From an optimization exercise on the open Yosys and OpenROAD flow, aimed at small area; shortcuts taken in it are not production practice.
RTL that was checked went through simulation tests only; none was proved equivalent to the original.
The series may have gaps, and a smaller design here may also do less where the tests do not look.
The RTL of runs 2, 3 and 5 to 7 was laid out without a check of its function.

==> design.v <==
module bram #(
    parameter ADDR_WIDTH = 10,
    parameter DATA_WIDTH = 8
)(
    output reg  [DATA_WIDTH-1:0] dout,
    input  wire                   clk,
    input  wire                   cea,
    input  wire                   reseta,
    input  wire [ADDR_WIDTH-1:0]  ada,
    input  wire [DATA_WIDTH-1:0]  din,
    input  wire                   ceb,
    input  wire                   resetb,
    input  wire                   oce,
    input  wire [ADDR_WIDTH-1:0]  adb
);
    localparam integer DEPTH = 1 << ADDR_WIDTH;
    (* ram_style = "block", syn_ramstyle = "block_ram" *)
    reg [DATA_WIDTH-1:0] mem [0:DEPTH-1];
    reg [DATA_WIDTH-1:0] dout_reg;
    always @(posedge clk) begin
        if (!reseta && cea) begin
            mem[ada] <= din;
        end
    end
    always @(posedge clk) begin
        if (resetb) begin
            dout_reg <= {DATA_WIDTH{1'b0}};
            dout     <= {DATA_WIDTH{1'b0}};
        end else begin
            if (ceb) begin
                dout_reg <= mem[adb];
            end
            if (oce) begin
                dout <= dout_reg;
            end
        end
    end
endmodule
module line_buffer #(
    parameter IMG_WIDTH   = 640,
    parameter PIXEL_WIDTH = 8,
    parameter ADDR_WIDTH  = 10
)(
    input  wire                     clk,
    input  wire                     rst_n,
    input  wire                     pixel_valid,
    input  wire [PIXEL_WIDTH-1:0]   pixel_in,
    output wire                     window_valid,
    output wire [PIXEL_WIDTH*9-1:0] window_out
);
    reg [ADDR_WIDTH-1:0] col_addr;
    reg [ADDR_WIDTH-1:0] row_count;
    reg pixel_valid_d1, pixel_valid_d2;
    reg [ADDR_WIDTH-1:0] col_addr_d1, col_addr_d2;
    reg [ADDR_WIDTH-1:0] row_count_d1, row_count_d2;
    reg [PIXEL_WIDTH-1:0] pixel_in_d1, pixel_in_d2;
    wire [PIXEL_WIDTH-1:0] line0_q, line1_q, line2_q;
    reg [PIXEL_WIDTH-1:0] top_row  [0:2];   
    reg [PIXEL_WIDTH-1:0] mid_row  [0:2];   
    reg [PIXEL_WIDTH-1:0] bot_row  [0:2];   
    reg prefill_active;
    reg [ADDR_WIDTH+1:0] fill_count;
    localparam FLUSH_THRESHOLD = (IMG_WIDTH * 2) + 1;
    localparam [PIXEL_WIDTH-1:0] ZERO_PIXEL = {PIXEL_WIDTH{1'b0}};
    reg window_valid_reg;
    integer i;
    always @(posedge clk or negedge rst_n) begin
        if (!rst_n) begin
            col_addr <= {ADDR_WIDTH{1'b0}};
        end else if (pixel_valid) begin
            col_addr <= (col_addr == IMG_WIDTH - 1) ? {ADDR_WIDTH{1'b0}} : col_addr + 1'b1;
        end
    end
    always @(posedge clk or negedge rst_n) begin
        if (!rst_n) begin
            row_count <= {ADDR_WIDTH{1'b0}};
        end else if (pixel_valid && (col_addr == IMG_WIDTH - 1)) begin
            if (row_count != {ADDR_WIDTH{1'b1}}) begin
                row_count <= row_count + 1'b1;
            end
        end
    end
    always @(posedge clk or negedge rst_n) begin
        if (!rst_n) begin
            prefill_active <= 1'b1;
            fill_count <= {(ADDR_WIDTH+2){1'b0}};
        end else if (prefill_active && pixel_valid) begin
            if (fill_count >= FLUSH_THRESHOLD - 1) begin
                prefill_active <= 1'b0;
            end else begin
                fill_count <= fill_count + 1'b1;
            end
        end
    end
    always @(posedge clk or negedge rst_n) begin
        if (!rst_n) begin
            pixel_valid_d1 <= 1'b0;
            col_addr_d1    <= {ADDR_WIDTH{1'b0}};
            row_count_d1   <= {ADDR_WIDTH{1'b0}};
            pixel_in_d1    <= {PIXEL_WIDTH{1'b0}};
        end else begin
            pixel_valid_d1 <= pixel_valid;
            if (pixel_valid) begin
                col_addr_d1  <= col_addr;
                row_count_d1 <= row_count;
                pixel_in_d1  <= pixel_in;
            end
        end
    end
    always @(posedge clk or negedge rst_n) begin
        if (!rst_n) begin
            pixel_valid_d2 <= 1'b0;
            col_addr_d2    <= {ADDR_WIDTH{1'b0}};
            row_count_d2   <= {ADDR_WIDTH{1'b0}};
            pixel_in_d2    <= {PIXEL_WIDTH{1'b0}};
        end else begin
            pixel_valid_d2 <= pixel_valid_d1;
            if (pixel_valid_d1) begin
                col_addr_d2  <= col_addr_d1;
                row_count_d2 <= row_count_d1;
                pixel_in_d2  <= pixel_in_d1;
            end
        end
    end
    always @(posedge clk or negedge rst_n) begin
        if (!rst_n) begin
            for (i = 0; i < 3; i = i + 1) begin
                top_row[i] <= ZERO_PIXEL;
                mid_row[i] <= ZERO_PIXEL;
                bot_row[i] <= ZERO_PIXEL;
            end
        end else if (pixel_valid_d2) begin
            if (prefill_active) begin
                for (i = 0; i < 3; i = i + 1) begin
                    top_row[i] <= ZERO_PIXEL;
                    mid_row[i] <= ZERO_PIXEL;
                    bot_row[i] <= ZERO_PIXEL;
                end
            end else begin
                top_row[0] <= top_row[1];
                top_row[1] <= top_row[2];
                top_row[2] <= line2_q;       
                mid_row[0] <= mid_row[1];
                mid_row[1] <= mid_row[2];
                mid_row[2] <= line1_q;       
                bot_row[0] <= bot_row[1];
                bot_row[1] <= bot_row[2];
                bot_row[2] <= pixel_in_d2;   
            end
        end
    end
    always @(posedge clk or negedge rst_n) begin
        if (!rst_n) begin
            window_valid_reg <= 1'b0;
        end else begin
            window_valid_reg <= pixel_valid_d2 && 
                                (row_count_d2 >= 3) && 
                                (col_addr_d2 >= 2) && 
                                !prefill_active;
        end
    end
    assign window_valid = window_valid_reg;
    assign window_out[7:0]   = top_row[0];
    assign window_out[15:8]  = top_row[1];
    assign window_out[23:16] = top_row[2];
    assign window_out[31:24] = mid_row[0];
    assign window_out[39:32] = mid_row[1];
    assign window_out[47:40] = mid_row[2];
    assign window_out[55:48] = bot_row[0];
    assign window_out[63:56] = bot_row[1];
    assign window_out[71:64] = bot_row[2];
    bram #(.ADDR_WIDTH(ADDR_WIDTH), .DATA_WIDTH(PIXEL_WIDTH)) line0 (
        .dout   (line0_q),
        .clk    (clk),
        .cea    (pixel_valid),       
        .reseta (~rst_n),
        .ceb    (1'b1),              
        .resetb (~rst_n),
        .oce    (1'b1),              
        .ada    (col_addr),          
        .din    (pixel_in),          
        .adb    (col_addr)           
    );
    wire [PIXEL_WIDTH-1:0] line1_din = (prefill_active && (row_count_d1 == 0)) 
                                       ? ZERO_PIXEL : line0_q;
    bram #(.ADDR_WIDTH(ADDR_WIDTH), .DATA_WIDTH(PIXEL_WIDTH)) line1 (
        .dout   (line1_q),
        .clk    (clk),
        .cea    (pixel_valid_d1),
        .reseta (~rst_n),
        .ceb    (1'b1),
        .resetb (~rst_n),
        .oce    (1'b1),
        .ada    (col_addr_d1),
        .din    (line1_din),
        .adb    (col_addr_d1)
    );
    wire [PIXEL_WIDTH-1:0] line2_din = (prefill_active && (row_count_d2 <= 1)) 
                                       ? ZERO_PIXEL : line1_q;
    bram #(.ADDR_WIDTH(ADDR_WIDTH), .DATA_WIDTH(PIXEL_WIDTH)) line2 (
        .dout   (line2_q),
        .clk    (clk),
        .cea    (pixel_valid_d2),
        .reseta (~rst_n),
        .ceb    (1'b1),
        .resetb (~rst_n),
        .oce    (1'b1),
        .ada    (col_addr_d2),
        .din    (line2_din),
        .adb    (col_addr_d2)
    );
endmodule
module rgb_to_gray (
    input  wire        clk,
    input  wire        rst_n,
    input  wire        pixel_valid,
    input  wire [15:0] rgb565_in,      
    output reg         gray_valid,
    output reg  [7:0]  gray_out
);
    wire [7:0] red   = {rgb565_in[15:11], rgb565_in[15:13]};   
    wire [7:0] green = {rgb565_in[10:5], rgb565_in[10:9]};    
    wire [7:0] blue  = {rgb565_in[4:0], rgb565_in[4:2]};      
    wire [9:0] simple_avg = red + green + blue;
    wire [7:0] gray_simple = simple_avg[9:2];   
    wire [15:0] red_weighted   = red * 77;     
    wire [15:0] green_weighted = green * 151;  
    wire [15:0] blue_weighted  = blue * 28;    
    wire [17:0] weighted_sum   = red_weighted + green_weighted + blue_weighted;
    wire [7:0]  gray_weighted  = weighted_sum[15:8];   
    parameter USE_WEIGHTED = 1;   
    wire [7:0] gray_result = USE_WEIGHTED ? gray_weighted : gray_simple;
    always @(posedge clk or negedge rst_n) begin
        if (!rst_n) begin
            gray_valid <= 1'b0;
            gray_out <= 8'd0;
        end else begin
            gray_valid <= pixel_valid;
            gray_out <= gray_result;
        end
    end
endmodule
module gaussian_blur #(
    parameter PIXEL_WIDTH = 8
)(
    input  wire clk,
    input  wire rst_n,
    input  wire window_valid,
    input  wire [PIXEL_WIDTH*9-1:0] window_flat,
    output reg blur_valid,
    output reg [PIXEL_WIDTH*9-1:0] window_blurred
);
    wire [PIXEL_WIDTH-1:0] p00 = window_flat[PIXEL_WIDTH*0 +: PIXEL_WIDTH];
    wire [PIXEL_WIDTH-1:0] p01 = window_flat[PIXEL_WIDTH*1 +: PIXEL_WIDTH];
    wire [PIXEL_WIDTH-1:0] p02 = window_flat[PIXEL_WIDTH*2 +: PIXEL_WIDTH];
    wire [PIXEL_WIDTH-1:0] p10 = window_flat[PIXEL_WIDTH*3 +: PIXEL_WIDTH];
    wire [PIXEL_WIDTH-1:0] p11 = window_flat[PIXEL_WIDTH*4 +: PIXEL_WIDTH];
    wire [PIXEL_WIDTH-1:0] p12 = window_flat[PIXEL_WIDTH*5 +: PIXEL_WIDTH];
    wire [PIXEL_WIDTH-1:0] p20 = window_flat[PIXEL_WIDTH*6 +: PIXEL_WIDTH];
    wire [PIXEL_WIDTH-1:0] p21 = window_flat[PIXEL_WIDTH*7 +: PIXEL_WIDTH];
    wire [PIXEL_WIDTH-1:0] p22 = window_flat[PIXEL_WIDTH*8 +: PIXEL_WIDTH];
    wire [PIXEL_WIDTH+3:0] sum = 
        p00 + (p01 << 1) + p02 +
        (p10 << 1) + (p11 << 2) + (p12 << 1) +
        p20 + (p21 << 1) + p22;
    wire [PIXEL_WIDTH-1:0] center_blurred = sum[PIXEL_WIDTH+3:4];  
    wire [PIXEL_WIDTH-1:0] b00 = p00;
    wire [PIXEL_WIDTH-1:0] b01 = p01;
    wire [PIXEL_WIDTH-1:0] b02 = p02;
    wire [PIXEL_WIDTH-1:0] b10 = p10;
    wire [PIXEL_WIDTH-1:0] b11 = center_blurred;  
    wire [PIXEL_WIDTH-1:0] b12 = p12;
    wire [PIXEL_WIDTH-1:0] b20 = p20;
    wire [PIXEL_WIDTH-1:0] b21 = p21;
    wire [PIXEL_WIDTH-1:0] b22 = p22;
    always @(posedge clk or negedge rst_n) begin
        if (!rst_n) begin
            blur_valid <= 1'b0;
            window_blurred <= {(PIXEL_WIDTH*9){1'b0}};
        end else begin
            blur_valid <= window_valid;
            if (window_valid) begin
                window_blurred <= {b22, b21, b20, b12, b11, b10, b02, b01, b00};
            end
        end
    end
endmodule
module bilateral_filter #(
    parameter PIXEL_WIDTH = 8,
    parameter SIGMA_SPATIAL = 2,     
    parameter SIGMA_RANGE = 20       
)(
    input  wire clk,
    input  wire rst_n,
    input  wire window_valid,
    input  wire [PIXEL_WIDTH*9-1:0] window_flat,
    output reg filter_valid,
    output reg [PIXEL_WIDTH*9-1:0] window_filtered
);
    wire [PIXEL_WIDTH-1:0] p00 = window_flat[PIXEL_WIDTH*0 +: PIXEL_WIDTH];
    wire [PIXEL_WIDTH-1:0] p01 = window_flat[PIXEL_WIDTH*1 +: PIXEL_WIDTH];
    wire [PIXEL_WIDTH-1:0] p02 = window_flat[PIXEL_WIDTH*2 +: PIXEL_WIDTH];
    wire [PIXEL_WIDTH-1:0] p10 = window_flat[PIXEL_WIDTH*3 +: PIXEL_WIDTH];
    wire [PIXEL_WIDTH-1:0] p11 = window_flat[PIXEL_WIDTH*4 +: PIXEL_WIDTH];  
    wire [PIXEL_WIDTH-1:0] p12 = window_flat[PIXEL_WIDTH*5 +: PIXEL_WIDTH];
    wire [PIXEL_WIDTH-1:0] p20 = window_flat[PIXEL_WIDTH*6 +: PIXEL_WIDTH];
    wire [PIXEL_WIDTH-1:0] p21 = window_flat[PIXEL_WIDTH*7 +: PIXEL_WIDTH];
    wire [PIXEL_WIDTH-1:0] p22 = window_flat[PIXEL_WIDTH*8 +: PIXEL_WIDTH];
    wire signed [PIXEL_WIDTH:0] diff00 = p11 - p00;
    wire signed [PIXEL_WIDTH:0] diff01 = p11 - p01;
    wire signed [PIXEL_WIDTH:0] diff02 = p11 - p02;
    wire signed [PIXEL_WIDTH:0] diff10 = p11 - p10;
    wire signed [PIXEL_WIDTH:0] diff12 = p11 - p12;
    wire signed [PIXEL_WIDTH:0] diff20 = p11 - p20;
    wire signed [PIXEL_WIDTH:0] diff21 = p11 - p21;
    wire signed [PIXEL_WIDTH:0] diff22 = p11 - p22;
    wire [PIXEL_WIDTH-1:0] abs_diff00 = (diff00[PIXEL_WIDTH]) ? -diff00 : diff00;
    wire [PIXEL_WIDTH-1:0] abs_diff01 = (diff01[PIXEL_WIDTH]) ? -diff01 : diff01;
    wire [PIXEL_WIDTH-1:0] abs_diff02 = (diff02[PIXEL_WIDTH]) ? -diff02 : diff02;
    wire [PIXEL_WIDTH-1:0] abs_diff10 = (diff10[PIXEL_WIDTH]) ? -diff10 : diff10;
    wire [PIXEL_WIDTH-1:0] abs_diff12 = (diff12[PIXEL_WIDTH]) ? -diff12 : diff12;
    wire [PIXEL_WIDTH-1:0] abs_diff20 = (diff20[PIXEL_WIDTH]) ? -diff20 : diff20;
    wire [PIXEL_WIDTH-1:0] abs_diff21 = (diff21[PIXEL_WIDTH]) ? -diff21 : diff21;
    wire [PIXEL_WIDTH-1:0] abs_diff22 = (diff22[PIXEL_WIDTH]) ? -diff22 : diff22;
    wire [2:0] w00 = (abs_diff00 < SIGMA_RANGE) ? 3'd1 : 3'd0;
    wire [2:0] w01 = (abs_diff01 < SIGMA_RANGE) ? 3'd2 : 3'd0;
    wire [2:0] w02 = (abs_diff02 < SIGMA_RANGE) ? 3'd1 : 3'd0;
    wire [2:0] w10 = (abs_diff10 < SIGMA_RANGE) ? 3'd2 : 3'd0;
    wire [2:0] w11 = 3'd4;  
    wire [2:0] w12 = (abs_diff12 < SIGMA_RANGE) ? 3'd2 : 3'd0;
    wire [2:0] w20 = (abs_diff20 < SIGMA_RANGE) ? 3'd1 : 3'd0;
    wire [2:0] w21 = (abs_diff21 < SIGMA_RANGE) ? 3'd2 : 3'd0;
    wire [2:0] w22 = (abs_diff22 < SIGMA_RANGE) ? 3'd1 : 3'd0;
    wire [PIXEL_WIDTH+7:0] weighted_sum = 
        (p00 * w00) + (p01 * w01) + (p02 * w02) +
        (p10 * w10) + (p11 * w11) + (p12 * w12) +
        (p20 * w20) + (p21 * w21) + (p22 * w22);
    wire [4:0] weight_sum = w00 + w01 + w02 + w10 + w11 + w12 + w20 + w21 + w22;
    wire [PIXEL_WIDTH-1:0] center_filtered = 
        (weight_sum > 0) ? (weighted_sum / weight_sum) : p11;
    wire [PIXEL_WIDTH-1:0] f00 = p00;
    wire [PIXEL_WIDTH-1:0] f01 = p01;
    wire [PIXEL_WIDTH-1:0] f02 = p02;
    wire [PIXEL_WIDTH-1:0] f10 = p10;
    wire [PIXEL_WIDTH-1:0] f11 = center_filtered;
    wire [PIXEL_WIDTH-1:0] f12 = p12;
    wire [PIXEL_WIDTH-1:0] f20 = p20;
    wire [PIXEL_WIDTH-1:0] f21 = p21;
    wire [PIXEL_WIDTH-1:0] f22 = p22;
    always @(posedge clk or negedge rst_n) begin
        if (!rst_n) begin
            filter_valid <= 1'b0;
            window_filtered <= {(PIXEL_WIDTH*9){1'b0}};
        end else begin
            filter_valid <= window_valid;
            if (window_valid) begin
                window_filtered <= {f22, f21, f20, f12, f11, f10, f02, f01, f00};
            end
        end
    end
endmodule
module sobel_kernel #(
    parameter PIXEL_WIDTH = 8,
    parameter SOBEL_WIDTH = 11
)(
    input  wire clk,
    input  wire rst_n,
    input  wire window_valid,
    input  wire [PIXEL_WIDTH*9-1:0] window_flat,
    output reg sobel_valid,
    output reg signed [SOBEL_WIDTH-1:0] gx_out,
    output reg signed [SOBEL_WIDTH-1:0] gy_out
);
    wire [PIXEL_WIDTH-1:0] p0 = window_flat[7:0];
    wire [PIXEL_WIDTH-1:0] p1 = window_flat[15:8];
    wire [PIXEL_WIDTH-1:0] p2 = window_flat[23:16];
    wire [PIXEL_WIDTH-1:0] p3 = window_flat[31:24];
    wire [PIXEL_WIDTH-1:0] p4 = window_flat[39:32];
    wire [PIXEL_WIDTH-1:0] p5 = window_flat[47:40];
    wire [PIXEL_WIDTH-1:0] p6 = window_flat[55:48];
    wire [PIXEL_WIDTH-1:0] p7 = window_flat[63:56];
    wire [PIXEL_WIDTH-1:0] p8 = window_flat[71:64];
    wire signed [PIXEL_WIDTH:0] ps0 = {1'b0, p0};
    wire signed [PIXEL_WIDTH:0] ps1 = {1'b0, p1};
    wire signed [PIXEL_WIDTH:0] ps2 = {1'b0, p2};
    wire signed [PIXEL_WIDTH:0] ps3 = {1'b0, p3};
    wire signed [PIXEL_WIDTH:0] ps4 = {1'b0, p4};
    wire signed [PIXEL_WIDTH:0] ps5 = {1'b0, p5};
    wire signed [PIXEL_WIDTH:0] ps6 = {1'b0, p6};
    wire signed [PIXEL_WIDTH:0] ps7 = {1'b0, p7};
    wire signed [PIXEL_WIDTH:0] ps8 = {1'b0, p8};
    wire signed [SOBEL_WIDTH-1:0] gx_result =
        -ps0 + ps2 - (ps3 <<< 1) + (ps5 <<< 1) - ps6 + ps8;
    wire signed [SOBEL_WIDTH-1:0] gy_result =
        -ps0 - (ps1 <<< 1) - ps2 + ps6 + (ps7 <<< 1) + ps8;
    wire [SOBEL_WIDTH-1:0] gx_abs_dbg = gx_result[SOBEL_WIDTH-1] ? (~gx_result + 1'b1) : gx_result;
    wire [SOBEL_WIDTH-1:0] gy_abs_dbg = gy_result[SOBEL_WIDTH-1] ? (~gy_result + 1'b1) : gy_result;
    wire [SOBEL_WIDTH:0] mag_sum_dbg = {1'b0, gx_abs_dbg} + {1'b0, gy_abs_dbg};
    wire mag_overflow_dbg = |mag_sum_dbg[SOBEL_WIDTH:PIXEL_WIDTH];
    wire [PIXEL_WIDTH-1:0] mag_sat_dbg = mag_overflow_dbg ? {PIXEL_WIDTH{1'b1}} : mag_sum_dbg[PIXEL_WIDTH-1:0];
    always @(posedge clk or negedge rst_n) begin
        if (!rst_n) begin
            sobel_valid <= 1'b0;
            gx_out <= 0;
            gy_out <= 0;
        end else begin
            sobel_valid <= window_valid;
            gx_out <= gx_result;
            gy_out <= gy_result;
        end
    end
endmodule
module edge_mag #(
    parameter SOBEL_WIDTH = 11,
    parameter OUTPUT_WIDTH = 8
)(
    input  wire clk,
    input  wire rst_n,
    input  wire sobel_valid,
    input  wire signed [SOBEL_WIDTH-1:0] gx_in,
    input  wire signed [SOBEL_WIDTH-1:0] gy_in,
    output reg edge_valid,
    output reg [OUTPUT_WIDTH-1:0] edge_magnitude
);
    wire [SOBEL_WIDTH-1:0] gx_abs = gx_in[SOBEL_WIDTH-1] ? (~gx_in + 1'b1) : gx_in;
    wire [SOBEL_WIDTH-1:0] gy_abs = gy_in[SOBEL_WIDTH-1] ? (~gy_in + 1'b1) : gy_in;
    wire [SOBEL_WIDTH:0] magnitude_sum = {1'b0, gx_abs} + {1'b0, gy_abs};
    wire [SOBEL_WIDTH:0] magnitude_scaled = magnitude_sum >> 1;
    wire [OUTPUT_WIDTH-1:0] magnitude_pre = magnitude_scaled[OUTPUT_WIDTH-1:0];
    wire [OUTPUT_WIDTH-1:0] max_value = {OUTPUT_WIDTH{1'b1}};
    wire [OUTPUT_WIDTH-1:0] magnitude_sat = (magnitude_scaled > max_value) ? max_value : magnitude_pre;
    always @(posedge clk or negedge rst_n) begin
        if (!rst_n) begin
            edge_valid <= 1'b0;
            edge_magnitude <= {OUTPUT_WIDTH{1'b0}};
        end else begin
            edge_valid <= sobel_valid;
            if (sobel_valid) begin
                edge_magnitude <= magnitude_sat;
            end else begin
                edge_magnitude <= {OUTPUT_WIDTH{1'b0}};
            end
        end
    end
endmodule
module image_binarization #(
    parameter PIXEL_WIDTH       = 8,
    parameter DEFAULT_THRESHOLD = 8'd100,
    parameter HIGH_THRESHOLD    = 8'd150,    
    parameter LOW_THRESHOLD     = 8'd50,     
    parameter ADAPTIVE_MODE     = 0          
)(
    input  wire                     clk,
    input  wire                     rst_n,
    input  wire [PIXEL_WIDTH-1:0]   edge_magnitude,
    input  wire                     edge_valid,
    input  wire [PIXEL_WIDTH-1:0]   threshold,           
    input  wire [1:0]               threshold_mode,      
    output reg                      binary_pixel,
    output reg                      binary_valid,
    output reg                      strong_edge,         
    output reg                      weak_edge            
);
    wire fixed_threshold_result;
    assign fixed_threshold_result = (edge_magnitude > threshold);
    wire is_strong_edge;
    wire is_weak_edge;
    wire is_suppressed;
    assign is_strong_edge = (edge_magnitude >= HIGH_THRESHOLD);
    assign is_weak_edge   = (edge_magnitude >= LOW_THRESHOLD) && 
                            (edge_magnitude < HIGH_THRESHOLD);
    assign is_suppressed  = (edge_magnitude < LOW_THRESHOLD);
    reg [PIXEL_WIDTH+7:0] magnitude_sum;     
    reg [7:0]             pixel_count;
    reg [PIXEL_WIDTH-1:0] local_mean;
    wire [PIXEL_WIDTH-1:0] adaptive_threshold;
    always @(posedge clk or negedge rst_n) begin
        if (!rst_n) begin
            magnitude_sum <= 0;
            pixel_count <= 0;
            local_mean <= 8'd100;    
        end else if (edge_valid) begin
            if (pixel_count == 8'd255) begin
                magnitude_sum <= edge_magnitude;
                pixel_count <= 1;
                local_mean <= magnitude_sum[PIXEL_WIDTH+7:8];   
            end else begin
                magnitude_sum <= magnitude_sum + edge_magnitude;
                pixel_count <= pixel_count + 1;
            end
        end
    end
    assign adaptive_threshold = local_mean + 8'd20;
    wire adaptive_result = (edge_magnitude > adaptive_threshold);
    reg binary_result;
    always @(*) begin
        case (threshold_mode)
            2'b00:   binary_result = fixed_threshold_result;       
            2'b01:   binary_result = adaptive_result;              
            2'b10:   binary_result = is_strong_edge | is_weak_edge;  
            default: binary_result = fixed_threshold_result;
        endcase
    end
    always @(posedge clk or negedge rst_n) begin
        if (!rst_n) begin
            binary_pixel <= 1'b0;
            binary_valid <= 1'b0;
            strong_edge  <= 1'b0;
            weak_edge    <= 1'b0;
        end else begin
            binary_valid <= edge_valid;
            if (edge_valid) begin
                binary_pixel <= binary_result;
                strong_edge  <= is_strong_edge;
                weak_edge    <= is_weak_edge;
            end
        end
    end
endmodule
module noise_rejection_filter (
    input  wire clk,
    input  wire rst_n,
    input  wire pixel_valid,
    input  wire pixel_in,
    output reg pixel_out,
    output reg pixel_out_valid
);
    reg [2:0] row_current;
    reg prev_out;
    reg prev_prev_out;
    wire has_horizontal;
    wire has_vertical;
    wire keep_pixel;
    assign has_horizontal = row_current[0] | row_current[2];   
    assign has_vertical = prev_out | prev_prev_out;             
    assign keep_pixel = row_current[1] && (has_horizontal || has_vertical);
    always @(posedge clk or negedge rst_n) begin
        if (!rst_n) begin
            row_current <= 3'b0;
            prev_out <= 1'b0;
            prev_prev_out <= 1'b0;
            pixel_out <= 1'b0;
            pixel_out_valid <= 1'b0;
        end else if (pixel_valid) begin
            row_current <= {row_current[1:0], pixel_in};
            prev_prev_out <= prev_out;
            prev_out <= keep_pixel;
            pixel_out <= keep_pixel;
            pixel_out_valid <= pixel_valid;
        end
    end
endmodule
module sobel_processor #(
    parameter IMG_WIDTH = 64,
    parameter IMG_HEIGHT = 480,
    parameter PIXEL_WIDTH = 8,
    parameter USE_BILATERAL = 1               
)(
    input  wire clk,
    input  wire rst_n,
    input  wire href,
    input  wire vsync,
    input  wire [15:0] pixel_in,
    input  wire sobel_enable,
    input  wire [7:0] edge_threshold,         
    input  wire [1:0] threshold_mode,         
    output wire pixel_valid,
    output wire [15:0] pixel_out,
    output wire binary_pixel,                 
    output wire binary_valid,                 
    output wire strong_edge,                  
    output wire weak_edge                     
);
    wire [PIXEL_WIDTH-1:0] gray_pixel;
    wire gray_valid;
    wire [PIXEL_WIDTH*9-1:0] window_flat;
    wire window_valid;
    wire [PIXEL_WIDTH*9-1:0] window_blurred;
    wire blur_valid;
    wire signed [10:0] gx, gy;
    wire sobel_valid;
    wire [PIXEL_WIDTH-1:0] edge_magnitude;
    wire edge_valid;
    rgb_to_gray #(.USE_WEIGHTED(1)) u_rgb2gray (
        .clk(clk), .rst_n(rst_n), .pixel_valid(href),
        .rgb565_in(pixel_in), .gray_out(gray_pixel), .gray_valid(gray_valid)
    );
    localparam LB_ADDR_WIDTH = $clog2(IMG_WIDTH);
    line_buffer #(.IMG_WIDTH(IMG_WIDTH), .ADDR_WIDTH(LB_ADDR_WIDTH)) u_linebuf (
        .clk(clk), .rst_n(rst_n), .pixel_valid(gray_valid),
        .pixel_in(gray_pixel), .window_valid(window_valid), .window_out(window_flat)
    );
    gaussian_blur #(.PIXEL_WIDTH(PIXEL_WIDTH)) u_gaussian (
        .clk(clk), .rst_n(rst_n), .window_valid(window_valid),
        .window_flat(window_flat), .blur_valid(blur_valid), .window_blurred(window_blurred)
    );
    wire [PIXEL_WIDTH*9-1:0] window_bilateral;
    wire bilateral_valid;
    bilateral_filter #(
        .PIXEL_WIDTH(PIXEL_WIDTH),
        .SIGMA_RANGE(28)   
    ) u_bilateral (
        .clk(clk), .rst_n(rst_n), .window_valid(window_valid),
        .window_flat(window_flat), .filter_valid(bilateral_valid), .window_filtered(window_bilateral)
    );
    wire [PIXEL_WIDTH*9-1:0] window_filtered = USE_BILATERAL ? window_bilateral : window_blurred;
    wire filter_valid = USE_BILATERAL ? bilateral_valid : blur_valid;
    sobel_kernel u_sobel (
        .clk(clk), .rst_n(rst_n), .window_valid(filter_valid),
        .window_flat(window_filtered), .sobel_valid(sobel_valid), .gx_out(gx), .gy_out(gy)
    );
    edge_mag u_magnitude (
        .clk(clk), .rst_n(rst_n), .sobel_valid(sobel_valid),
        .gx_in(gx), .gy_in(gy), .edge_valid(edge_valid), .edge_magnitude(edge_magnitude)
    );
    reg signed [10:0] gx_prev, gy_prev;
    reg edge_valid_d;
    reg [PIXEL_WIDTH-1:0] edge_magnitude_d;
    reg [PIXEL_WIDTH-1:0] magnitude_prev;
    always @(posedge clk or negedge rst_n) begin
        if (!rst_n)
            edge_valid_d <= 1'b0;
        else
            edge_valid_d <= edge_valid;
    end
    always @(posedge clk) begin
        if (edge_valid) begin
            gx_prev <= gx;
            gy_prev <= gy;
            edge_magnitude_d <= edge_magnitude;
            magnitude_prev <= edge_magnitude;
        end
    end
    wire signed [21:0] dot_product = (gx * gx_prev) + (gy * gy_prev);
    wire signed [21:0] mag_product = (gx * gx) + (gy * gy) + 1;
    wire gradient_consistent = (dot_product > (mag_product >>> 1));  
    wire [PIXEL_WIDTH-1:0] mag_diff = (edge_magnitude_d > magnitude_prev) ? 
                                      (edge_magnitude_d - magnitude_prev) : 
                                      (magnitude_prev - edge_magnitude_d);
    wire magnitude_stable = (mag_diff < 8'd40);  
    wire magnitude_strong = (edge_magnitude_d > 8'd65);  
    wire edge_is_valid = gradient_consistent && magnitude_stable && magnitude_strong && edge_valid_d;
    wire [PIXEL_WIDTH-1:0] filtered_magnitude = edge_is_valid ? edge_magnitude_d : 8'd0;
    wire filtered_valid = edge_valid_d;
    wire binary_pixel_raw;
    wire binary_valid_raw;
    image_binarization #(
        .PIXEL_WIDTH(8),
        .DEFAULT_THRESHOLD(8'd100),
        .HIGH_THRESHOLD(8'd95),          
        .LOW_THRESHOLD(8'd55)            
    ) u_binarization (
        .clk            (clk),
        .rst_n          (rst_n),
        .edge_magnitude (filtered_magnitude),   
        .edge_valid     (filtered_valid),       
        .threshold      (edge_threshold),
        .threshold_mode (threshold_mode),
        .binary_pixel   (binary_pixel_raw),     
        .binary_valid   (binary_valid_raw),
        .strong_edge    (strong_edge),
        .weak_edge      (weak_edge)
    );
    noise_rejection_filter u_noise_filter (
        .clk              (clk),
        .rst_n            (rst_n),
        .pixel_valid      (binary_valid_raw),
        .pixel_in         (binary_pixel_raw),
        .pixel_out        (binary_pixel),
        .pixel_out_valid  (binary_valid)
    );
    wire [15:0] sobel_rgb565 = {edge_magnitude[7:3], edge_magnitude[7:2], edge_magnitude[7:3]};
    assign pixel_valid = sobel_enable ? edge_valid : href;
    assign pixel_out = sobel_enable ? sobel_rgb565 : pixel_in;
endmodule
==> run.sh <==
#!/bin/bash
# synth_recipe.tcl (not shown) runs the flow's synth.tcl, then flattens the netlist and writes it again
# the make line also repeats each setting of config.mk as NAME=value (left out here)
make -C /OpenROAD-flow-scripts/flow DESIGN_CONFIG=/design/flow/config.mk WORK_HOME=/design/flow/orfs CLKGATE_MAP_FILE= SYNTH_SCRIPT=/design/flow/synth_recipe.tcl finish
==> config.mk <==
export PLATFORM = sky130hd
export DESIGN_NAME = sobel_processor
export DESIGN_NICKNAME = sobel_processor
export VERILOG_FILES = /design/flow/design.v
export SDC_FILE = /design/flow/constraint.sdc
export NUM_CORES = 4
export LEC_CHECK = 0
export CAP_MARGIN = 20
export CORE_MARGIN = 2
export CORE_UTILIZATION = 40
export PLACE_DENSITY = 0.6
export SLEW_MARGIN = 20
==> constraint.sdc <==
create_clock -name core_clock -period 13.0 [get_ports {clk}]
set_input_delay 2.6000 -clock core_clock [delete_from_list [all_inputs] [get_ports {clk}]]
set_output_delay 2.6000 -clock core_clock [all_outputs]
set_load 0.01 [all_outputs]
Run 1, sequential cells grouped by signal name:
Other sequential cells in the stronger grey, the rest of the logic in the fainter grey.
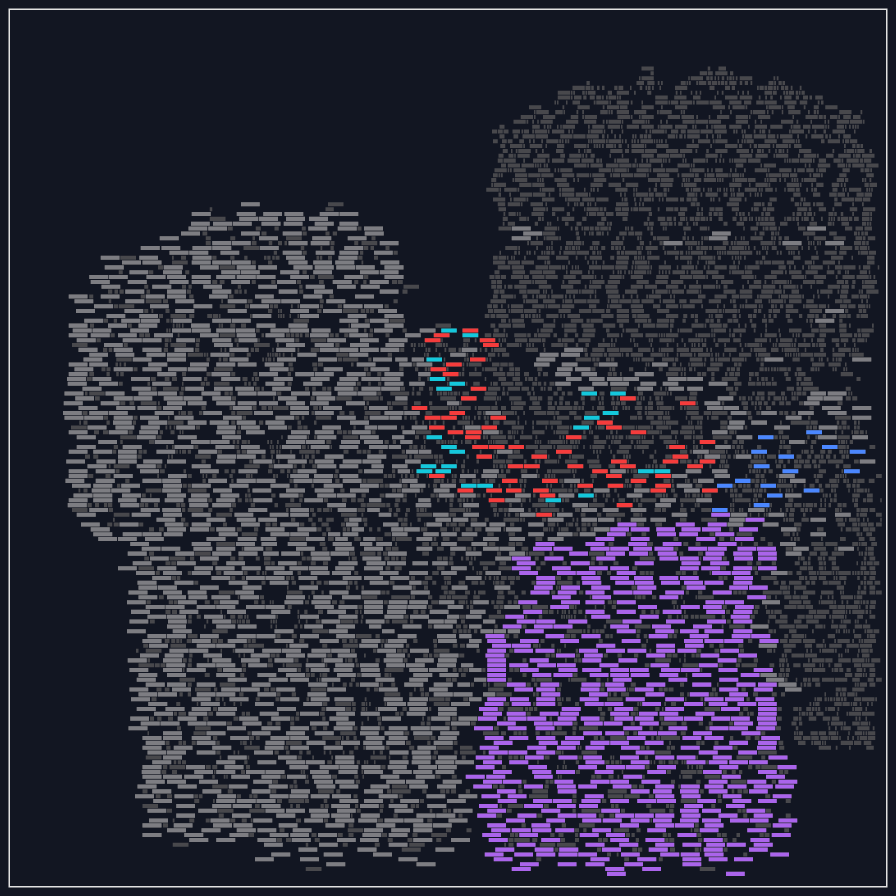
Key: blue = u_binarization.magnitude_sum [flops 16, where east]; cyan = u_linebuf.top_row [flops 24, where centre]; red = u_bilateral.window_filtered [flops 64, where centre]; purple = u_linebuf.line0.mem [flops 512]
Another 1,283 sequential cells are not coloured.

Run 1, placed cells, one colour a class:
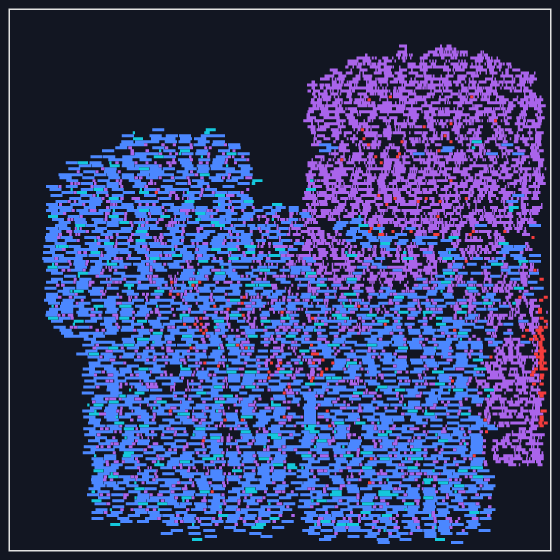
Key: purple = remaining logic cells [cells 4,740]; cyan = clock drivers and dummy loads [cells 340]; blue = registers [cells 1,899]; red = remaining buffers and delay cells [cells 153]

Run 1, wiring heat map:
The die is cut into 25 by 25 equal tiles; dark purple is low, yellow is high, scaled to the fullest tile. Values are wire area over tile area, all layers added.
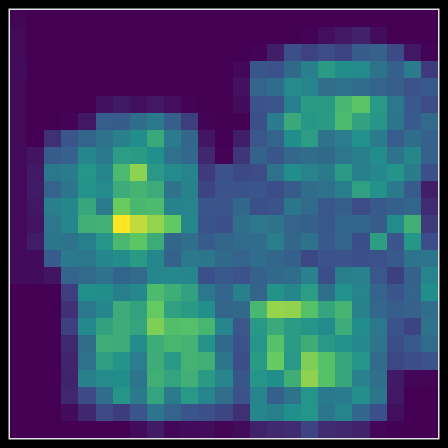
The mean over all tiles is 0.15. The densest ninth of the die: south. 23% of the tiles are nearly empty.

Run 1, metal layers overlaid:
Bar = 100 um. Two of the layers only.
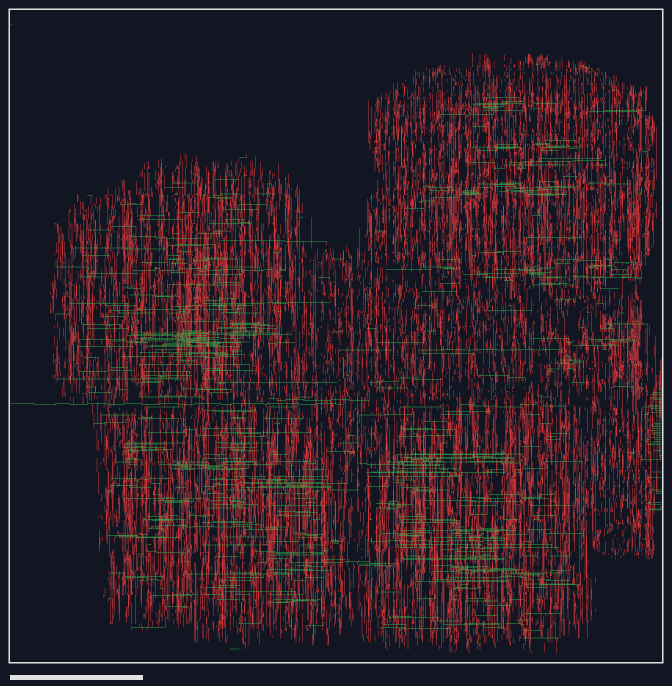
Key: red = M2 [wire length 109 mm]; green = M3 [wire length 15,600 um]

==> results.json, run 1 <==
{
  "setup.worst_path.end": "u_binarization.magnitude_sum[9]",
  "cp_slowest_cell": "dfrtp_1",
  "worstSetupEndpointType": "register",
  "gr-total-overflow": 0,
  "cts-root-buf": "clkbuf_16",
  "syn_nets": 7989,
  "clkbuf_count": 221,
  "drive_gt1_share_pct": 7.70,
  "max_stage_delay_ns": 0.79,
  "busiest_layer": "met2",
  "multiInputGateArea_um2": 35100,
  "synth_fa_ha_area_share_pct": 17.7,
  "largest_class": "sequential cells",
  "io-pin-count": 52,
  "fin_area_um2": 105000,
  "ys.flop_type": "edfxtp_1",
  "synth.avg_cell_area_um2": 13.6,
  "muxShareOfSynthArea_pct": 0.958,
  "cp.arrival_ns": 12.82,
  "clk_pin_slew_ns": 0.06,
  "hold_start": "u_bilateral.filter_valid",
  "clock-sinks": 1899,
  "maxCapViolations": 0,
  "cp_top_family": "adder cells",
  "setup_viol": 0,
  "r2r_cells": 34,
  "cts_setup_buffers": 0,
  "status": "complete, no violations",
  "place_area_um2": 99000,
  "synth_cells": 6984,
  "buffers": 153,
  "fin_tns_setup_ns": 0,
  "grt_use_met2_pct": 30.5,
  "area_share_nonclk_buffers_pct": 1.23,
  "hold_ws_ns": 0.346,
  "antenna_found_initial": 3,
  "grt_max_degree": 98,
  "drt-initial-drc-count": 5239,
  "ys_seq_area_share_pct": 58.1,
  "drv_slew": 0,
  "place.gp.congestion": 0.839,
  "pre_cts_ws_ns": 0.843,
  "synth_area_um2": 94900,
  "cts_resized": 0,
  "drc": 0,
  "rr_startpoint": "u_sobel.gy_out[9]",
  "vias": 56004,
  "crit_path_max_fanout": 13,
  "cp-startpoint": "u_sobel.gy_out[9]",
  "rsz0062_at_grt": "false"
}
Run 1, the whole layout, all layers:
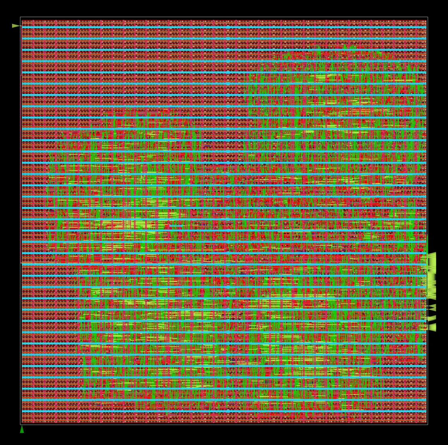

==> run 2: a larger rewrite; changed files in full <==
==> design.v <==
module sobel_processor #(
    parameter IMG_WIDTH = 64,
    parameter IMG_HEIGHT = 480,
    parameter PIXEL_WIDTH = 8,
    parameter USE_BILATERAL = 1
)(
    input  wire clk,
    input  wire rst_n,
    input  wire href,
    input  wire vsync,
    input  wire [15:0] pixel_in,
    input  wire sobel_enable,
    input  wire [7:0] edge_threshold,
    input  wire [1:0] threshold_mode,
    output wire pixel_valid,
    output wire [15:0] pixel_out,
    output wire binary_pixel,
    output wire binary_valid,
    output wire strong_edge,
    output wire weak_edge
);
    wire [7:0] red   = {pixel_in[15:11], pixel_in[15:13]};
    wire [7:0] green = {pixel_in[10:5],  pixel_in[10:9]};
    wire [7:0] blue  = {pixel_in[4:0],   pixel_in[4:2]};
    wire [17:0] wsum = red * 77 + green * 151 + blue * 28;
    wire [7:0] gray  = wsum[15:8];
    localparam N = 199;
    reg [8*N-1:0] dl;
    always @(posedge clk) begin
        if (href)
            dl <= {dl[8*N-9:0], gray};
    end
    wire [7:0] d [0:N-1];
    genvar gj;
    generate
        for (gj = 0; gj < N; gj = gj + 1) begin : g_taps
            assign d[gj] = dl[8*gj+7 -: 8];
        end
    endgenerate
    reg [5:0] cl;
    reg [2:0] rc;
    reg       a1;
    always @(posedge clk or negedge rst_n) begin
        if (!rst_n) begin
            cl <= 6'd63;
            rc <= 3'd7;
            a1 <= 1'b0;
        end else begin
            a1 <= href;
            if (href) begin
                cl <= cl + 1'b1;
                if (cl == 6'd63 && rc != 3'd3)
                    rc <= rc + 1'b1;
            end
        end
    end
    wire va = a1 && (rc == 3'd3) && (cl >= 6'd2);
    wire c2 = (cl == 6'd2);
    wire c3 = (cl == 6'd3);
    wire c4 = (cl == 6'd4);
    wire c5 = (cl == 6'd5);
    wire lo = (cl < 6'd4);
    wire [7:0] p8 = d[0];
    wire [7:0] p7 = d[1];
    wire [7:0] p6 = d[2];
    wire [7:0] p5 = d[130];
    wire [7:0] p3 = c2 ? d[68]  : c3 ? d[131] : d[132];
    wire [7:0] p2 = c2 ? d[132] : c3 ? d[195] : d[196];
    wire [7:0] p1 = lo ? d[133] : c4 ? d[196] : d[197];
    wire [7:0] p0 = c2 ? d[133] : lo ? d[134] : c4 ? d[134] : c5 ? d[197] : d[198];
    wire signed [10:0] e0 = {3'b0, p0};
    wire signed [10:0] e1 = {2'b0, p1, 1'b0};
    wire signed [10:0] e2 = {3'b0, p2};
    wire signed [10:0] e3 = {2'b0, p3, 1'b0};
    wire signed [10:0] e5 = {2'b0, p5, 1'b0};
    wire signed [10:0] e6 = {3'b0, p6};
    wire signed [10:0] e7 = {2'b0, p7, 1'b0};
    wire signed [10:0] e8 = {3'b0, p8};
    wire signed [10:0] gxc = e2 + e5 + e8 - e0 - e3 - e6;
    wire signed [10:0] gyc = e6 + e7 + e8 - e0 - e1 - e2;
    reg signed [10:0] gxa, gya;
    always @(posedge clk) begin
        gxa <= gxc;
        gya <= gyc;
    end
    wire [10:0] gx_abs = gxa[10] ? -gxa : gxa;
    wire [10:0] gy_abs = gya[10] ? -gya : gya;
    wire [11:0] msum   = {1'b0, gx_abs} + {1'b0, gy_abs};
    wire [7:0]  mag    = (msum[11:1] > 11'd255) ? 8'd255 : msum[8:1];
    wire signed [12:0] gxa2 = {gxa[10], gxa, 1'b0};
    wire signed [12:0] gya2 = {gya[10], gya, 1'b0};
    wire signed [12:0] ux = gxa2 - gxc;
    wire signed [12:0] uy = gya2 - gyc;
    wire [11:0] bxe = {gxc[10], gxc};
    wire [11:0] bye = {gyc[10], gyc};
    wire [13:0] mxe = {ux[12], ux};
    wire [13:0] mye = {uy[12], uy};
    reg  [24:0] cacc;
    reg  [2:0]  bg;
    reg  [13:0] bpp;
    reg         bneg;
    integer bi;
    always @(*) begin
        cacc = 25'd0 - 25'd2;
        for (bi = 0; bi < 6; bi = bi + 1) begin
            bg = {bxe[2*bi+1], bxe[2*bi], (bi == 0) ? 1'b0 : bxe[2*bi-1]};
            case (bg)
                3'b001, 3'b010: bpp = mxe;
                3'b011:         bpp = {mxe[12:0], 1'b0};
                3'b100:         bpp = ~{mxe[12:0], 1'b0};
                3'b101, 3'b110: bpp = ~mxe;
                default:        bpp = 14'd0;
            endcase
            bneg = bg[2] & ~(bg[1] & bg[0]);
            cacc = cacc + ({11'd0, ~bpp[13], bpp[12:0]} << (2*bi)) - (25'd1 << (13+2*bi))
                        + ({24'd0, bneg} << (2*bi));
            bg = {bye[2*bi+1], bye[2*bi], (bi == 0) ? 1'b0 : bye[2*bi-1]};
            case (bg)
                3'b001, 3'b010: bpp = mye;
                3'b011:         bpp = {mye[12:0], 1'b0};
                3'b100:         bpp = ~{mye[12:0], 1'b0};
                3'b101, 3'b110: bpp = ~mye;
                default:        bpp = 14'd0;
            endcase
            bneg = bg[2] & ~(bg[1] & bg[0]);
            cacc = cacc + ({11'd0, ~bpp[13], bpp[12:0]} << (2*bi)) - (25'd1 << (13+2*bi))
                        + ({24'd0, bneg} << (2*bi));
        end
    end
    wire cons = ~cacc[24];
    reg vb, v3, v4, v5, v6, ev, evd;
    always @(posedge clk or negedge rst_n) begin
        if (!rst_n) begin
            vb <= 1'b0; v3 <= 1'b0; v4 <= 1'b0; v5 <= 1'b0; v6 <= 1'b0;
            ev <= 1'b0; evd <= 1'b0;
        end else begin
            vb <= va; v3 <= vb; v4 <= v3; v5 <= v4; v6 <= v5;
            ev <= v6; evd <= ev;
        end
    end
    reg [7:0] m3, m4, m5, m6, emd;
    reg f4, f5, f6, f7, f8;
    always @(posedge clk) begin
        m3 <= mag;
        m4 <= m3; m5 <= m4; m6 <= m5;
        f4 <= cons && (m3 > 8'd65);
        f5 <= f4; f6 <= f5; f7 <= f6; f8 <= f7;
    end
    reg [7:0] em;
    always @(posedge clk or negedge rst_n) begin
        if (!rst_n)
            em <= 8'd0;
        else
            em <= v6 ? m6 : 8'd0;
    end
    always @(posedge clk)
        emd <= em;
    wire [7:0] fm = f8 ? emd : 8'd0;
    reg [15:0] msum_acc;
    reg [7:0]  pcount;
    reg [7:0]  local_mean;
    always @(posedge clk or negedge rst_n) begin
        if (!rst_n) begin
            msum_acc   <= 16'd0;
            pcount     <= 8'd0;
            local_mean <= 8'd100;
        end else if (evd) begin
            if (pcount == 8'd255) begin
                msum_acc   <= fm;
                pcount     <= 8'd1;
                local_mean <= msum_acc[15:8];
            end else begin
                msum_acc <= msum_acc + fm;
                pcount   <= pcount + 1'b1;
            end
        end
    end
    wire [7:0] adaptive_threshold = local_mean + 8'd20;
    wire is_strong = (fm >= 8'd95);
    wire is_weak   = (fm >= 8'd55) && (fm < 8'd95);
    reg  bres;
    always @(*) begin
        case (threshold_mode)
            2'b01:   bres = (fm > adaptive_threshold);
            2'b10:   bres = (fm >= 8'd55);
            default: bres = (fm > edge_threshold);
        endcase
    end
    reg bp_raw, bv_raw, se_r, we_r;
    always @(posedge clk or negedge rst_n) begin
        if (!rst_n) begin
            bp_raw <= 1'b0; bv_raw <= 1'b0; se_r <= 1'b0; we_r <= 1'b0;
        end else begin
            bv_raw <= evd;
            if (evd) begin
                bp_raw <= bres;
                se_r   <= is_strong;
                we_r   <= is_weak;
            end
        end
    end
    assign strong_edge = se_r;
    assign weak_edge   = we_r;
    reg [2:0] row_cur;
    reg prev_prev_out, nr_out, nr_valid;
    wire keep = row_cur[1] && (row_cur[0] | row_cur[2] | nr_out | prev_prev_out);
    always @(posedge clk or negedge rst_n) begin
        if (!rst_n) begin
            row_cur <= 3'b0; prev_prev_out <= 1'b0; nr_out <= 1'b0; nr_valid <= 1'b0;
        end else if (bv_raw) begin
            row_cur       <= {row_cur[1:0], bp_raw};
            prev_prev_out <= nr_out;
            nr_out        <= keep;
            nr_valid      <= 1'b1;
        end
    end
    assign binary_pixel = nr_out;
    assign binary_valid = nr_valid;
    assign pixel_valid = sobel_enable ? ev : href;
    assign pixel_out   = sobel_enable ? {em[7:3], em[7:2], em[7:3]} : pixel_in;
endmodule
==> config.mk <==
export PLATFORM = sky130hd
export DESIGN_NAME = sobel_processor
export DESIGN_NICKNAME = sobel_processor
export VERILOG_FILES = /design/flow/design.v
export SDC_FILE = /design/flow/constraint.sdc
export NUM_CORES = 4
export LEC_CHECK = 0
export CAP_MARGIN = 20
export CORE_MARGIN = 2
export CORE_UTILIZATION = 40
export CTS_BUF_LIST = sky130_fd_sc_hd__clkbuf_4
export PLACE_DENSITY = 0.6
export SLEW_MARGIN = 20
Run 2, the whole layout, all layers:
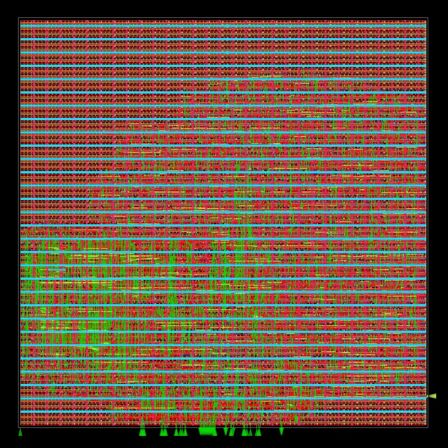
WL final: 119,000 um
standard-cell rows: 152
fin cells: 7,063
IO Pins: 52

Run 2, metal layers overlaid:
Bar = 100 um. Two of the layers only.
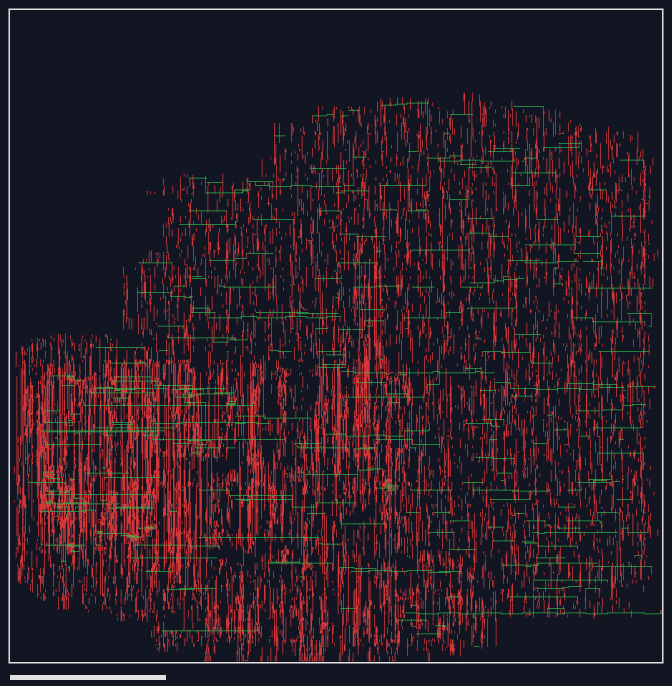
Key: green = M3 [wire length 6,110 um]; red = M2 [wire length 52.0 mm]

Run 2, wiring heat map:
The die is cut into 21 by 21 equal tiles; dark purple is low, yellow is high, scaled to the fullest tile. Values are wire area over tile area, all layers added.
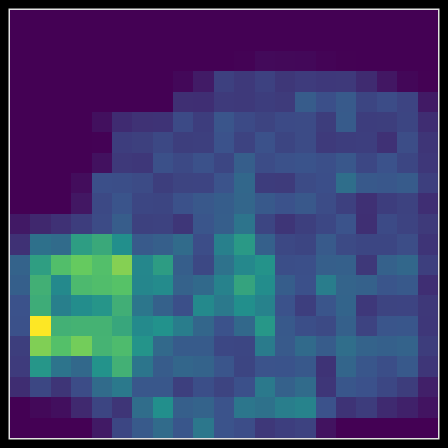
7.7% of the tiles are over half the peak. The fullest tile reaches 0.50. The emptiest ninth of the die: north-west. The mean over all tiles is 0.11. The densest ninth of the die: south-west. 24% of the tiles are nearly empty.

==> run 2 against run 1 <==
  * Critical path type unchanged
  * Register-to-register slack lost 0.10 ns
  * Synthesized area shrank 27%
  * Non-clock buffer count grew 5
  * Global-route usage shrank 5.2 points
  * Setup slack lost 0.10 ns
  * Clock skew grew 0.041 ns
==> results.json, run 2 <==
{
  "maxCapViolations": 0,
  "synth_top_cell_area_share_pct": 69.3,
  "synth_cell_type_count": 78,
  "setup.worst_path.end": "f4",
  "start_kind": "register",
  "cp.arrival_ns": 13.33,
  "r2r_cells": 45,
  "ys.flop_type": "edfxtp_1",
  "drv_slew": 0,
  "cp_slowest_cell": "fa_1",
  "seq_area_share_pct": 65.1,
  "synth_area_leaders": "edfxtp_1 (69%), fa_1 (7.5%), ha_1 (4.6%)",
  "place_area_um2": 72800,
  "drc": 0,
  "rsz0062_at_grt": "false",
  "max_stage_delay_ns": 0.52,
  "syn_nets": 4499,
  "h-tree-depth": 5,
  "drt-initial-drc-count": 2447,
  "hold_ws_ns": 0.316,
  "fin_area_um2": 78100,
  "synth_compound_gate_area_share_pct": 4.23,
  "synth_fa_ha_area_share_pct": 12.3,
  "antenna_found_initial": 7,
  "status": "complete, no violations",
  "wl_met1_um": 57700,
  "cts-root-buf": "clkbuf_4",
  "setup_viol": 0,
  "gr-total-overflow": 0,
  "drive_gt1_share_pct": 17.4,
  "grt_use_met2_pct": 19.5,
  "clk_pin_slew_ns": 0.08,
  "muxShareOfSynthArea_pct": 1.18,
  "pre_cts_ws_ns": 0.347,
  "fin_tns_setup_ns": 0,
  "area_share_nonclk_buffers_pct": 1.78,
  "cts_setup_buffers": 0,
  "grt_max_degree": 210,
  "critPathKind": "register to register",
  "busiest_layer": "met1",
  "crit_top_cell": "fa_1",
  "synth_cells": 3959,
  "routedWlPerCell_um": 16.9,
  "place.gp.congestion": 0.871,
  "crit_path_max_fanout": 19,
  "hold_start": "m3[4]",
  "clock-sinks": 1726,
  "synth_edf_count": 1592,
  "vias": 32855,
  "worstSetupEndpointType": "register",
  "synth.avg_cell_area_um2": 17.4,
  "multiInputGateArea_um2": 16300,
  "cts_resized": 0,
  "cp-startpoint": "cl[5]",
  "rr_startpoint": "cl[5]",
  "ant_nets": 0,
  "clkbuf_count": 615,
  "cp_top_family": "adder cells",
  "ys_seq_area_share_pct": 73.7,
  "synth_area_um2": 69000,
  "largest_class": "sequential cells"
}
Run 2, placed cells, one colour a class:
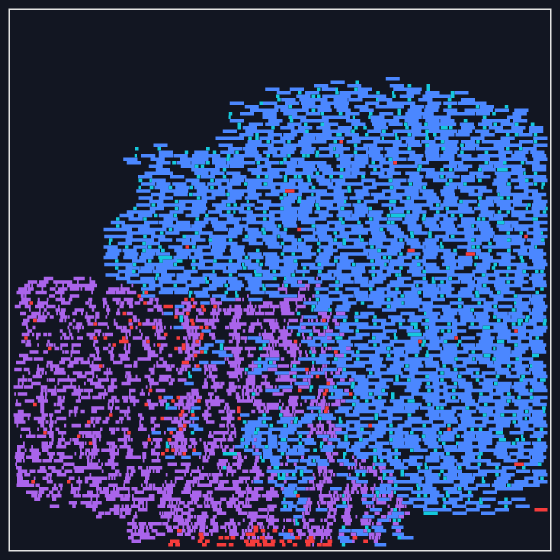

## Run 3: what changed since run 2
--- a/config.mk
+++ b/config.mk
@@ -7,7 +7,8 @@
 export LEC_CHECK = 0
 export CAP_MARGIN = 20
 export CORE_MARGIN = 2
-export CORE_UTILIZATION = 40
-export CTS_BUF_LIST = sky130_fd_sc_hd__clkbuf_4
-export PLACE_DENSITY = 0.6
+export CORE_UTILIZATION = 60
+export CTS_BUF_LIST = sky130_fd_sc_hd__clkbuf_8
+export CTS_CLUSTER_SIZE = 30
+export PLACE_DENSITY = 0.75
 export SLEW_MARGIN = 20
Run 3, placed cells, one colour a class:
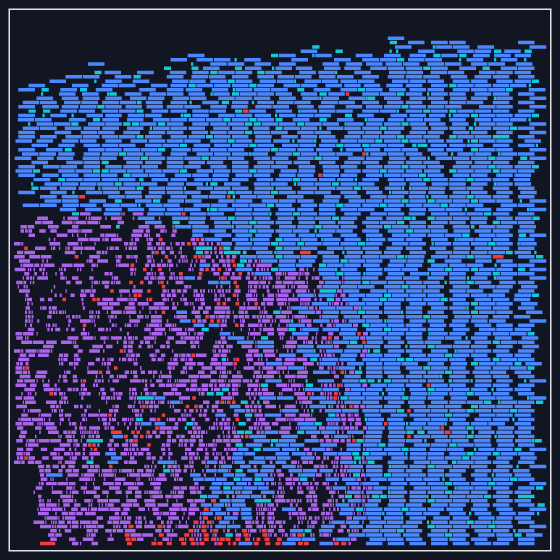
Key: purple = remaining logic cells [cells 2,135]; cyan = clock drivers and dummy loads [cells 452]; blue = registers [cells 1,726]; red = remaining buffers and delay cells [cells 159]

Run 3, the whole layout, all layers:
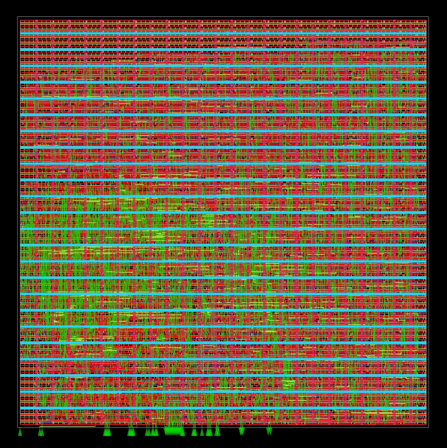
fin cells: 5,986
Layout Utilization: 67.2%

==> run 3 against run 2 <==
  * Sequential cell count unchanged
  * Core utilization up 22 points
  * First-iteration DRC count up 6.1%
  * Critical path depth up 1
  * Clock-buffer cell count down 334
  * Critical path type unchanged
  * Maximum frequency down 1.8%
==> results.json, run 3 <==
{
  "status": "complete, no violations",
  "fin_tns_setup_ns": 0,
  "setup.worst_path.end": "f4",
  "cp_slowest_cell": "dfstp_2",
  "crit_path_max_fanout": 11,
  "crit_top_cell": "fa_1",
  "rsz0062_at_grt": "false",
  "drt-initial-drc-count": 2597,
  "drc": 0,
  "h-tree-depth": 5,
  "muxShareOfSynthArea_pct": 1.18,
  "cp.arrival_ns": 13.20,
  "max_stage_delay_ns": 0.64,
  "cp-startpoint": "cl[2]",
  "syn_nets": 4499,
  "pre_cts_ws_ns": 0.340,
  "clkbuf_count": 281,
  "rr_startpoint": "cl[2]",
  "totalWireLength_um": 121000,
  "cts_resized": 0,
  "critPathKind": "register to register",
  "synth_compound_gate_area_share_pct": 4.23,
  "synth_fa_ha_area_share_pct": 12.3,
  "place.gp.congestion": 0.948,
  "synth_edf_count": 1592,
  "io-pin-count": 52,
  "busiest_layer": "met2",
  "fin_area_um2": 76700,
  "multiInputGateArea_um2": 16300,
  "drive_gt1_share_pct": 11.5,
  "hold_ws_ns": 0.284,
  "ys_seq_area_share_pct": 73.7,
  "synth_cell_type_count": 78,
  "ant_nets": 0,
  "clock-sinks": 1726,
  "drv_slew": 0,
  "gr-total-overflow": 0,
  "cp_top_family": "adder cells",
  "start_kind": "register"
}
Run 3, metal layers overlaid:
Bar = 100 um. Two of the layers only.
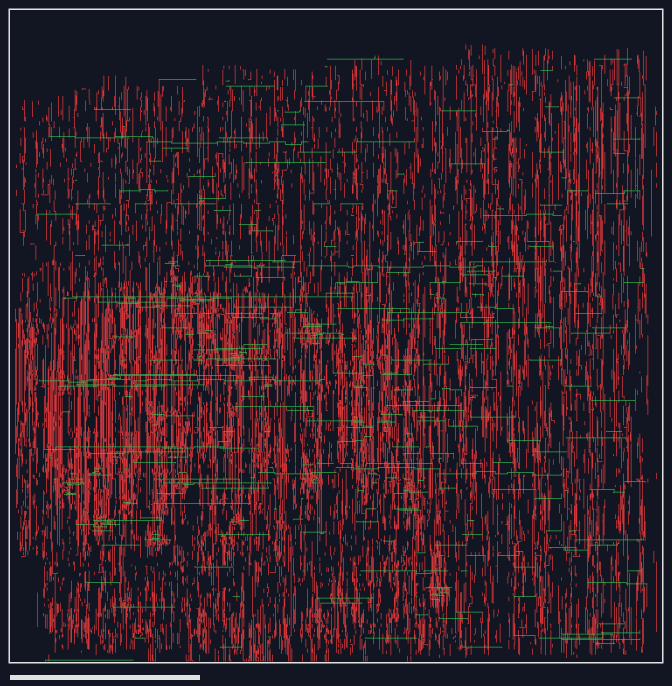
Key: green = M3 [wire length 5,430 um]; red = M2 [wire length 57.4 mm]

Run 3, sequential cells grouped by signal name:
Other sequential cells in the stronger grey, the rest of the logic in the fainter grey.
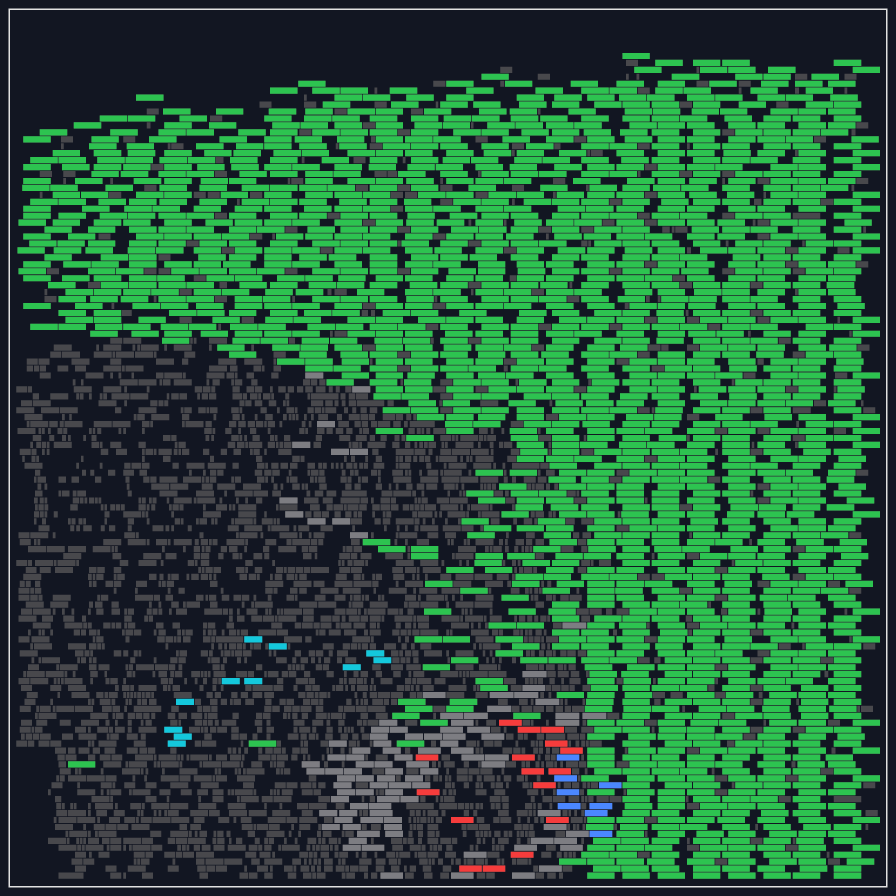

## Run 4: what changed since run 3
--- a/design.v
+++ b/design.v
@@ -91,43 +91,8 @@
     wire signed [12:0] gya2 = {gya[10], gya, 1'b0};
     wire signed [12:0] ux = gxa2 - gxc;
     wire signed [12:0] uy = gya2 - gyc;
-    wire [11:0] bxe = {gxc[10], gxc};
-    wire [11:0] bye = {gyc[10], gyc};
-    wire [13:0] mxe = {ux[12], ux};
-    wire [13:0] mye = {uy[12], uy};
-    reg  [24:0] cacc;
-    reg  [2:0]  bg;
-    reg  [13:0] bpp;
-    reg         bneg;
-    integer bi;
-    always @(*) begin
-        cacc = 25'd0 - 25'd2;
-        for (bi = 0; bi < 6; bi = bi + 1) begin
-            bg = {bxe[2*bi+1], bxe[2*bi], (bi == 0) ? 1'b0 : bxe[2*bi-1]};
-            case (bg)
-                3'b001, 3'b010: bpp = mxe;
-                3'b011:         bpp = {mxe[12:0], 1'b0};
-                3'b100:         bpp = ~{mxe[12:0], 1'b0};
-                3'b101, 3'b110: bpp = ~mxe;
-                default:        bpp = 14'd0;
-            endcase
-            bneg = bg[2] & ~(bg[1] & bg[0]);
-            cacc = cacc + ({11'd0, ~bpp[13], bpp[12:0]} << (2*bi)) - (25'd1 << (13+2*bi))
-                        + ({24'd0, bneg} << (2*bi));
-            bg = {bye[2*bi+1], bye[2*bi], (bi == 0) ? 1'b0 : bye[2*bi-1]};
-            case (bg)
-                3'b001, 3'b010: bpp = mye;
-                3'b011:         bpp = {mye[12:0], 1'b0};
-                3'b100:         bpp = ~{mye[12:0], 1'b0};
-                3'b101, 3'b110: bpp = ~mye;
-                default:        bpp = 14'd0;
-            endcase
-            bneg = bg[2] & ~(bg[1] & bg[0]);
-            cacc = cacc + ({11'd0, ~bpp[13], bpp[12:0]} << (2*bi)) - (25'd1 << (13+2*bi))
-                        + ({24'd0, bneg} << (2*bi));
-        end
-    end
-    wire cons = ~cacc[24];
+    wire signed [24:0] cdot = gxc * ux + gyc * uy;
+    wire cons = (cdot >= 25'sd2);
     reg vb, v3, v4, v5, v6, ev, evd;
     always @(posedge clk or negedge rst_n) begin
         if (!rst_n) begin
--- a/config.mk
+++ b/config.mk
@@ -7,8 +7,6 @@
 export LEC_CHECK = 0
 export CAP_MARGIN = 20
 export CORE_MARGIN = 2
-export CORE_UTILIZATION = 60
-export CTS_BUF_LIST = sky130_fd_sc_hd__clkbuf_8
-export CTS_CLUSTER_SIZE = 30
-export PLACE_DENSITY = 0.75
+export CORE_UTILIZATION = 40
+export PLACE_DENSITY = 0.6
 export SLEW_MARGIN = 20
Run 4, sequential cells grouped by signal name:
Other sequential cells in the stronger grey, the rest of the logic in the fainter grey.
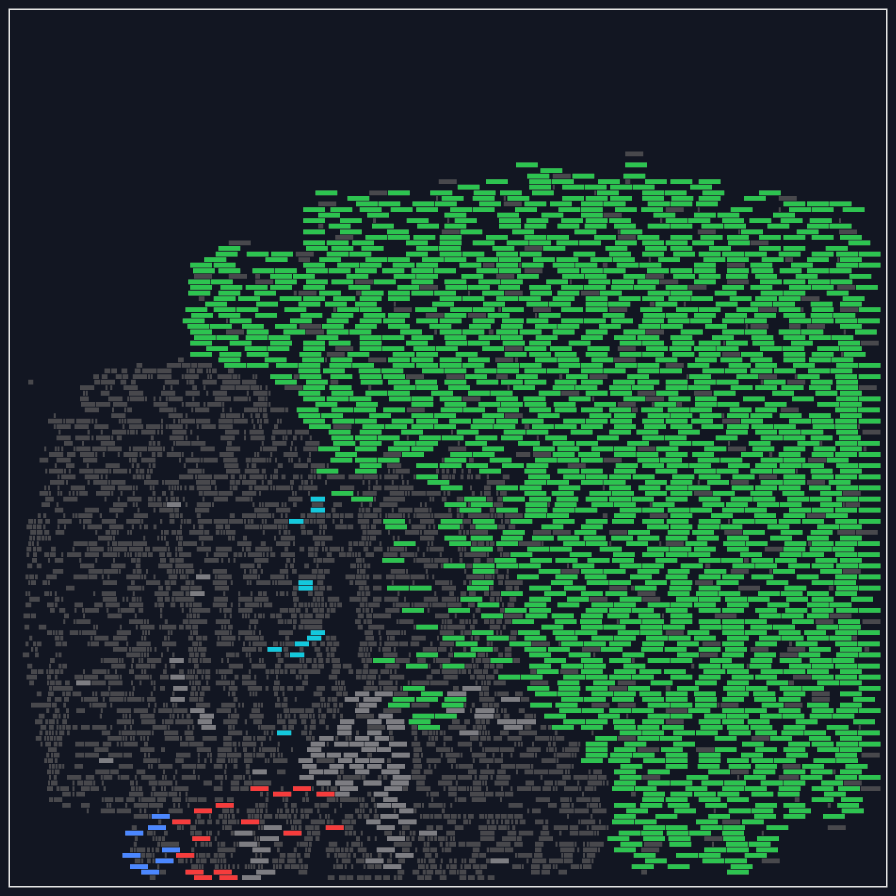
Key: red = msum_acc [flops 16, where south-west]; green = dl [flops 1,592]; cyan = gya [flops 11]; blue = pcount [flops 8, where south-west]
Another 99 sequential cells are not coloured.

Run 4, metal layers overlaid:
Bar = 100 um. Two of the layers only.
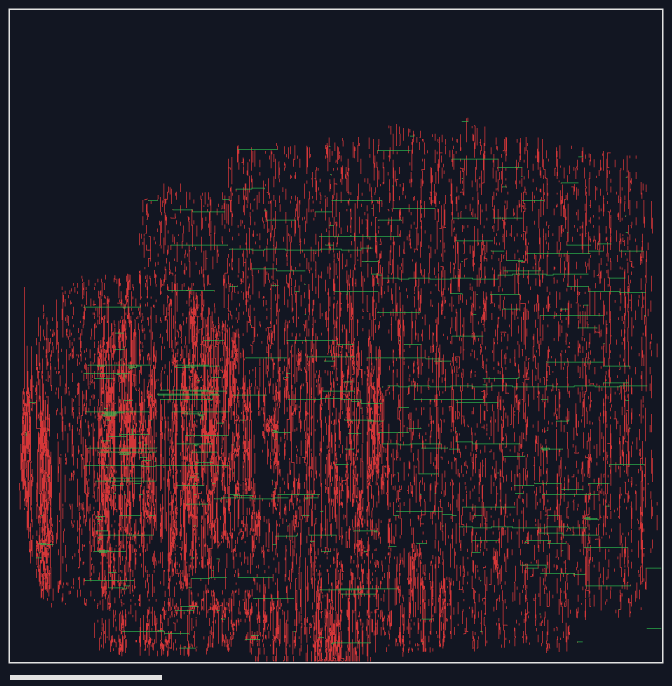
Key: red = M2 [wire length 52.0 mm]; green = M3 [wire length 4,340 um]

Run 4, the whole layout, all layers:
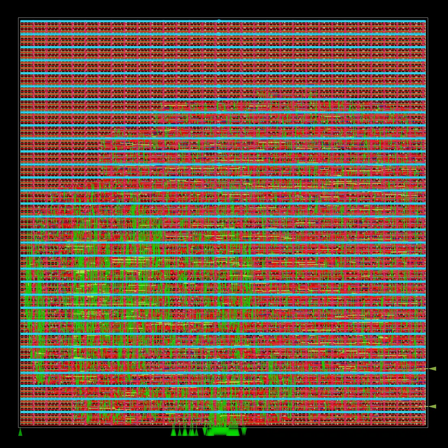
die extent in x: 428 um
WL final: 117,000 um
Layout Utilization: 46.2%
area of the die: 183,000 um^2

==> run 4 against run 3 <==
  * Maximum frequency up 0.30%
  * Critical path type unchanged
  * Clock-buffer cell count decreased by 70
  * Highest routed layer unchanged
  * Final cell count is 18% higher
  * Setup slack improved by 0.038 ns
==> results.json, run 4 <==
{
  "coreArea_um2": 178000,
  "synth-xor-area-share_pct": 1.28,
  "h-tree-depth": 4,
  "synth.avg_cell_area_um2": 17.0,
  "ys_seq_elements": 1726,
  "cts_resized": 3,
  "ctsHoldBuffers": 0,
  "drt-initial-drc-count": 2186,
  "cp.arrival_ns": 13.01,
  "rr_startpoint": "cl[5]",
  "hold_ws_ns": 0.325,
  "start_util_pct": 40.3,
  "multiInputGateArea_um2": 18900,
  "cts_buffers": 162,
  "crit_buf_inv": 11,
  "seq_cells": 1726,
  "ys_seq_area_share_pct": 70.7,
  "ant_nets": 0,
  "pre_cts_ws_ns": -0.0451,
  "drive_gt1_share_pct": 11.5,
  "vias": 32937,
  "async_flop_share_pct": 3.88,
  "syn2layout_area_growth_pct": 14.6,
  "grt_use_met2_pct": 19.4,
  "place_area_um2": 76600,
  "final_hold_viol_count": 0,
  "cts-root-buf": "clkbuf_16",
  "synth_compound_gate_area_share_pct": 2.74,
  "antenna_found_initial": 1,
  "busiest_layer": "met1",
  "clkLatencyLatePin_ns": 0.76,
  "gr-total-overflow": 0,
  "cp_top_family": "adder cells",
  "muxShareOfSynthArea_pct": 0.667,
  "setup.worst_path.end": "f4",
  "grt_use_met3_pct": 2.05,
  "synth_cell_type_count": 83,
  "grt_pass1_wl_um": 190000,
  "synth_top_family_by_area": "adder cells",
  "worstSetupEndpointType": "register",
  "multi_input_cells": 1819,
  "drv_slew": 0,
  "maxCapViolations": 0,
  "clkbuf_count": 211,
  "num_antenna_cells": 2,
  "cp_slowest_cell": "fa_1",
  "dr_wl_met2_um": 52000,
  "status": "complete, no violations",
  "timing.final.ws_setup_ns": 0.593,
  "fmax_mhz": 80.6,
  "crit_path_max_fanout": 14,
  "clock_skew_ns": 0.0456,
  "max_stage_delay_ns": 0.59,
  "synth_fa_ha_area_share_pct": 16.8,
  "tightest_slew_ns": 1.02,
  "top_register": "dl",
  "yosysMostFrequentCell": "edfxtp_1",
  "crit_top_cell": "fa_1",
  "cp-startpoint": "cl[5]",
  "layout_commonest_cell": "edfxtp_1",
  "synth_top_area_cell": "edfxtp_1",
  "grt_usage_pct": 13.1,
  "seq_area_share_pct": 61.7,
  "synth_common_cells": "edfxtp_1 (1,592), inv_1 (601), fa_1 (442)",
  "grt_use_met1_pct": 19.9,
  "syn_nets": 4947,
  "final_cells": 7069,
  "fin_area_um2": 82400,
  "fillers": 15212,
  "io-pin-count": 52,
  "grt_max_degree": 184,
  "critPathKind": "register to register",
  "clock-sinks": 1726,
  "clock_area_share_pct": 6.41,
  "synth_cells": 4217,
  "io_buffers": 50,
  "start_kind": "register",
  "place.gp.congestion": 0.845,
  "synth_edf_count": 1592,
  "dpl.cell_count": 6755,
  "ys.flop_type": "edfxtp_1",
  "fin_tns_setup_ns": 0,
  "drc": 0
}
Run 4, placed cells, one colour a class:
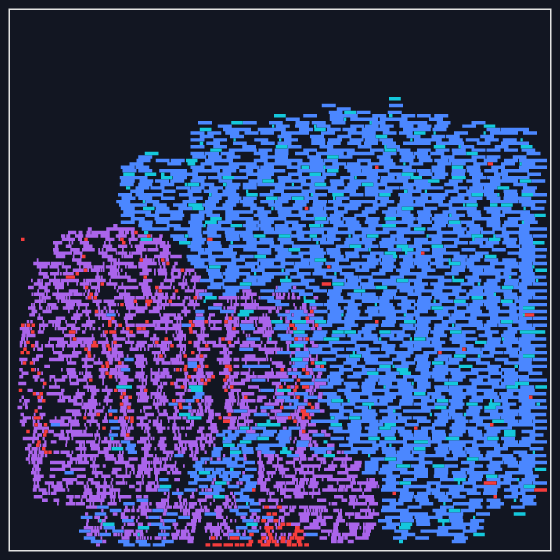

## Run 5: files that changed since run 4, shown whole
==> design.v <==
module sobel_processor #(
    parameter IMG_WIDTH = 64,
    parameter IMG_HEIGHT = 480,
    parameter PIXEL_WIDTH = 8,
    parameter USE_BILATERAL = 1
)(
    input  wire clk,
    input  wire rst_n,
    input  wire href,
    input  wire vsync,
    input  wire [15:0] pixel_in,
    input  wire sobel_enable,
    input  wire [7:0] edge_threshold,
    input  wire [1:0] threshold_mode,
    output wire pixel_valid,
    output wire [15:0] pixel_out,
    output wire binary_pixel,
    output wire binary_valid,
    output wire strong_edge,
    output wire weak_edge
);
    wire [17:0] red   = {pixel_in[15:11], pixel_in[15:13]};
    wire [17:0] green = {pixel_in[10:5],  pixel_in[10:9]};
    wire [17:0] blue  = {pixel_in[4:0],   pixel_in[4:2]};
    wire [17:0] wsum  = (red << 6) + (red << 3) + (red << 2) + red
                      + (green << 7) + (green << 4) + (green << 3) - green
                      + (blue << 5) - (blue << 2);
    wire [7:0] gray  = wsum[15:8];
    localparam NB = 129;
    localparam NC = 61;
    reg [23:0]     la;
    reg [8*NB-1:0] lb;
    reg [8*NC-1:0] lc;
    reg [5:0] cl;
    reg [2:0] rc;
    reg       a1;
    always @(posedge clk or negedge rst_n) begin
        if (!rst_n) begin
            cl <= 6'd63;
            rc <= 3'd7;
            a1 <= 1'b0;
        end else begin
            a1 <= href;
            if (href) begin
                cl <= cl + 1'b1;
                if (cl == 6'd63 && rc != 3'd3)
                    rc <= rc + 1'b1;
            end
        end
    end
    wire en_b = (cl != 6'd1);
    wire en_c = (cl == 6'd63) || (cl == 6'd0) || (cl > 6'd4);
    always @(posedge clk) begin
        if (href) begin
            la <= {la[15:0], gray};
            if (en_b) begin
                lb <= {lb[8*NB-9:0], la[23:16]};
                if (en_c)
                    lc <= {lc[8*NC-9:0], lb[8*NB-1 -: 8]};
            end
        end
    end
    wire [7:0] a_ [0:2];
    wire [7:0] b_ [0:NB-1];
    wire [7:0] c_ [0:NC-1];
    genvar gj;
    generate
        for (gj = 0; gj < 3; gj = gj + 1) begin : g_ta
            assign a_[gj] = la[8*gj+7 -: 8];
        end
        for (gj = 0; gj < NB; gj = gj + 1) begin : g_tb
            assign b_[gj] = lb[8*gj+7 -: 8];
        end
        for (gj = 0; gj < NC; gj = gj + 1) begin : g_tc
            assign c_[gj] = lc[8*gj+7 -: 8];
        end
    endgenerate
    wire va = a1 && (rc == 3'd3) && (cl >= 6'd2);
    wire c2 = (cl == 6'd2);
    wire c3 = (cl == 6'd3);
    wire c4 = (cl == 6'd4);
    wire c5 = (cl == 6'd5);
    wire [7:0] p8 = a_[0];
    wire [7:0] p7 = a_[1];
    wire [7:0] p6 = a_[2];
    wire [7:0] p5 = b_[125];
    wire [7:0] p3 = c2 ? b_[63]  : c3 ? b_[126] : b_[127];
    wire [7:0] p2 = c2 ? b_[126] : (c3 | c4) ? c_[59] : c_[58];
    wire [7:0] p1 = (c2 | c3) ? b_[127] : c_[59];
    wire [7:0] p0 = c2 ? b_[127] : (c3 | c4) ? b_[128] : c5 ? c_[59] : c_[60];
    wire signed [9:0] x0 = {1'b0, p5} - {1'b0, p3};
    wire signed [9:0] x1 = {1'b0, p7} - {1'b0, p1};
    wire signed [9:0] x2 = {1'b0, p8} - {1'b0, p0};
    wire signed [9:0] x3 = {1'b0, p2} - {1'b0, p6};
    wire signed [10:0] sc = x2 + x0 + x1;
    wire signed [10:0] tc = x3 + x0 - x1;
    reg signed [10:0] sa, ta;
    always @(posedge clk) begin
        sa <= sc;
        ta <= tc;
    end
    wire [9:0] s_abs = sa[10] ? -sa : sa;
    wire [9:0] t_abs = ta[10] ? -ta : ta;
    wire [9:0] mx    = (s_abs > t_abs) ? s_abs : t_abs;
    wire [7:0] mag   = (mx[9:8] != 2'b00) ? 8'd255 : mx[7:0];
    wire signed [12:0] sa2 = {sa[10], sa, 1'b0};
    wire signed [12:0] ta2 = {ta[10], ta, 1'b0};
    wire signed [12:0] ux = sa2 - sc;
    wire signed [12:0] uy = ta2 - tc;
    wire [11:0] bxe = {sc[10], sc};
    wire [11:0] bye = {tc[10], tc};
    wire [13:0] mxe = {ux[12], ux};
    wire [13:0] mye = {uy[12], uy};
    reg  [22:0] cacc;
    reg  [2:0]  bg;
    reg  [13:0] bpp;
    reg         bneg;
    integer bi;
    always @(*) begin
        cacc = 23'd0 - 23'd1;
        for (bi = 0; bi < 6; bi = bi + 1) begin
            bg = {bxe[2*bi+1], bxe[2*bi], (bi == 0) ? 1'b0 : bxe[2*bi-1]};
            case (bg)
                3'b001, 3'b010: bpp = mxe;
                3'b011:         bpp = {mxe[12:0], 1'b0};
                3'b100:         bpp = ~{mxe[12:0], 1'b0};
                3'b101, 3'b110: bpp = ~mxe;
                default:        bpp = 14'd0;
            endcase
            bneg = bg[2] & ~(bg[1] & bg[0]);
            cacc = cacc + ({9'd0, ~bpp[13], bpp[12:0]} << (2*bi)) - (23'd1 << (13+2*bi))
                        + ({22'd0, bneg} << (2*bi));
            bg = {bye[2*bi+1], bye[2*bi], (bi == 0) ? 1'b0 : bye[2*bi-1]};
            case (bg)
                3'b001, 3'b010: bpp = mye;
                3'b011:         bpp = {mye[12:0], 1'b0};
                3'b100:         bpp = ~{mye[12:0], 1'b0};
                3'b101, 3'b110: bpp = ~mye;
                default:        bpp = 14'd0;
            endcase
            bneg = bg[2] & ~(bg[1] & bg[0]);
            cacc = cacc + ({9'd0, ~bpp[13], bpp[12:0]} << (2*bi)) - (23'd1 << (13+2*bi))
                        + ({22'd0, bneg} << (2*bi));
        end
    end
    wire cons = ~cacc[22];
    reg vb, v3, v4, v5, v6, ev, evd;
    always @(posedge clk or negedge rst_n) begin
        if (!rst_n) begin
            vb <= 1'b0; v3 <= 1'b0; v4 <= 1'b0; v5 <= 1'b0; v6 <= 1'b0;
            ev <= 1'b0; evd <= 1'b0;
        end else begin
            vb <= va; v3 <= vb; v4 <= v3; v5 <= v4; v6 <= v5;
            ev <= v6; evd <= ev;
        end
    end
    reg [7:0] m3, m4, m5, m6, emd;
    reg f4, f5, f6, f7, f8;
    always @(posedge clk) begin
        m3 <= mag;
        m4 <= m3; m5 <= m4; m6 <= m5;
        f4 <= cons && (m3 > 8'd65);
        f5 <= f4; f6 <= f5; f7 <= f6; f8 <= f7;
    end
    reg [7:0] em;
    always @(posedge clk or negedge rst_n) begin
        if (!rst_n)
            em <= 8'd0;
        else
            em <= v6 ? m6 : 8'd0;
    end
    always @(posedge clk)
        emd <= em;
    wire [7:0] fm = f8 ? emd : 8'd0;
    reg [15:0] msum_acc;
    reg [7:0]  pcount;
    reg [7:0]  local_mean;
    always @(posedge clk or negedge rst_n) begin
        if (!rst_n) begin
            msum_acc   <= 16'd0;
            pcount     <= 8'd0;
            local_mean <= 8'd100;
        end else if (evd) begin
            if (pcount == 8'd255) begin
                msum_acc   <= fm;
                pcount     <= 8'd1;
                local_mean <= msum_acc[15:8];
            end else begin
                msum_acc <= msum_acc + fm;
                pcount   <= pcount + 1'b1;
            end
        end
    end
    wire [7:0] adaptive_threshold = local_mean + 8'd20;
    wire is_strong = (fm >= 8'd95);
    wire is_weak   = (fm >= 8'd55) && (fm < 8'd95);
    reg  bres;
    always @(*) begin
        case (threshold_mode)
            2'b01:   bres = (fm > adaptive_threshold);
            2'b10:   bres = (fm >= 8'd55);
            default: bres = (fm > edge_threshold);
        endcase
    end
    reg bp_raw, bv_raw, se_r, we_r;
    always @(posedge clk or negedge rst_n) begin
        if (!rst_n) begin
            bp_raw <= 1'b0; bv_raw <= 1'b0; se_r <= 1'b0; we_r <= 1'b0;
        end else begin
            bv_raw <= evd;
            if (evd) begin
                bp_raw <= bres;
                se_r   <= is_strong;
                we_r   <= is_weak;
            end
        end
    end
    assign strong_edge = se_r;
    assign weak_edge   = we_r;
    reg [2:0] row_cur;
    reg prev_prev_out, nr_out, nr_valid;
    wire keep = row_cur[1] && (row_cur[0] | row_cur[2] | nr_out | prev_prev_out);
    always @(posedge clk or negedge rst_n) begin
        if (!rst_n) begin
            row_cur <= 3'b0; prev_prev_out <= 1'b0; nr_out <= 1'b0; nr_valid <= 1'b0;
        end else if (bv_raw) begin
            row_cur       <= {row_cur[1:0], bp_raw};
            prev_prev_out <= nr_out;
            nr_out        <= keep;
            nr_valid      <= 1'b1;
        end
    end
    assign binary_pixel = nr_out;
    assign binary_valid = nr_valid;
    assign pixel_valid = sobel_enable ? ev : href;
    assign pixel_out   = sobel_enable ? {em[7:3], em[7:2], em[7:3]} : pixel_in;
endmodule
==> config.mk <==
export PLATFORM = sky130hd
export DESIGN_NAME = sobel_processor
export DESIGN_NICKNAME = sobel_processor
export VERILOG_FILES = /design/flow/design.v
export SDC_FILE = /design/flow/constraint.sdc
export NUM_CORES = 4
export LEC_CHECK = 0
export CAP_MARGIN = 20
export CORE_MARGIN = 2
export CORE_UTILIZATION = 60
export CTS_BUF_LIST = sky130_fd_sc_hd__clkbuf_16
export CTS_CLUSTER_DIAMETER = 100
export CTS_CLUSTER_SIZE = 30
export PLACE_DENSITY = 0.75
export SLEW_MARGIN = 20
Run 5, placed cells, one colour a class:
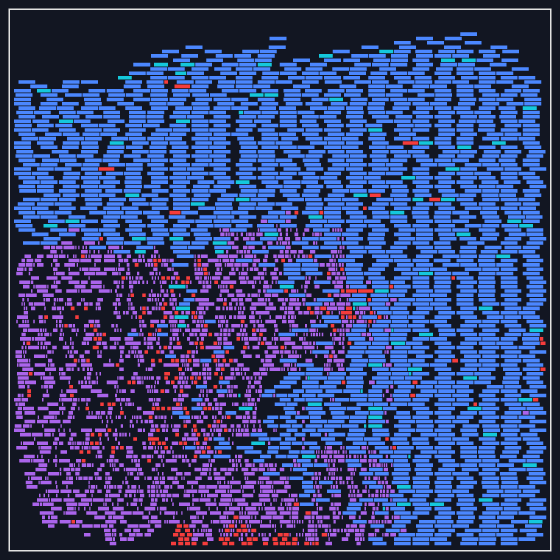
Key: blue = registers [cells 1,678]; cyan = clock drivers and dummy loads [cells 85]; purple = remaining logic cells [cells 2,102]; red = remaining buffers and delay cells [cells 247]

Run 5, wiring heat map:
The die is cut into 34 by 34 equal tiles; dark purple is low, yellow is high, scaled to the fullest tile. Values are wire area over tile area, all layers added.
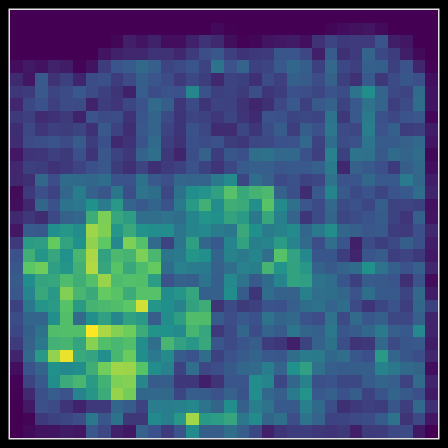
The fullest tile reaches 0.55. The emptiest ninth of the die: north-west. 8.0% of the tiles are nearly empty. The mean over all tiles is 0.16. 14% of the tiles are over half the peak.

Run 5, the whole layout, all layers:
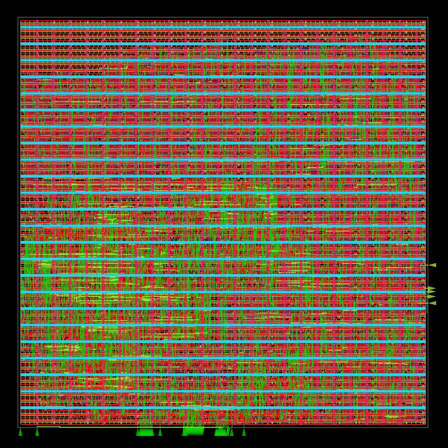
die extent in x: 337 um
fin cells: 5,601
area of the die: 114,000 um^2
WL final: 116,000 um

==> run 5 against run 4 <==
  * Maximum frequency fell by 0.33%
  * Critical path type unchanged
  * Still clean on timing, DRC and antenna
  * Non-clock buffer count fell by 11
  * Synthesized area fell by 7.2%
  * Register-to-register slack got worse by 0.04 ns
  * Global-route usage rose by 7.8 points
  * Sequential share of layout area rose by 6.4 points
  * Critical path depth rose by 5
  * First-iteration DRC count rose by 23%
==> results.json, run 5 <==
{
  "final_util_pct": 65.6,
  "ant_nets": 0,
  "ctsHoldBuffers": 0,
  "cts_resized": 4,
  "fillers": 7526,
  "maxCapViolations": 0,
  "drive_gt1_share_pct": 9.46,
  "clkbuf_count": 69,
  "io_buffers": 50,
  "cts-root-buf": "clkbuf_16",
  "multi_input_cells": 1781,
  "cp-startpoint": "cl[0]",
  "worstSetupEndpointType": "register",
  "seq_area_share_pct": 68.1,
  "busiest_layer": "met2",
  "hold_ws_ns": 0.295,
  "ys.flop_type": "edfxtp_1",
  "num_antenna_cells": 1,
  "syn_nets": 4356,
  "vias": 31044,
  "synth_top_area_cell": "edfxtp_1",
  "muxShareOfSynthArea_pct": 1.16,
  "yosysMostFrequentCell": "edfxtp_1",
  "start_kind": "register",
  "cp_slowest_cell": "dfstp_2",
  "fmax_mhz": 80.3,
  "crit_top_cell": "fa_1",
  "grt_use_met2_pct": 32.8,
  "synth_fa_ha_area_share_pct": 10.7,
  "pre_cts_ws_ns": -0.0560,
  "synth_edf_count": 1544,
  "clock_skew_ns": 0.0491,
  "h-tree-depth": 3,
  "status": "complete, no violations",
  "synth_top_family_by_area": "adder cells",
  "tightest_slew_ns": 1.06,
  "dpl.cell_count": 5501,
  "ys_seq_elements": 1678,
  "clock-sinks": 1678,
  "grt_use_met1_pct": 31.0,
  "dr_wl_met2_um": 55200,
  "drt-initial-drc-count": 2682,
  "synth_common_cells": "edfxtp_1 (1,544), inv_1 (314), ha_1 (251)",
  "setup.worst_path.end": "f4",
  "synth-xor-area-share_pct": 3.05,
  "crit_path_max_fanout": 5,
  "timing.final.ws_setup_ns": 0.551,
  "grt_max_degree": 222,
  "coreArea_um2": 111000,
  "place_area_um2": 70100,
  "synth_cells": 3877,
  "grt_usage_pct": 20.9,
  "io-pin-count": 52,
  "rr_startpoint": "cl[0]",
  "grt_pass1_wl_um": 179000,
  "async_flop_share_pct": 3.99,
  "drc": 0,
  "fin_tns_setup_ns": 0
}
Run 5, metal layers overlaid:
Bar = 100 um. Two of the layers only.
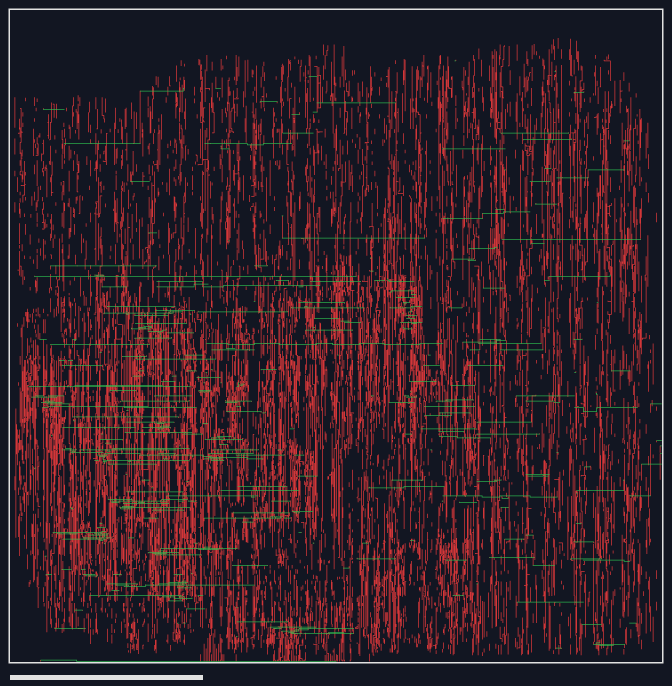

## Run 6: what changed since run 5
--- a/config.mk
+++ b/config.mk
@@ -11,5 +11,6 @@
 export CTS_BUF_LIST = sky130_fd_sc_hd__clkbuf_16
 export CTS_CLUSTER_DIAMETER = 100
 export CTS_CLUSTER_SIZE = 30
+export GPL_TIMING_DRIVEN = 0
 export PLACE_DENSITY = 0.75
 export SLEW_MARGIN = 20
Run 6, metal layers overlaid:
Bar = 100 um. Two of the layers only.
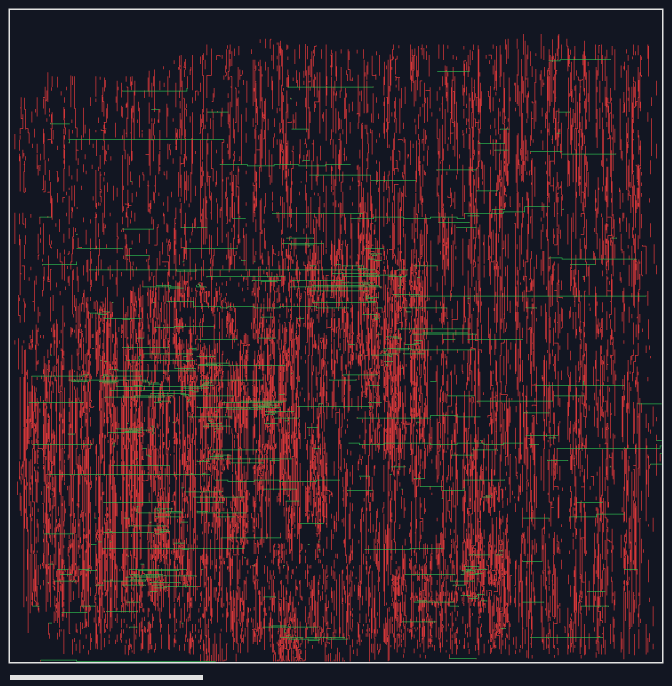
Key: green = M3 [wire length 5,330 um]; red = M2 [wire length 61.2 mm]

Run 6, placed cells, one colour a class:
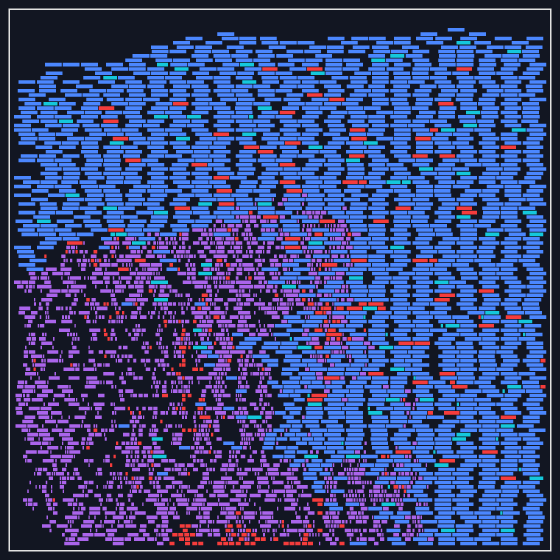
Key: purple = remaining logic cells [cells 2,102]; red = remaining buffers and delay cells [cells 266]; cyan = clock drivers and dummy loads [cells 96]; blue = registers [cells 1,678]

==> run 6 against run 5 <==
  * Synthesized area did not move
  * Die area did not move
  * Routed wire length rose by 9.6%
  * Still clean
  * Clock-buffer cell count rose by 1
  * Cell area rose by 2.5%
  * Largest cell class unchanged
  * Final cell count rose by 0.52%
  * Via count rose by 2.2%
  * Sequential share of layout area fell by 1.6 points
==> results.json, run 6 <==
{
  "ctsHoldBuffers": 0,
  "cp_slowest_cell": "fa_1",
  "synth_fa_ha_area_share_pct": 10.7,
  "synth_edf_count": 1544,
  "synth-xor-area-share_pct": 3.05,
  "die_area_um2": 114000,
  "cts_tree": "built",
  "clkbuf_count": 70,
  "grt_use_met2_pct": 36.9,
  "maxCapViolations": 0,
  "place_area_um2": 71100,
  "rr_startpoint": "cl[5]",
  "synth_cells": 3877,
  "ys_seq_elements": 1678,
  "hold_ws_ns": 0.306,
  "n_tap_cell": 1488,
  "post-route-period-util_pct": 97.3,
  "final_cells": 5630,
  "multiInputGateArea_um2": 16500,
  "final_util_pct": 67.2,
  "drc": 0,
  "cp-startpoint": "cl[5]",
  "ys.flop_type": "edfxtp_1",
  "tightest_slew_ns": 1.08,
  "dpl.cell_count": 5491,
  "nNonClkInverters": 321,
  "clock_skew_ns": 0.0516,
  "cts_resized": 88,
  "start_util_pct": 60.3,
  "max_stage_delay_ns": 0.56,
  "clkLatencyLatePin_ns": 0.69,
  "crit_path_max_fanout": 10,
  "synth_top_area_cell": "edfxtp_1",
  "critPathKind": "register to register",
  "drive_gt1_share_pct": 10.0,
  "rrSetupSlack_ns": 0.35,
  "synth_top_family_by_area": "adder cells",
  "setup.worst_path.end": "f4",
  "busiest_layer": "met2",
  "grt_usage_pct": 22.9,
  "rows": 122,
  "yosys.area_share.simple_pct": 3.85,
  "grt_pass1_wl_um": 194000,
  "timing.final.ws_setup_ns": 0.351,
  "drt-initial-drc-count": 2933,
  "routedWlPerCell_um": 22.7,
  "grt_use_met1_pct": 33.3,
  "multi_input_cells": 1781,
  "status": "complete, no violations",
  "cts_max_path_buffers": 3,
  "wl_met1_um": 57200,
  "pre_cts_ws_ns": -3.09,
  "yosysMostFrequentCell": "edfxtp_1",
  "fmax_mhz": 79.1,
  "syn2layout_area_growth_pct": 11.4,
  "top_register": "lb",
  "num_antenna_cells": 0,
  "fillers": 7293,
  "io-pin-count": 52,
  "largest_class": "sequential cells",
  "cts-root-buf": "clkbuf_16",
  "synth_common_cells": "edfxtp_1 (1,544), inv_1 (314), ha_1 (251)",
  "grt_max_degree": 36,
  "syn_nets": 4356,
  "dieWidth_um": 337,
  "totalWireLength_um": 128000,
  "cts_setup_buffers": 20,
  "ant_nets": 0,
  "seq_area_share_pct": 66.5,
  "worstSetupEndpointType": "register",
  "async_flop_share_pct": 3.99,
  "dr_wl_met2_um": 61200,
  "vias": 31730,
  "cp.depth": 55,
  "start_kind": "register",
  "io_buffers": 50,
  "fin_tns_setup_ns": 0,
  "clock-sinks": 1678,
  "coreArea_um2": 111000,
  "muxShareOfSynthArea_pct": 1.16,
  "synth_top_cell_area_share_pct": 69.5,
  "h-tree-depth": 3
}
Run 6, wiring heat map:
The die is cut into 34 by 34 equal tiles; dark purple is low, yellow is high, scaled to the fullest tile. Values are wire area over tile area, all layers added.
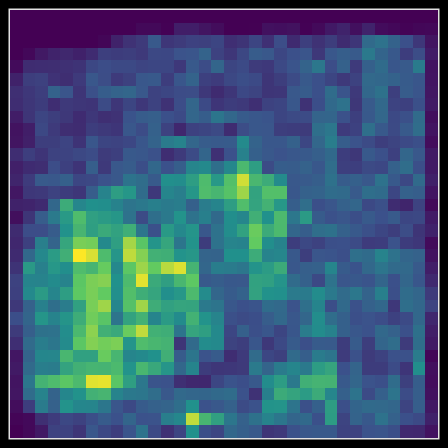
The fullest tile reaches 0.56. 16% of the tiles are over half the peak. The emptiest ninth of the die: north-west.

Run 6, the whole layout, all layers:
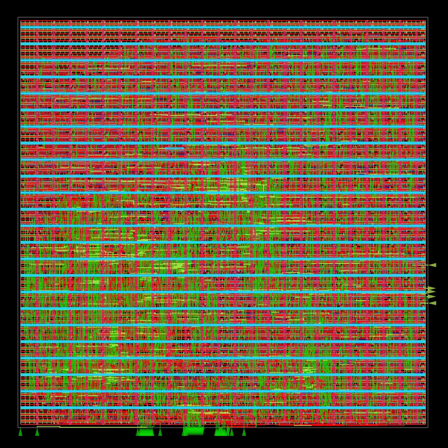

## Run 7: what changed since run 6
--- a/config.mk
+++ b/config.mk
@@ -8,9 +8,8 @@
 export CAP_MARGIN = 20
 export CORE_MARGIN = 2
 export CORE_UTILIZATION = 60
-export CTS_BUF_LIST = sky130_fd_sc_hd__clkbuf_16
-export CTS_CLUSTER_DIAMETER = 100
-export CTS_CLUSTER_SIZE = 30
-export GPL_TIMING_DRIVEN = 0
+export CTS_BUF_LIST = sky130_fd_sc_hd__clkbuf_8 sky130_fd_sc_hd__clkbuf_16
+export CTS_CLUSTER_DIAMETER = 90
+export CTS_CLUSTER_SIZE = 18
 export PLACE_DENSITY = 0.75
 export SLEW_MARGIN = 20
Run 7, the whole layout, all layers:
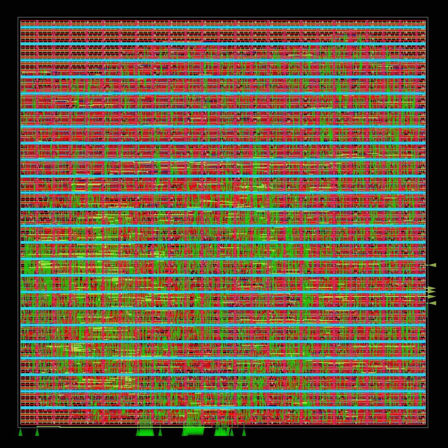
Layout Utilization: 66.4%
fin cells: 5,643

Run 7, placed cells, one colour a class:
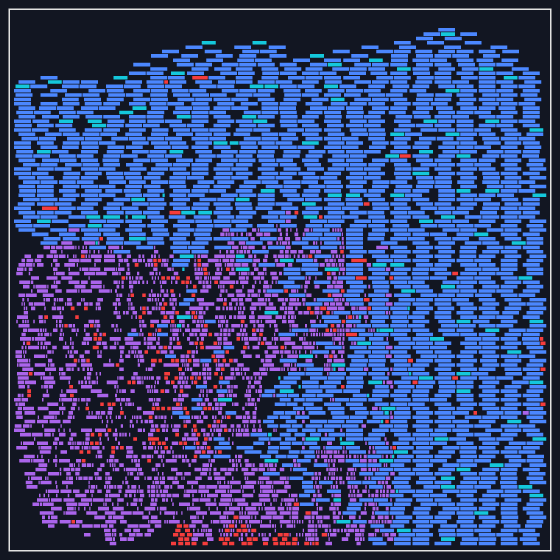
Key: red = remaining buffers and delay cells [cells 243]; purple = remaining logic cells [cells 2,102]; cyan = clock drivers and dummy loads [cells 130]; blue = registers [cells 1,678]

Run 7, wiring heat map:
The die is cut into 34 by 34 equal tiles; dark purple is low, yellow is high, scaled to the fullest tile. Values are wire area over tile area, all layers added.
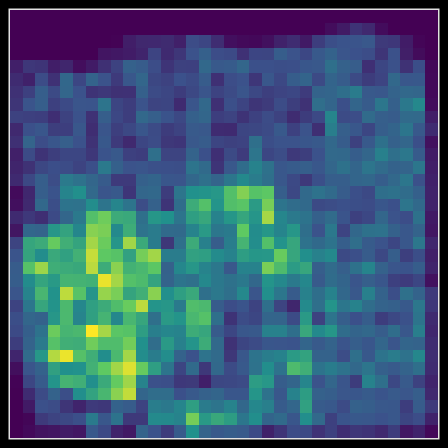
7.6% of the tiles are nearly empty. 16% of the tiles are over half the peak. The fullest tile reaches 0.54. The emptiest ninth of the die: north-west.

==> run 7 against run 6 <==
  * Largest cell class unchanged
  * Clock skew increased by 0.023 ns
  * Non-clock buffer count decreased by 23
  * Core utilization decreased by 0.81 points
  * Still clean
  * Final cell count increased by 0.23%
  * Synthesized area unchanged
==> results.json, run 7 <==
{
  "tightest_slew_ns": 1.11,
  "dpl.cell_count": 5501,
  "place_area_um2": 70100,
  "vias": 31408,
  "drc": 0,
  "muxShareOfSynthArea_pct": 1.16,
  "synth_cells": 3877,
  "clock_skew_ns": 0.0749,
  "ant_nets": 0,
  "die_area_um2": 114000,
  "coreArea_um2": 111000,
  "timing.final.ws_setup_ns": 0.515,
  "grt_use_met1_pct": 31.4,
  "clkbuf_count": 105,
  "h-tree-depth": 3,
  "totalWireLength_um": 121000,
  "dieWidth_um": 337,
  "ys.flop_type": "edfxtp_1",
  "synth_edf_count": 1544,
  "fin_tns_setup_ns": 0,
  "synth_top_area_cell": "edfxtp_1",
  "clock-sinks": 1678,
  "start_kind": "register",
  "grt_max_degree": 222,
  "async_flop_share_pct": 3.99,
  "drt-initial-drc-count": 2746,
  "maxCapViolations": 0,
  "hold_ws_ns": 0.320,
  "rows": 122,
  "io-pin-count": 52,
  "cts-root-buf": "clkbuf_16",
  "cts_max_path_buffers": 3,
  "max_stage_delay_ns": 0.60,
  "synth_common_cells": "edfxtp_1 (1,544), inv_1 (314), ha_1 (251)",
  "multi_input_cells": 1781,
  "cp-startpoint": "cl[0]",
  "multiInputGateArea_um2": 16000,
  "rr_startpoint": "cl[0]",
  "syn2layout_area_growth_pct": 10.1,
  "grt_pass1_wl_um": 186000,
  "syn_nets": 4356,
  "fmax_mhz": 80.1,
  "busiest_layer": "met2",
  "status": "complete, no violations",
  "post-route-period-util_pct": 96.0,
  "critPathKind": "register to register"
}
Run 7, metal layers overlaid:
Bar = 100 um. Two of the layers only.
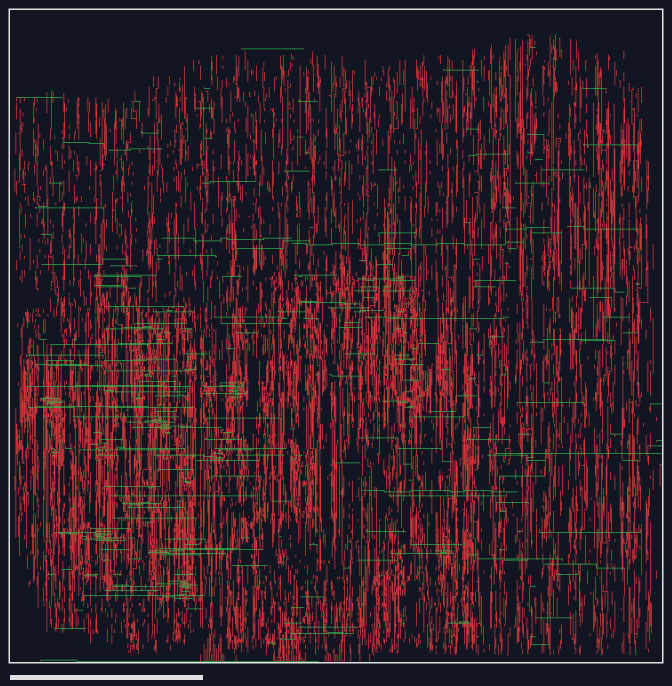

## Run 8: what changed since run 7
--- a/design.v
+++ b/design.v
@@ -94,21 +94,23 @@
     wire signed [9:0] x3 = {1'b0, p2} - {1'b0, p6};
     wire signed [10:0] sc = x2 + x0 + x1;
     wire signed [10:0] tc = x3 + x0 - x1;
-    reg signed [10:0] sa, ta;
+    reg signed [10:0] sa, ta, sb, tb;
     always @(posedge clk) begin
         sa <= sc;
         ta <= tc;
+        sb <= sa;
+        tb <= ta;
     end
     wire [9:0] s_abs = sa[10] ? -sa : sa;
     wire [9:0] t_abs = ta[10] ? -ta : ta;
     wire [9:0] mx    = (s_abs > t_abs) ? s_abs : t_abs;
     wire [7:0] mag   = (mx[9:8] != 2'b00) ? 8'd255 : mx[7:0];
-    wire signed [12:0] sa2 = {sa[10], sa, 1'b0};
-    wire signed [12:0] ta2 = {ta[10], ta, 1'b0};
-    wire signed [12:0] ux = sa2 - sc;
-    wire signed [12:0] uy = ta2 - tc;
-    wire [11:0] bxe = {sc[10], sc};
-    wire [11:0] bye = {tc[10], tc};
+    wire signed [12:0] sb2 = {sb[10], sb, 1'b0};
+    wire signed [12:0] tb2 = {tb[10], tb, 1'b0};
+    wire signed [12:0] ux = sb2 - sa;
+    wire signed [12:0] uy = tb2 - ta;
+    wire [11:0] bxe = {sa[10], sa};
+    wire [11:0] bye = {ta[10], ta};
     wire [13:0] mxe = {ux[12], ux};
     wire [13:0] mye = {uy[12], uy};
     reg  [22:0] cacc;
@@ -155,12 +157,12 @@
         end
     end
     reg [7:0] m3, m4, m5, m6, emd;
-    reg f4, f5, f6, f7, f8;
+    reg f5, f6, f7, f8;
     always @(posedge clk) begin
         m3 <= mag;
         m4 <= m3; m5 <= m4; m6 <= m5;
-        f4 <= cons && (m3 > 8'd65);
-        f5 <= f4; f6 <= f5; f7 <= f6; f8 <= f7;
+        f5 <= cons && (m4 > 8'd65);
+        f6 <= f5; f7 <= f6; f8 <= f7;
     end
     reg [7:0] em;
     always @(posedge clk or negedge rst_n) begin
==> config.mk (replaced) <==
export PLATFORM = sky130hd
export DESIGN_NAME = sobel_processor
export DESIGN_NICKNAME = sobel_processor
export VERILOG_FILES = /design/flow/design.v
export SDC_FILE = /design/flow/constraint.sdc
export NUM_CORES = 4
export LEC_CHECK = 0
export CAP_MARGIN = 20
export CORE_MARGIN = 2
export CORE_UTILIZATION = 70
export CTS_BUF_LIST = sky130_fd_sc_hd__clkbuf_16
export CTS_CLUSTER_DIAMETER = 100
export CTS_CLUSTER_SIZE = 30
export PLACE_DENSITY = 0.85
export SLEW_MARGIN = 20
Run 8, metal layers overlaid:
Bar = 100 um. Two of the layers only.
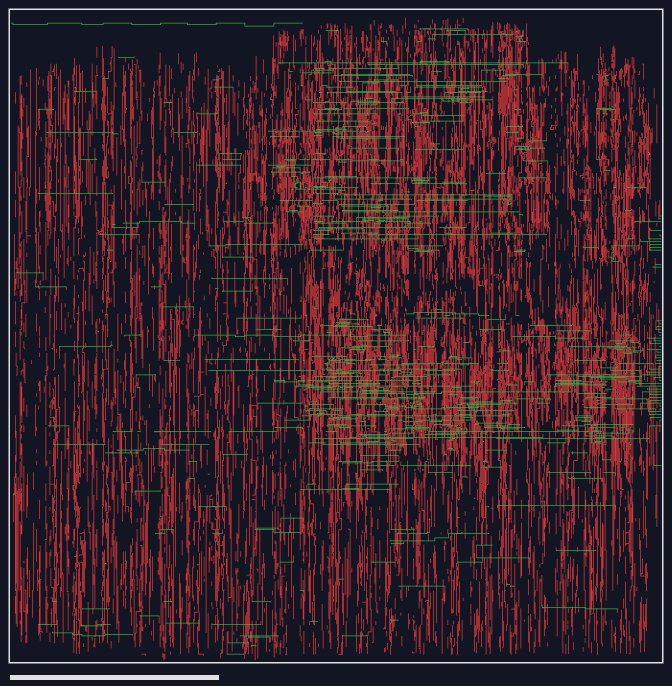
Key: green = M3 [wire length 7,890 um]; red = M2 [wire length 62.4 mm]

Run 8, sequential cells grouped by signal name:
Other sequential cells in the stronger grey, the rest of the logic in the fainter grey.
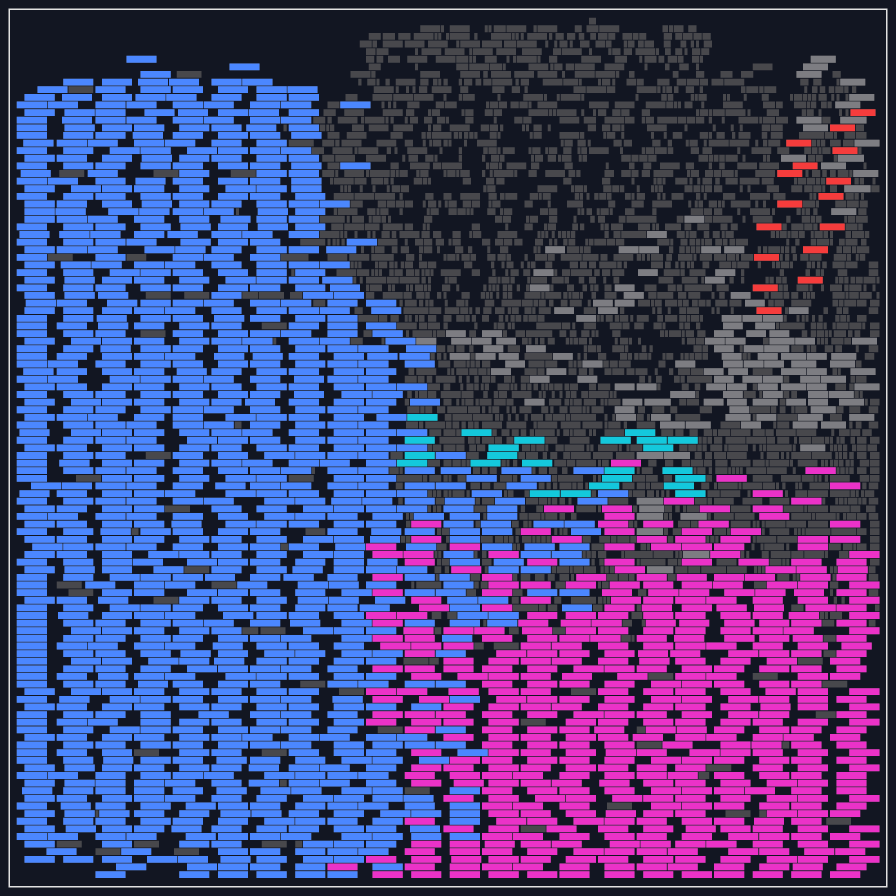
Key: red = msum_acc [flops 16, where north-east]; magenta = lc [flops 488]; cyan = la [flops 24]; blue = lb [flops 1,032]

==> run 8 against run 7 <==
  * Still clean on timing, DRC and antenna
  * Critical path depth is 26 lower
  * Via count shrank 0.32%
  * Synthesized area about the same
  * Cell area is 3.6% lower
  * Sequential cell count up 21
  * Setup slack improved by 3.0 ns
  * Register-to-register slack better by 3.0 ns
  * Hold slack improved by 0.014 ns
==> results.json, run 8 <==
{
  "cts_max_path_buffers": 3,
  "fin_tns_setup_ns": 0,
  "synth_cells": 3836,
  "max_stage_delay_ns": 0.92,
  "slew_headroom_pct": 19.4,
  "via_per_inst": 6.04,
  "status": "complete, no violations",
  "cts_buffers": 67,
  "grt_pass1_wl_um": 190000,
  "drt-initial-drc-count": 3566,
  "regArea_um2": 49800,
  "setup.worst_path.end": "f5",
  "synth_area_leaders": "edfxtp_1 (70%), fa_1 (6.2%), ha_1 (4.6%)",
  "grt_use_met1_pct": 37.3,
  "hold_ws_ns": 0.333,
  "syn_nets": 4315,
  "cp_slowest_cell": "xor2_2",
  "io-pin-count": 52,
  "cts-root-buf": "clkbuf_16",
  "multi_input_area_share_pct": 21.7,
  "final_cells": 5182,
  "totalWireLength_um": 126000,
  "final_util_pct": 74.7,
  "fmax_mhz": 105,
  "grt_pass1_vias": 31504,
  "start_kind": "register",
  "rsz0062_at_grt": "false",
  "coreArea_um2": 94700,
  "ant_nets": 0,
  "multi_input_cells": 1702,
  "synth_common_cells": "edfxtp_1 (1,544), inv_1 (325), ha_1 (243)",
  "maxCapViolations": 0,
  "ys.flop_type": "edfxtp_1",
  "nets": 4376,
  "hp-class": "register to register",
  "cp-startpoint": "sa[5]",
  "drc": 0,
  "post-route-period-util_pct": 73.1,
  "top_register": "lb",
  "tightest_slew_ns": 1.21,
  "h-tree-depth": 3,
  "dieWidth_um": 313,
  "grt_usage_pct": 26.1,
  "clock-sinks": 1699,
  "place_area_um2": 68800,
  "dpl.cell_count": 5089,
  "vias": 31306,
  "critPathKind": "register to register",
  "gr-total-overflow": 0,
  "die_area_um2": 97800,
  "timing.final.ws_setup_ns": 3.50,
  "synth_edf_count": 1544,
  "pre_cts_ws_ns": 3.73,
  "reg.largest.list": "lb x1032, lc x488, la x24",
  "muxShareOfSynthArea_pct": 0.944,
  "multiInputGateArea_um2": 15300,
  "wl_met1_um": 51800,
  "clock_skew_ns": 0.0427,
  "async_flop_share_pct": 3.94,
  "rows": 113,
  "ys_seq_area_share_pct": 74.7,
  "busiest_layer": "met2",
  "clkbuf_count": 68,
  "grt_max_degree": 225,
  "synth_fa_ha_area_share_pct": 10.7,
  "syn2layout_area_growth_pct": 6.12,
  "rr_startpoint": "sa[5]",
  "synth_top_area_cell": "edfxtp_1"
}
Run 8, placed cells, one colour a class:
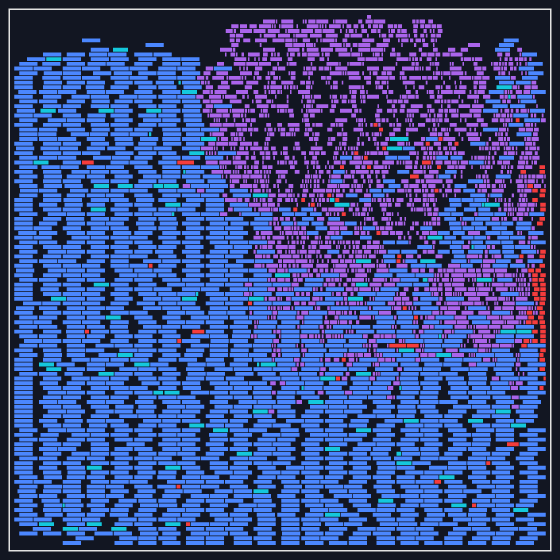
Key: cyan = clock drivers and dummy loads [cells 88]; red = remaining buffers and delay cells [cells 96]; purple = remaining logic cells [cells 2,033]; blue = registers [cells 1,699]

Run 8, the whole layout, all layers:
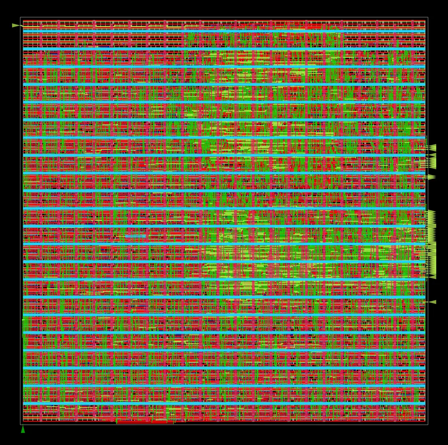

## Run 9: what changed since run 8
--- a/config.mk
+++ b/config.mk
@@ -7,9 +7,9 @@
 export LEC_CHECK = 0
 export CAP_MARGIN = 20
 export CORE_MARGIN = 2
-export CORE_UTILIZATION = 70
+export CORE_UTILIZATION = 60
 export CTS_BUF_LIST = sky130_fd_sc_hd__clkbuf_16
 export CTS_CLUSTER_DIAMETER = 100
 export CTS_CLUSTER_SIZE = 30
-export PLACE_DENSITY = 0.85
+export PLACE_DENSITY = 0.75
 export SLEW_MARGIN = 20
Run 9, the whole layout, all layers:
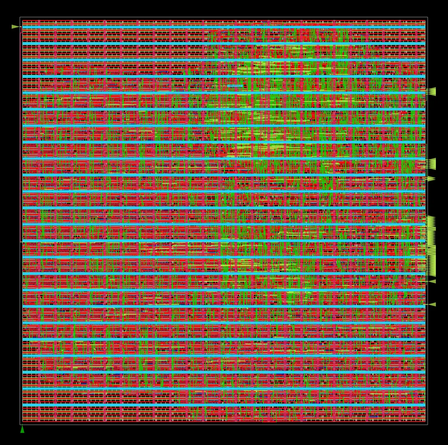
fin cells: 5,396
standard-cell rows: 122
die extent in x: 337 um
Layout Utilization: 64.3%

Run 9, wiring heat map:
The die is cut into 34 by 34 equal tiles; dark purple is low, yellow is high, scaled to the fullest tile. Values are wire area over tile area, all layers added.
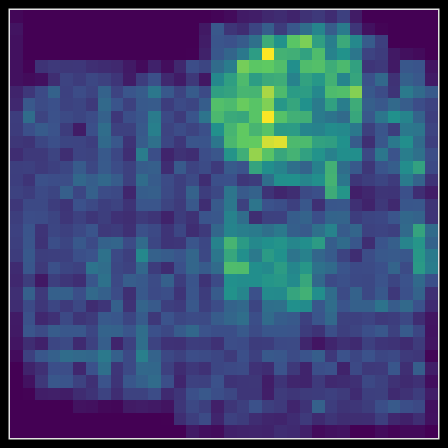
10% of the tiles are nearly empty. The emptiest ninth of the die: north-west. The mean over all tiles is 0.15. The densest ninth of the die: north. 9.6% of the tiles are over half the peak. The fullest tile reaches 0.59.

==> run 9 against run 8 <==
  * Clock-buffer cell count is the same
  * Die area grew 16%
  * Global-route usage shrank 7.0 points
  * Critical path type unchanged
  * Largest cell class unchanged
==> results.json, run 9 <==
{
  "muxShareOfSynthArea_pct": 0.944,
  "regArea_um2": 49800,
  "drt-initial-drc-count": 2374,
  "nets": 4373,
  "rr_startpoint": "sa[3]",
  "ys_seq_area_share_pct": 74.7,
  "multiInputGateArea_um2": 15400,
  "maxCapViolations": 0,
  "synth_cells": 3836,
  "grt_pass1_wl_um": 166000,
  "clk_pin_slew_ns": 0.11,
  "vias": 29655,
  "tightest_slew_ns": 1.10,
  "cp-startpoint": "sa[3]",
  "status": "complete, no violations",
  "ant_nets": 0,
  "clock-sinks": 1699,
  "io-pin-count": 52,
  "grt_use_met1_pct": 29.0,
  "top_register": "lb",
  "busiest_layer": "met2",
  "ys.flop_type": "edfxtp_1",
  "clock_skew_ns": 0.0230,
  "synth_fa_ha_area_share_pct": 10.7,
  "syn2layout_area_growth_pct": 6.59,
  "cts_buffers": 67,
  "cts_max_path_buffers": 3,
  "hp-class": "register to register",
  "cp_slowest_cell": "dfxtp_1",
  "grt_max_degree": 219,
  "synth_top_area_cell": "edfxtp_1",
  "cts-root-buf": "clkbuf_16",
  "critPathKind": "register to register",
  "slew_headroom_pct": 26.5,
  "place_area_um2": 69100,
  "clkbuf_count": 68,
  "die_area_um2": 114000,
  "fin_tns_setup_ns": 0,
  "synth_area_leaders": "edfxtp_1 (70%), fa_1 (6.2%), ha_1 (4.6%)",
  "syn_nets": 4315,
  "totalWireLength_um": 107000,
  "coreArea_um2": 111000,
  "drc": 0,
  "pre_cts_ws_ns": 3.84,
  "reg.largest.list": "lb x1032, lc x488, la x24",
  "fmax_mhz": 108,
  "post-route-period-util_pct": 71.2,
  "grt_usage_pct": 19.1,
  "timing.final.ws_setup_ns": 3.75,
  "synth_edf_count": 1544,
  "max_stage_delay_ns": 0.86,
  "via_per_inst": 5.50
}
Run 9, sequential cells grouped by signal name:
Other sequential cells in the stronger grey, the rest of the logic in the fainter grey.
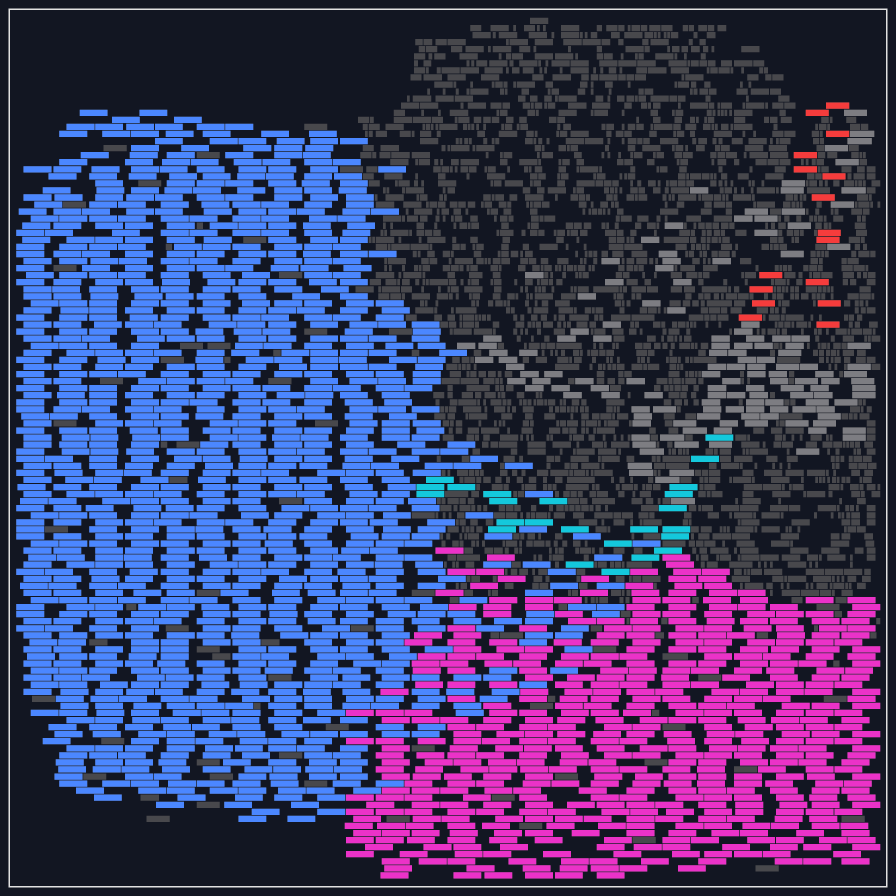
Key: red = msum_acc [flops 16, where north-east]; blue = lb [flops 1,032]; cyan = la [flops 24]; magenta = lc [flops 488]


## Gallery

Wiring heat map.
shot_01.png
The die is cut into 34 by 34 equal tiles; dark purple is low, yellow is high, scaled to the fullest tile. Values are wire area over tile area, all layers added.
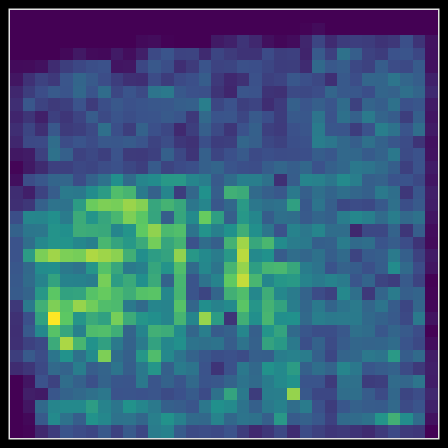
shot_02.png
The die is cut into 31 by 31 equal tiles; dark purple is low, yellow is high, scaled to the fullest tile. Values are wire area over tile area, all layers added.
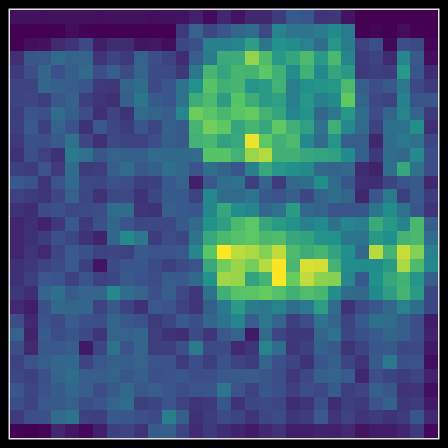
shot_03.png
The die is cut into 21 by 21 equal tiles; dark purple is low, yellow is high, scaled to the fullest tile. Values are wire area over tile area, all layers added.
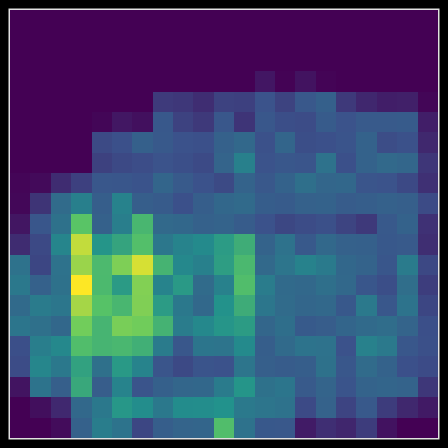
shot_03.png is run 4.
shot_01.png is run 3.
shot_02.png is run 8.


==> notes/layouts.md <==
Pictures saved along the way, in no particular order.

Sequential cells grouped by signal name.
Other sequential cells in the stronger grey, the rest of the logic in the fainter grey.
image #1
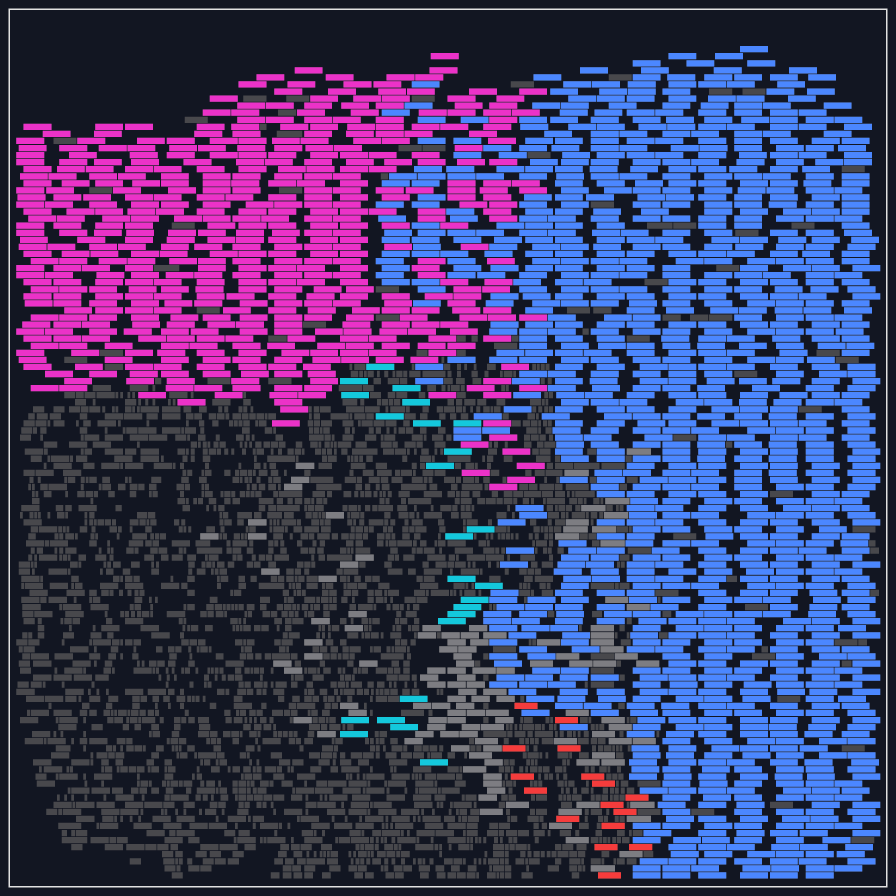
image #2
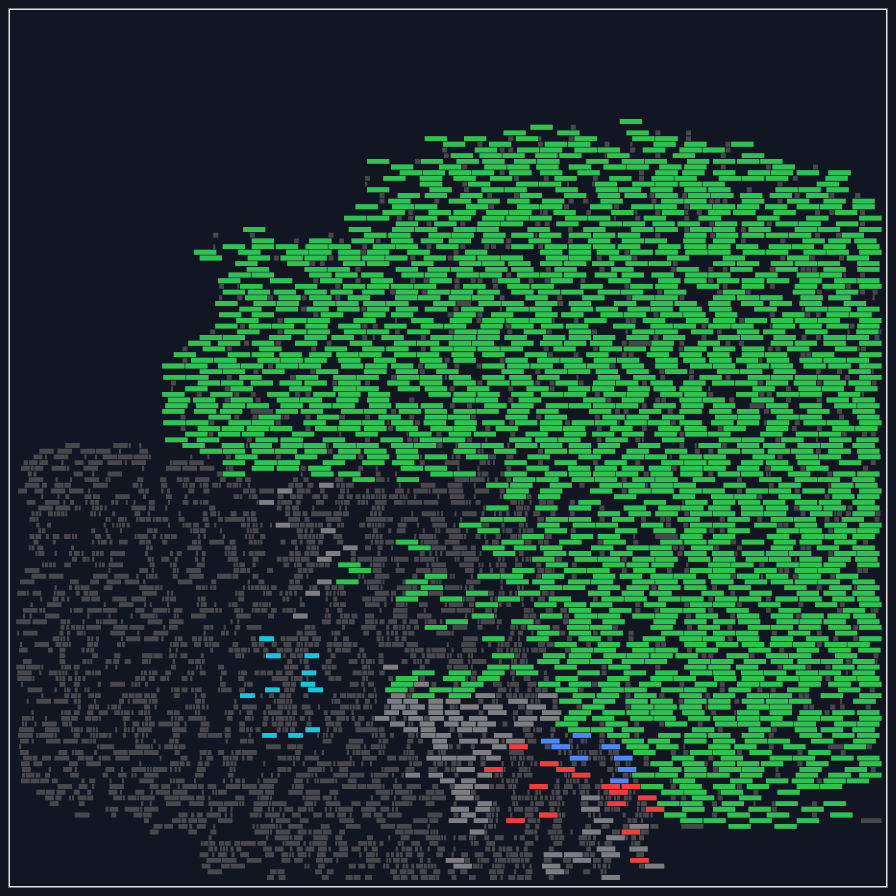
- run 5 = image #1
- run 2 = image #2
The one with the most cells is image #2.

Key to image #2:
Key: blue = pcount [flops 8]; cyan = gya [flops 11]; green = dl [flops 1,592]; red = msum_acc [flops 16]

-- static timing again, ports no longer ideal --
In the flow no input, the clock included, has a driving cell. The finished layouts below were timed again as built, in two steps. Step 1, drivers: a clkbuf_16 drives clk and a buf_2 each remaining input, both assumed. Step 2 moves the port delays by t, midway between the first and last clock arrival at a register: inputs arrive t later, outputs are due t later. That takes back most of the time a late clock gives input paths. Slacks: ideal / step 1 / step 2; pairs: ideal / step 1.
run | t, ns | setup WS [ns] | worst data-port slew with drivers (ns)
run 1 | 0.908 | 0.880 / 0.880 / 0.880 | 0.06
run 2 | 1.296 | 0.780 / 0.780 / 0.780 | 0.08
run 3 | 0.950 | 0.555 / 0.555 / 0.555 | 0.08
run 4 | 0.809 | 0.593 / 0.593 / 0.593 | 0.09
run 5 | 0.732 | 0.551 / 0.551 / 0.551 | 0.05
run 6 | 0.738 | 0.351 / 0.351 / 0.351 | 0.06
run 7 | 0.754 | 0.515 / 0.515 / 0.515 | 0.06
run 8 | 0.726 | 3.498 / 3.498 / 3.498 | 0.04
run 9 | 0.726 | 3.746 / 3.746 / 3.746 | 0.04
After both steps every run listed still meets setup and hold.
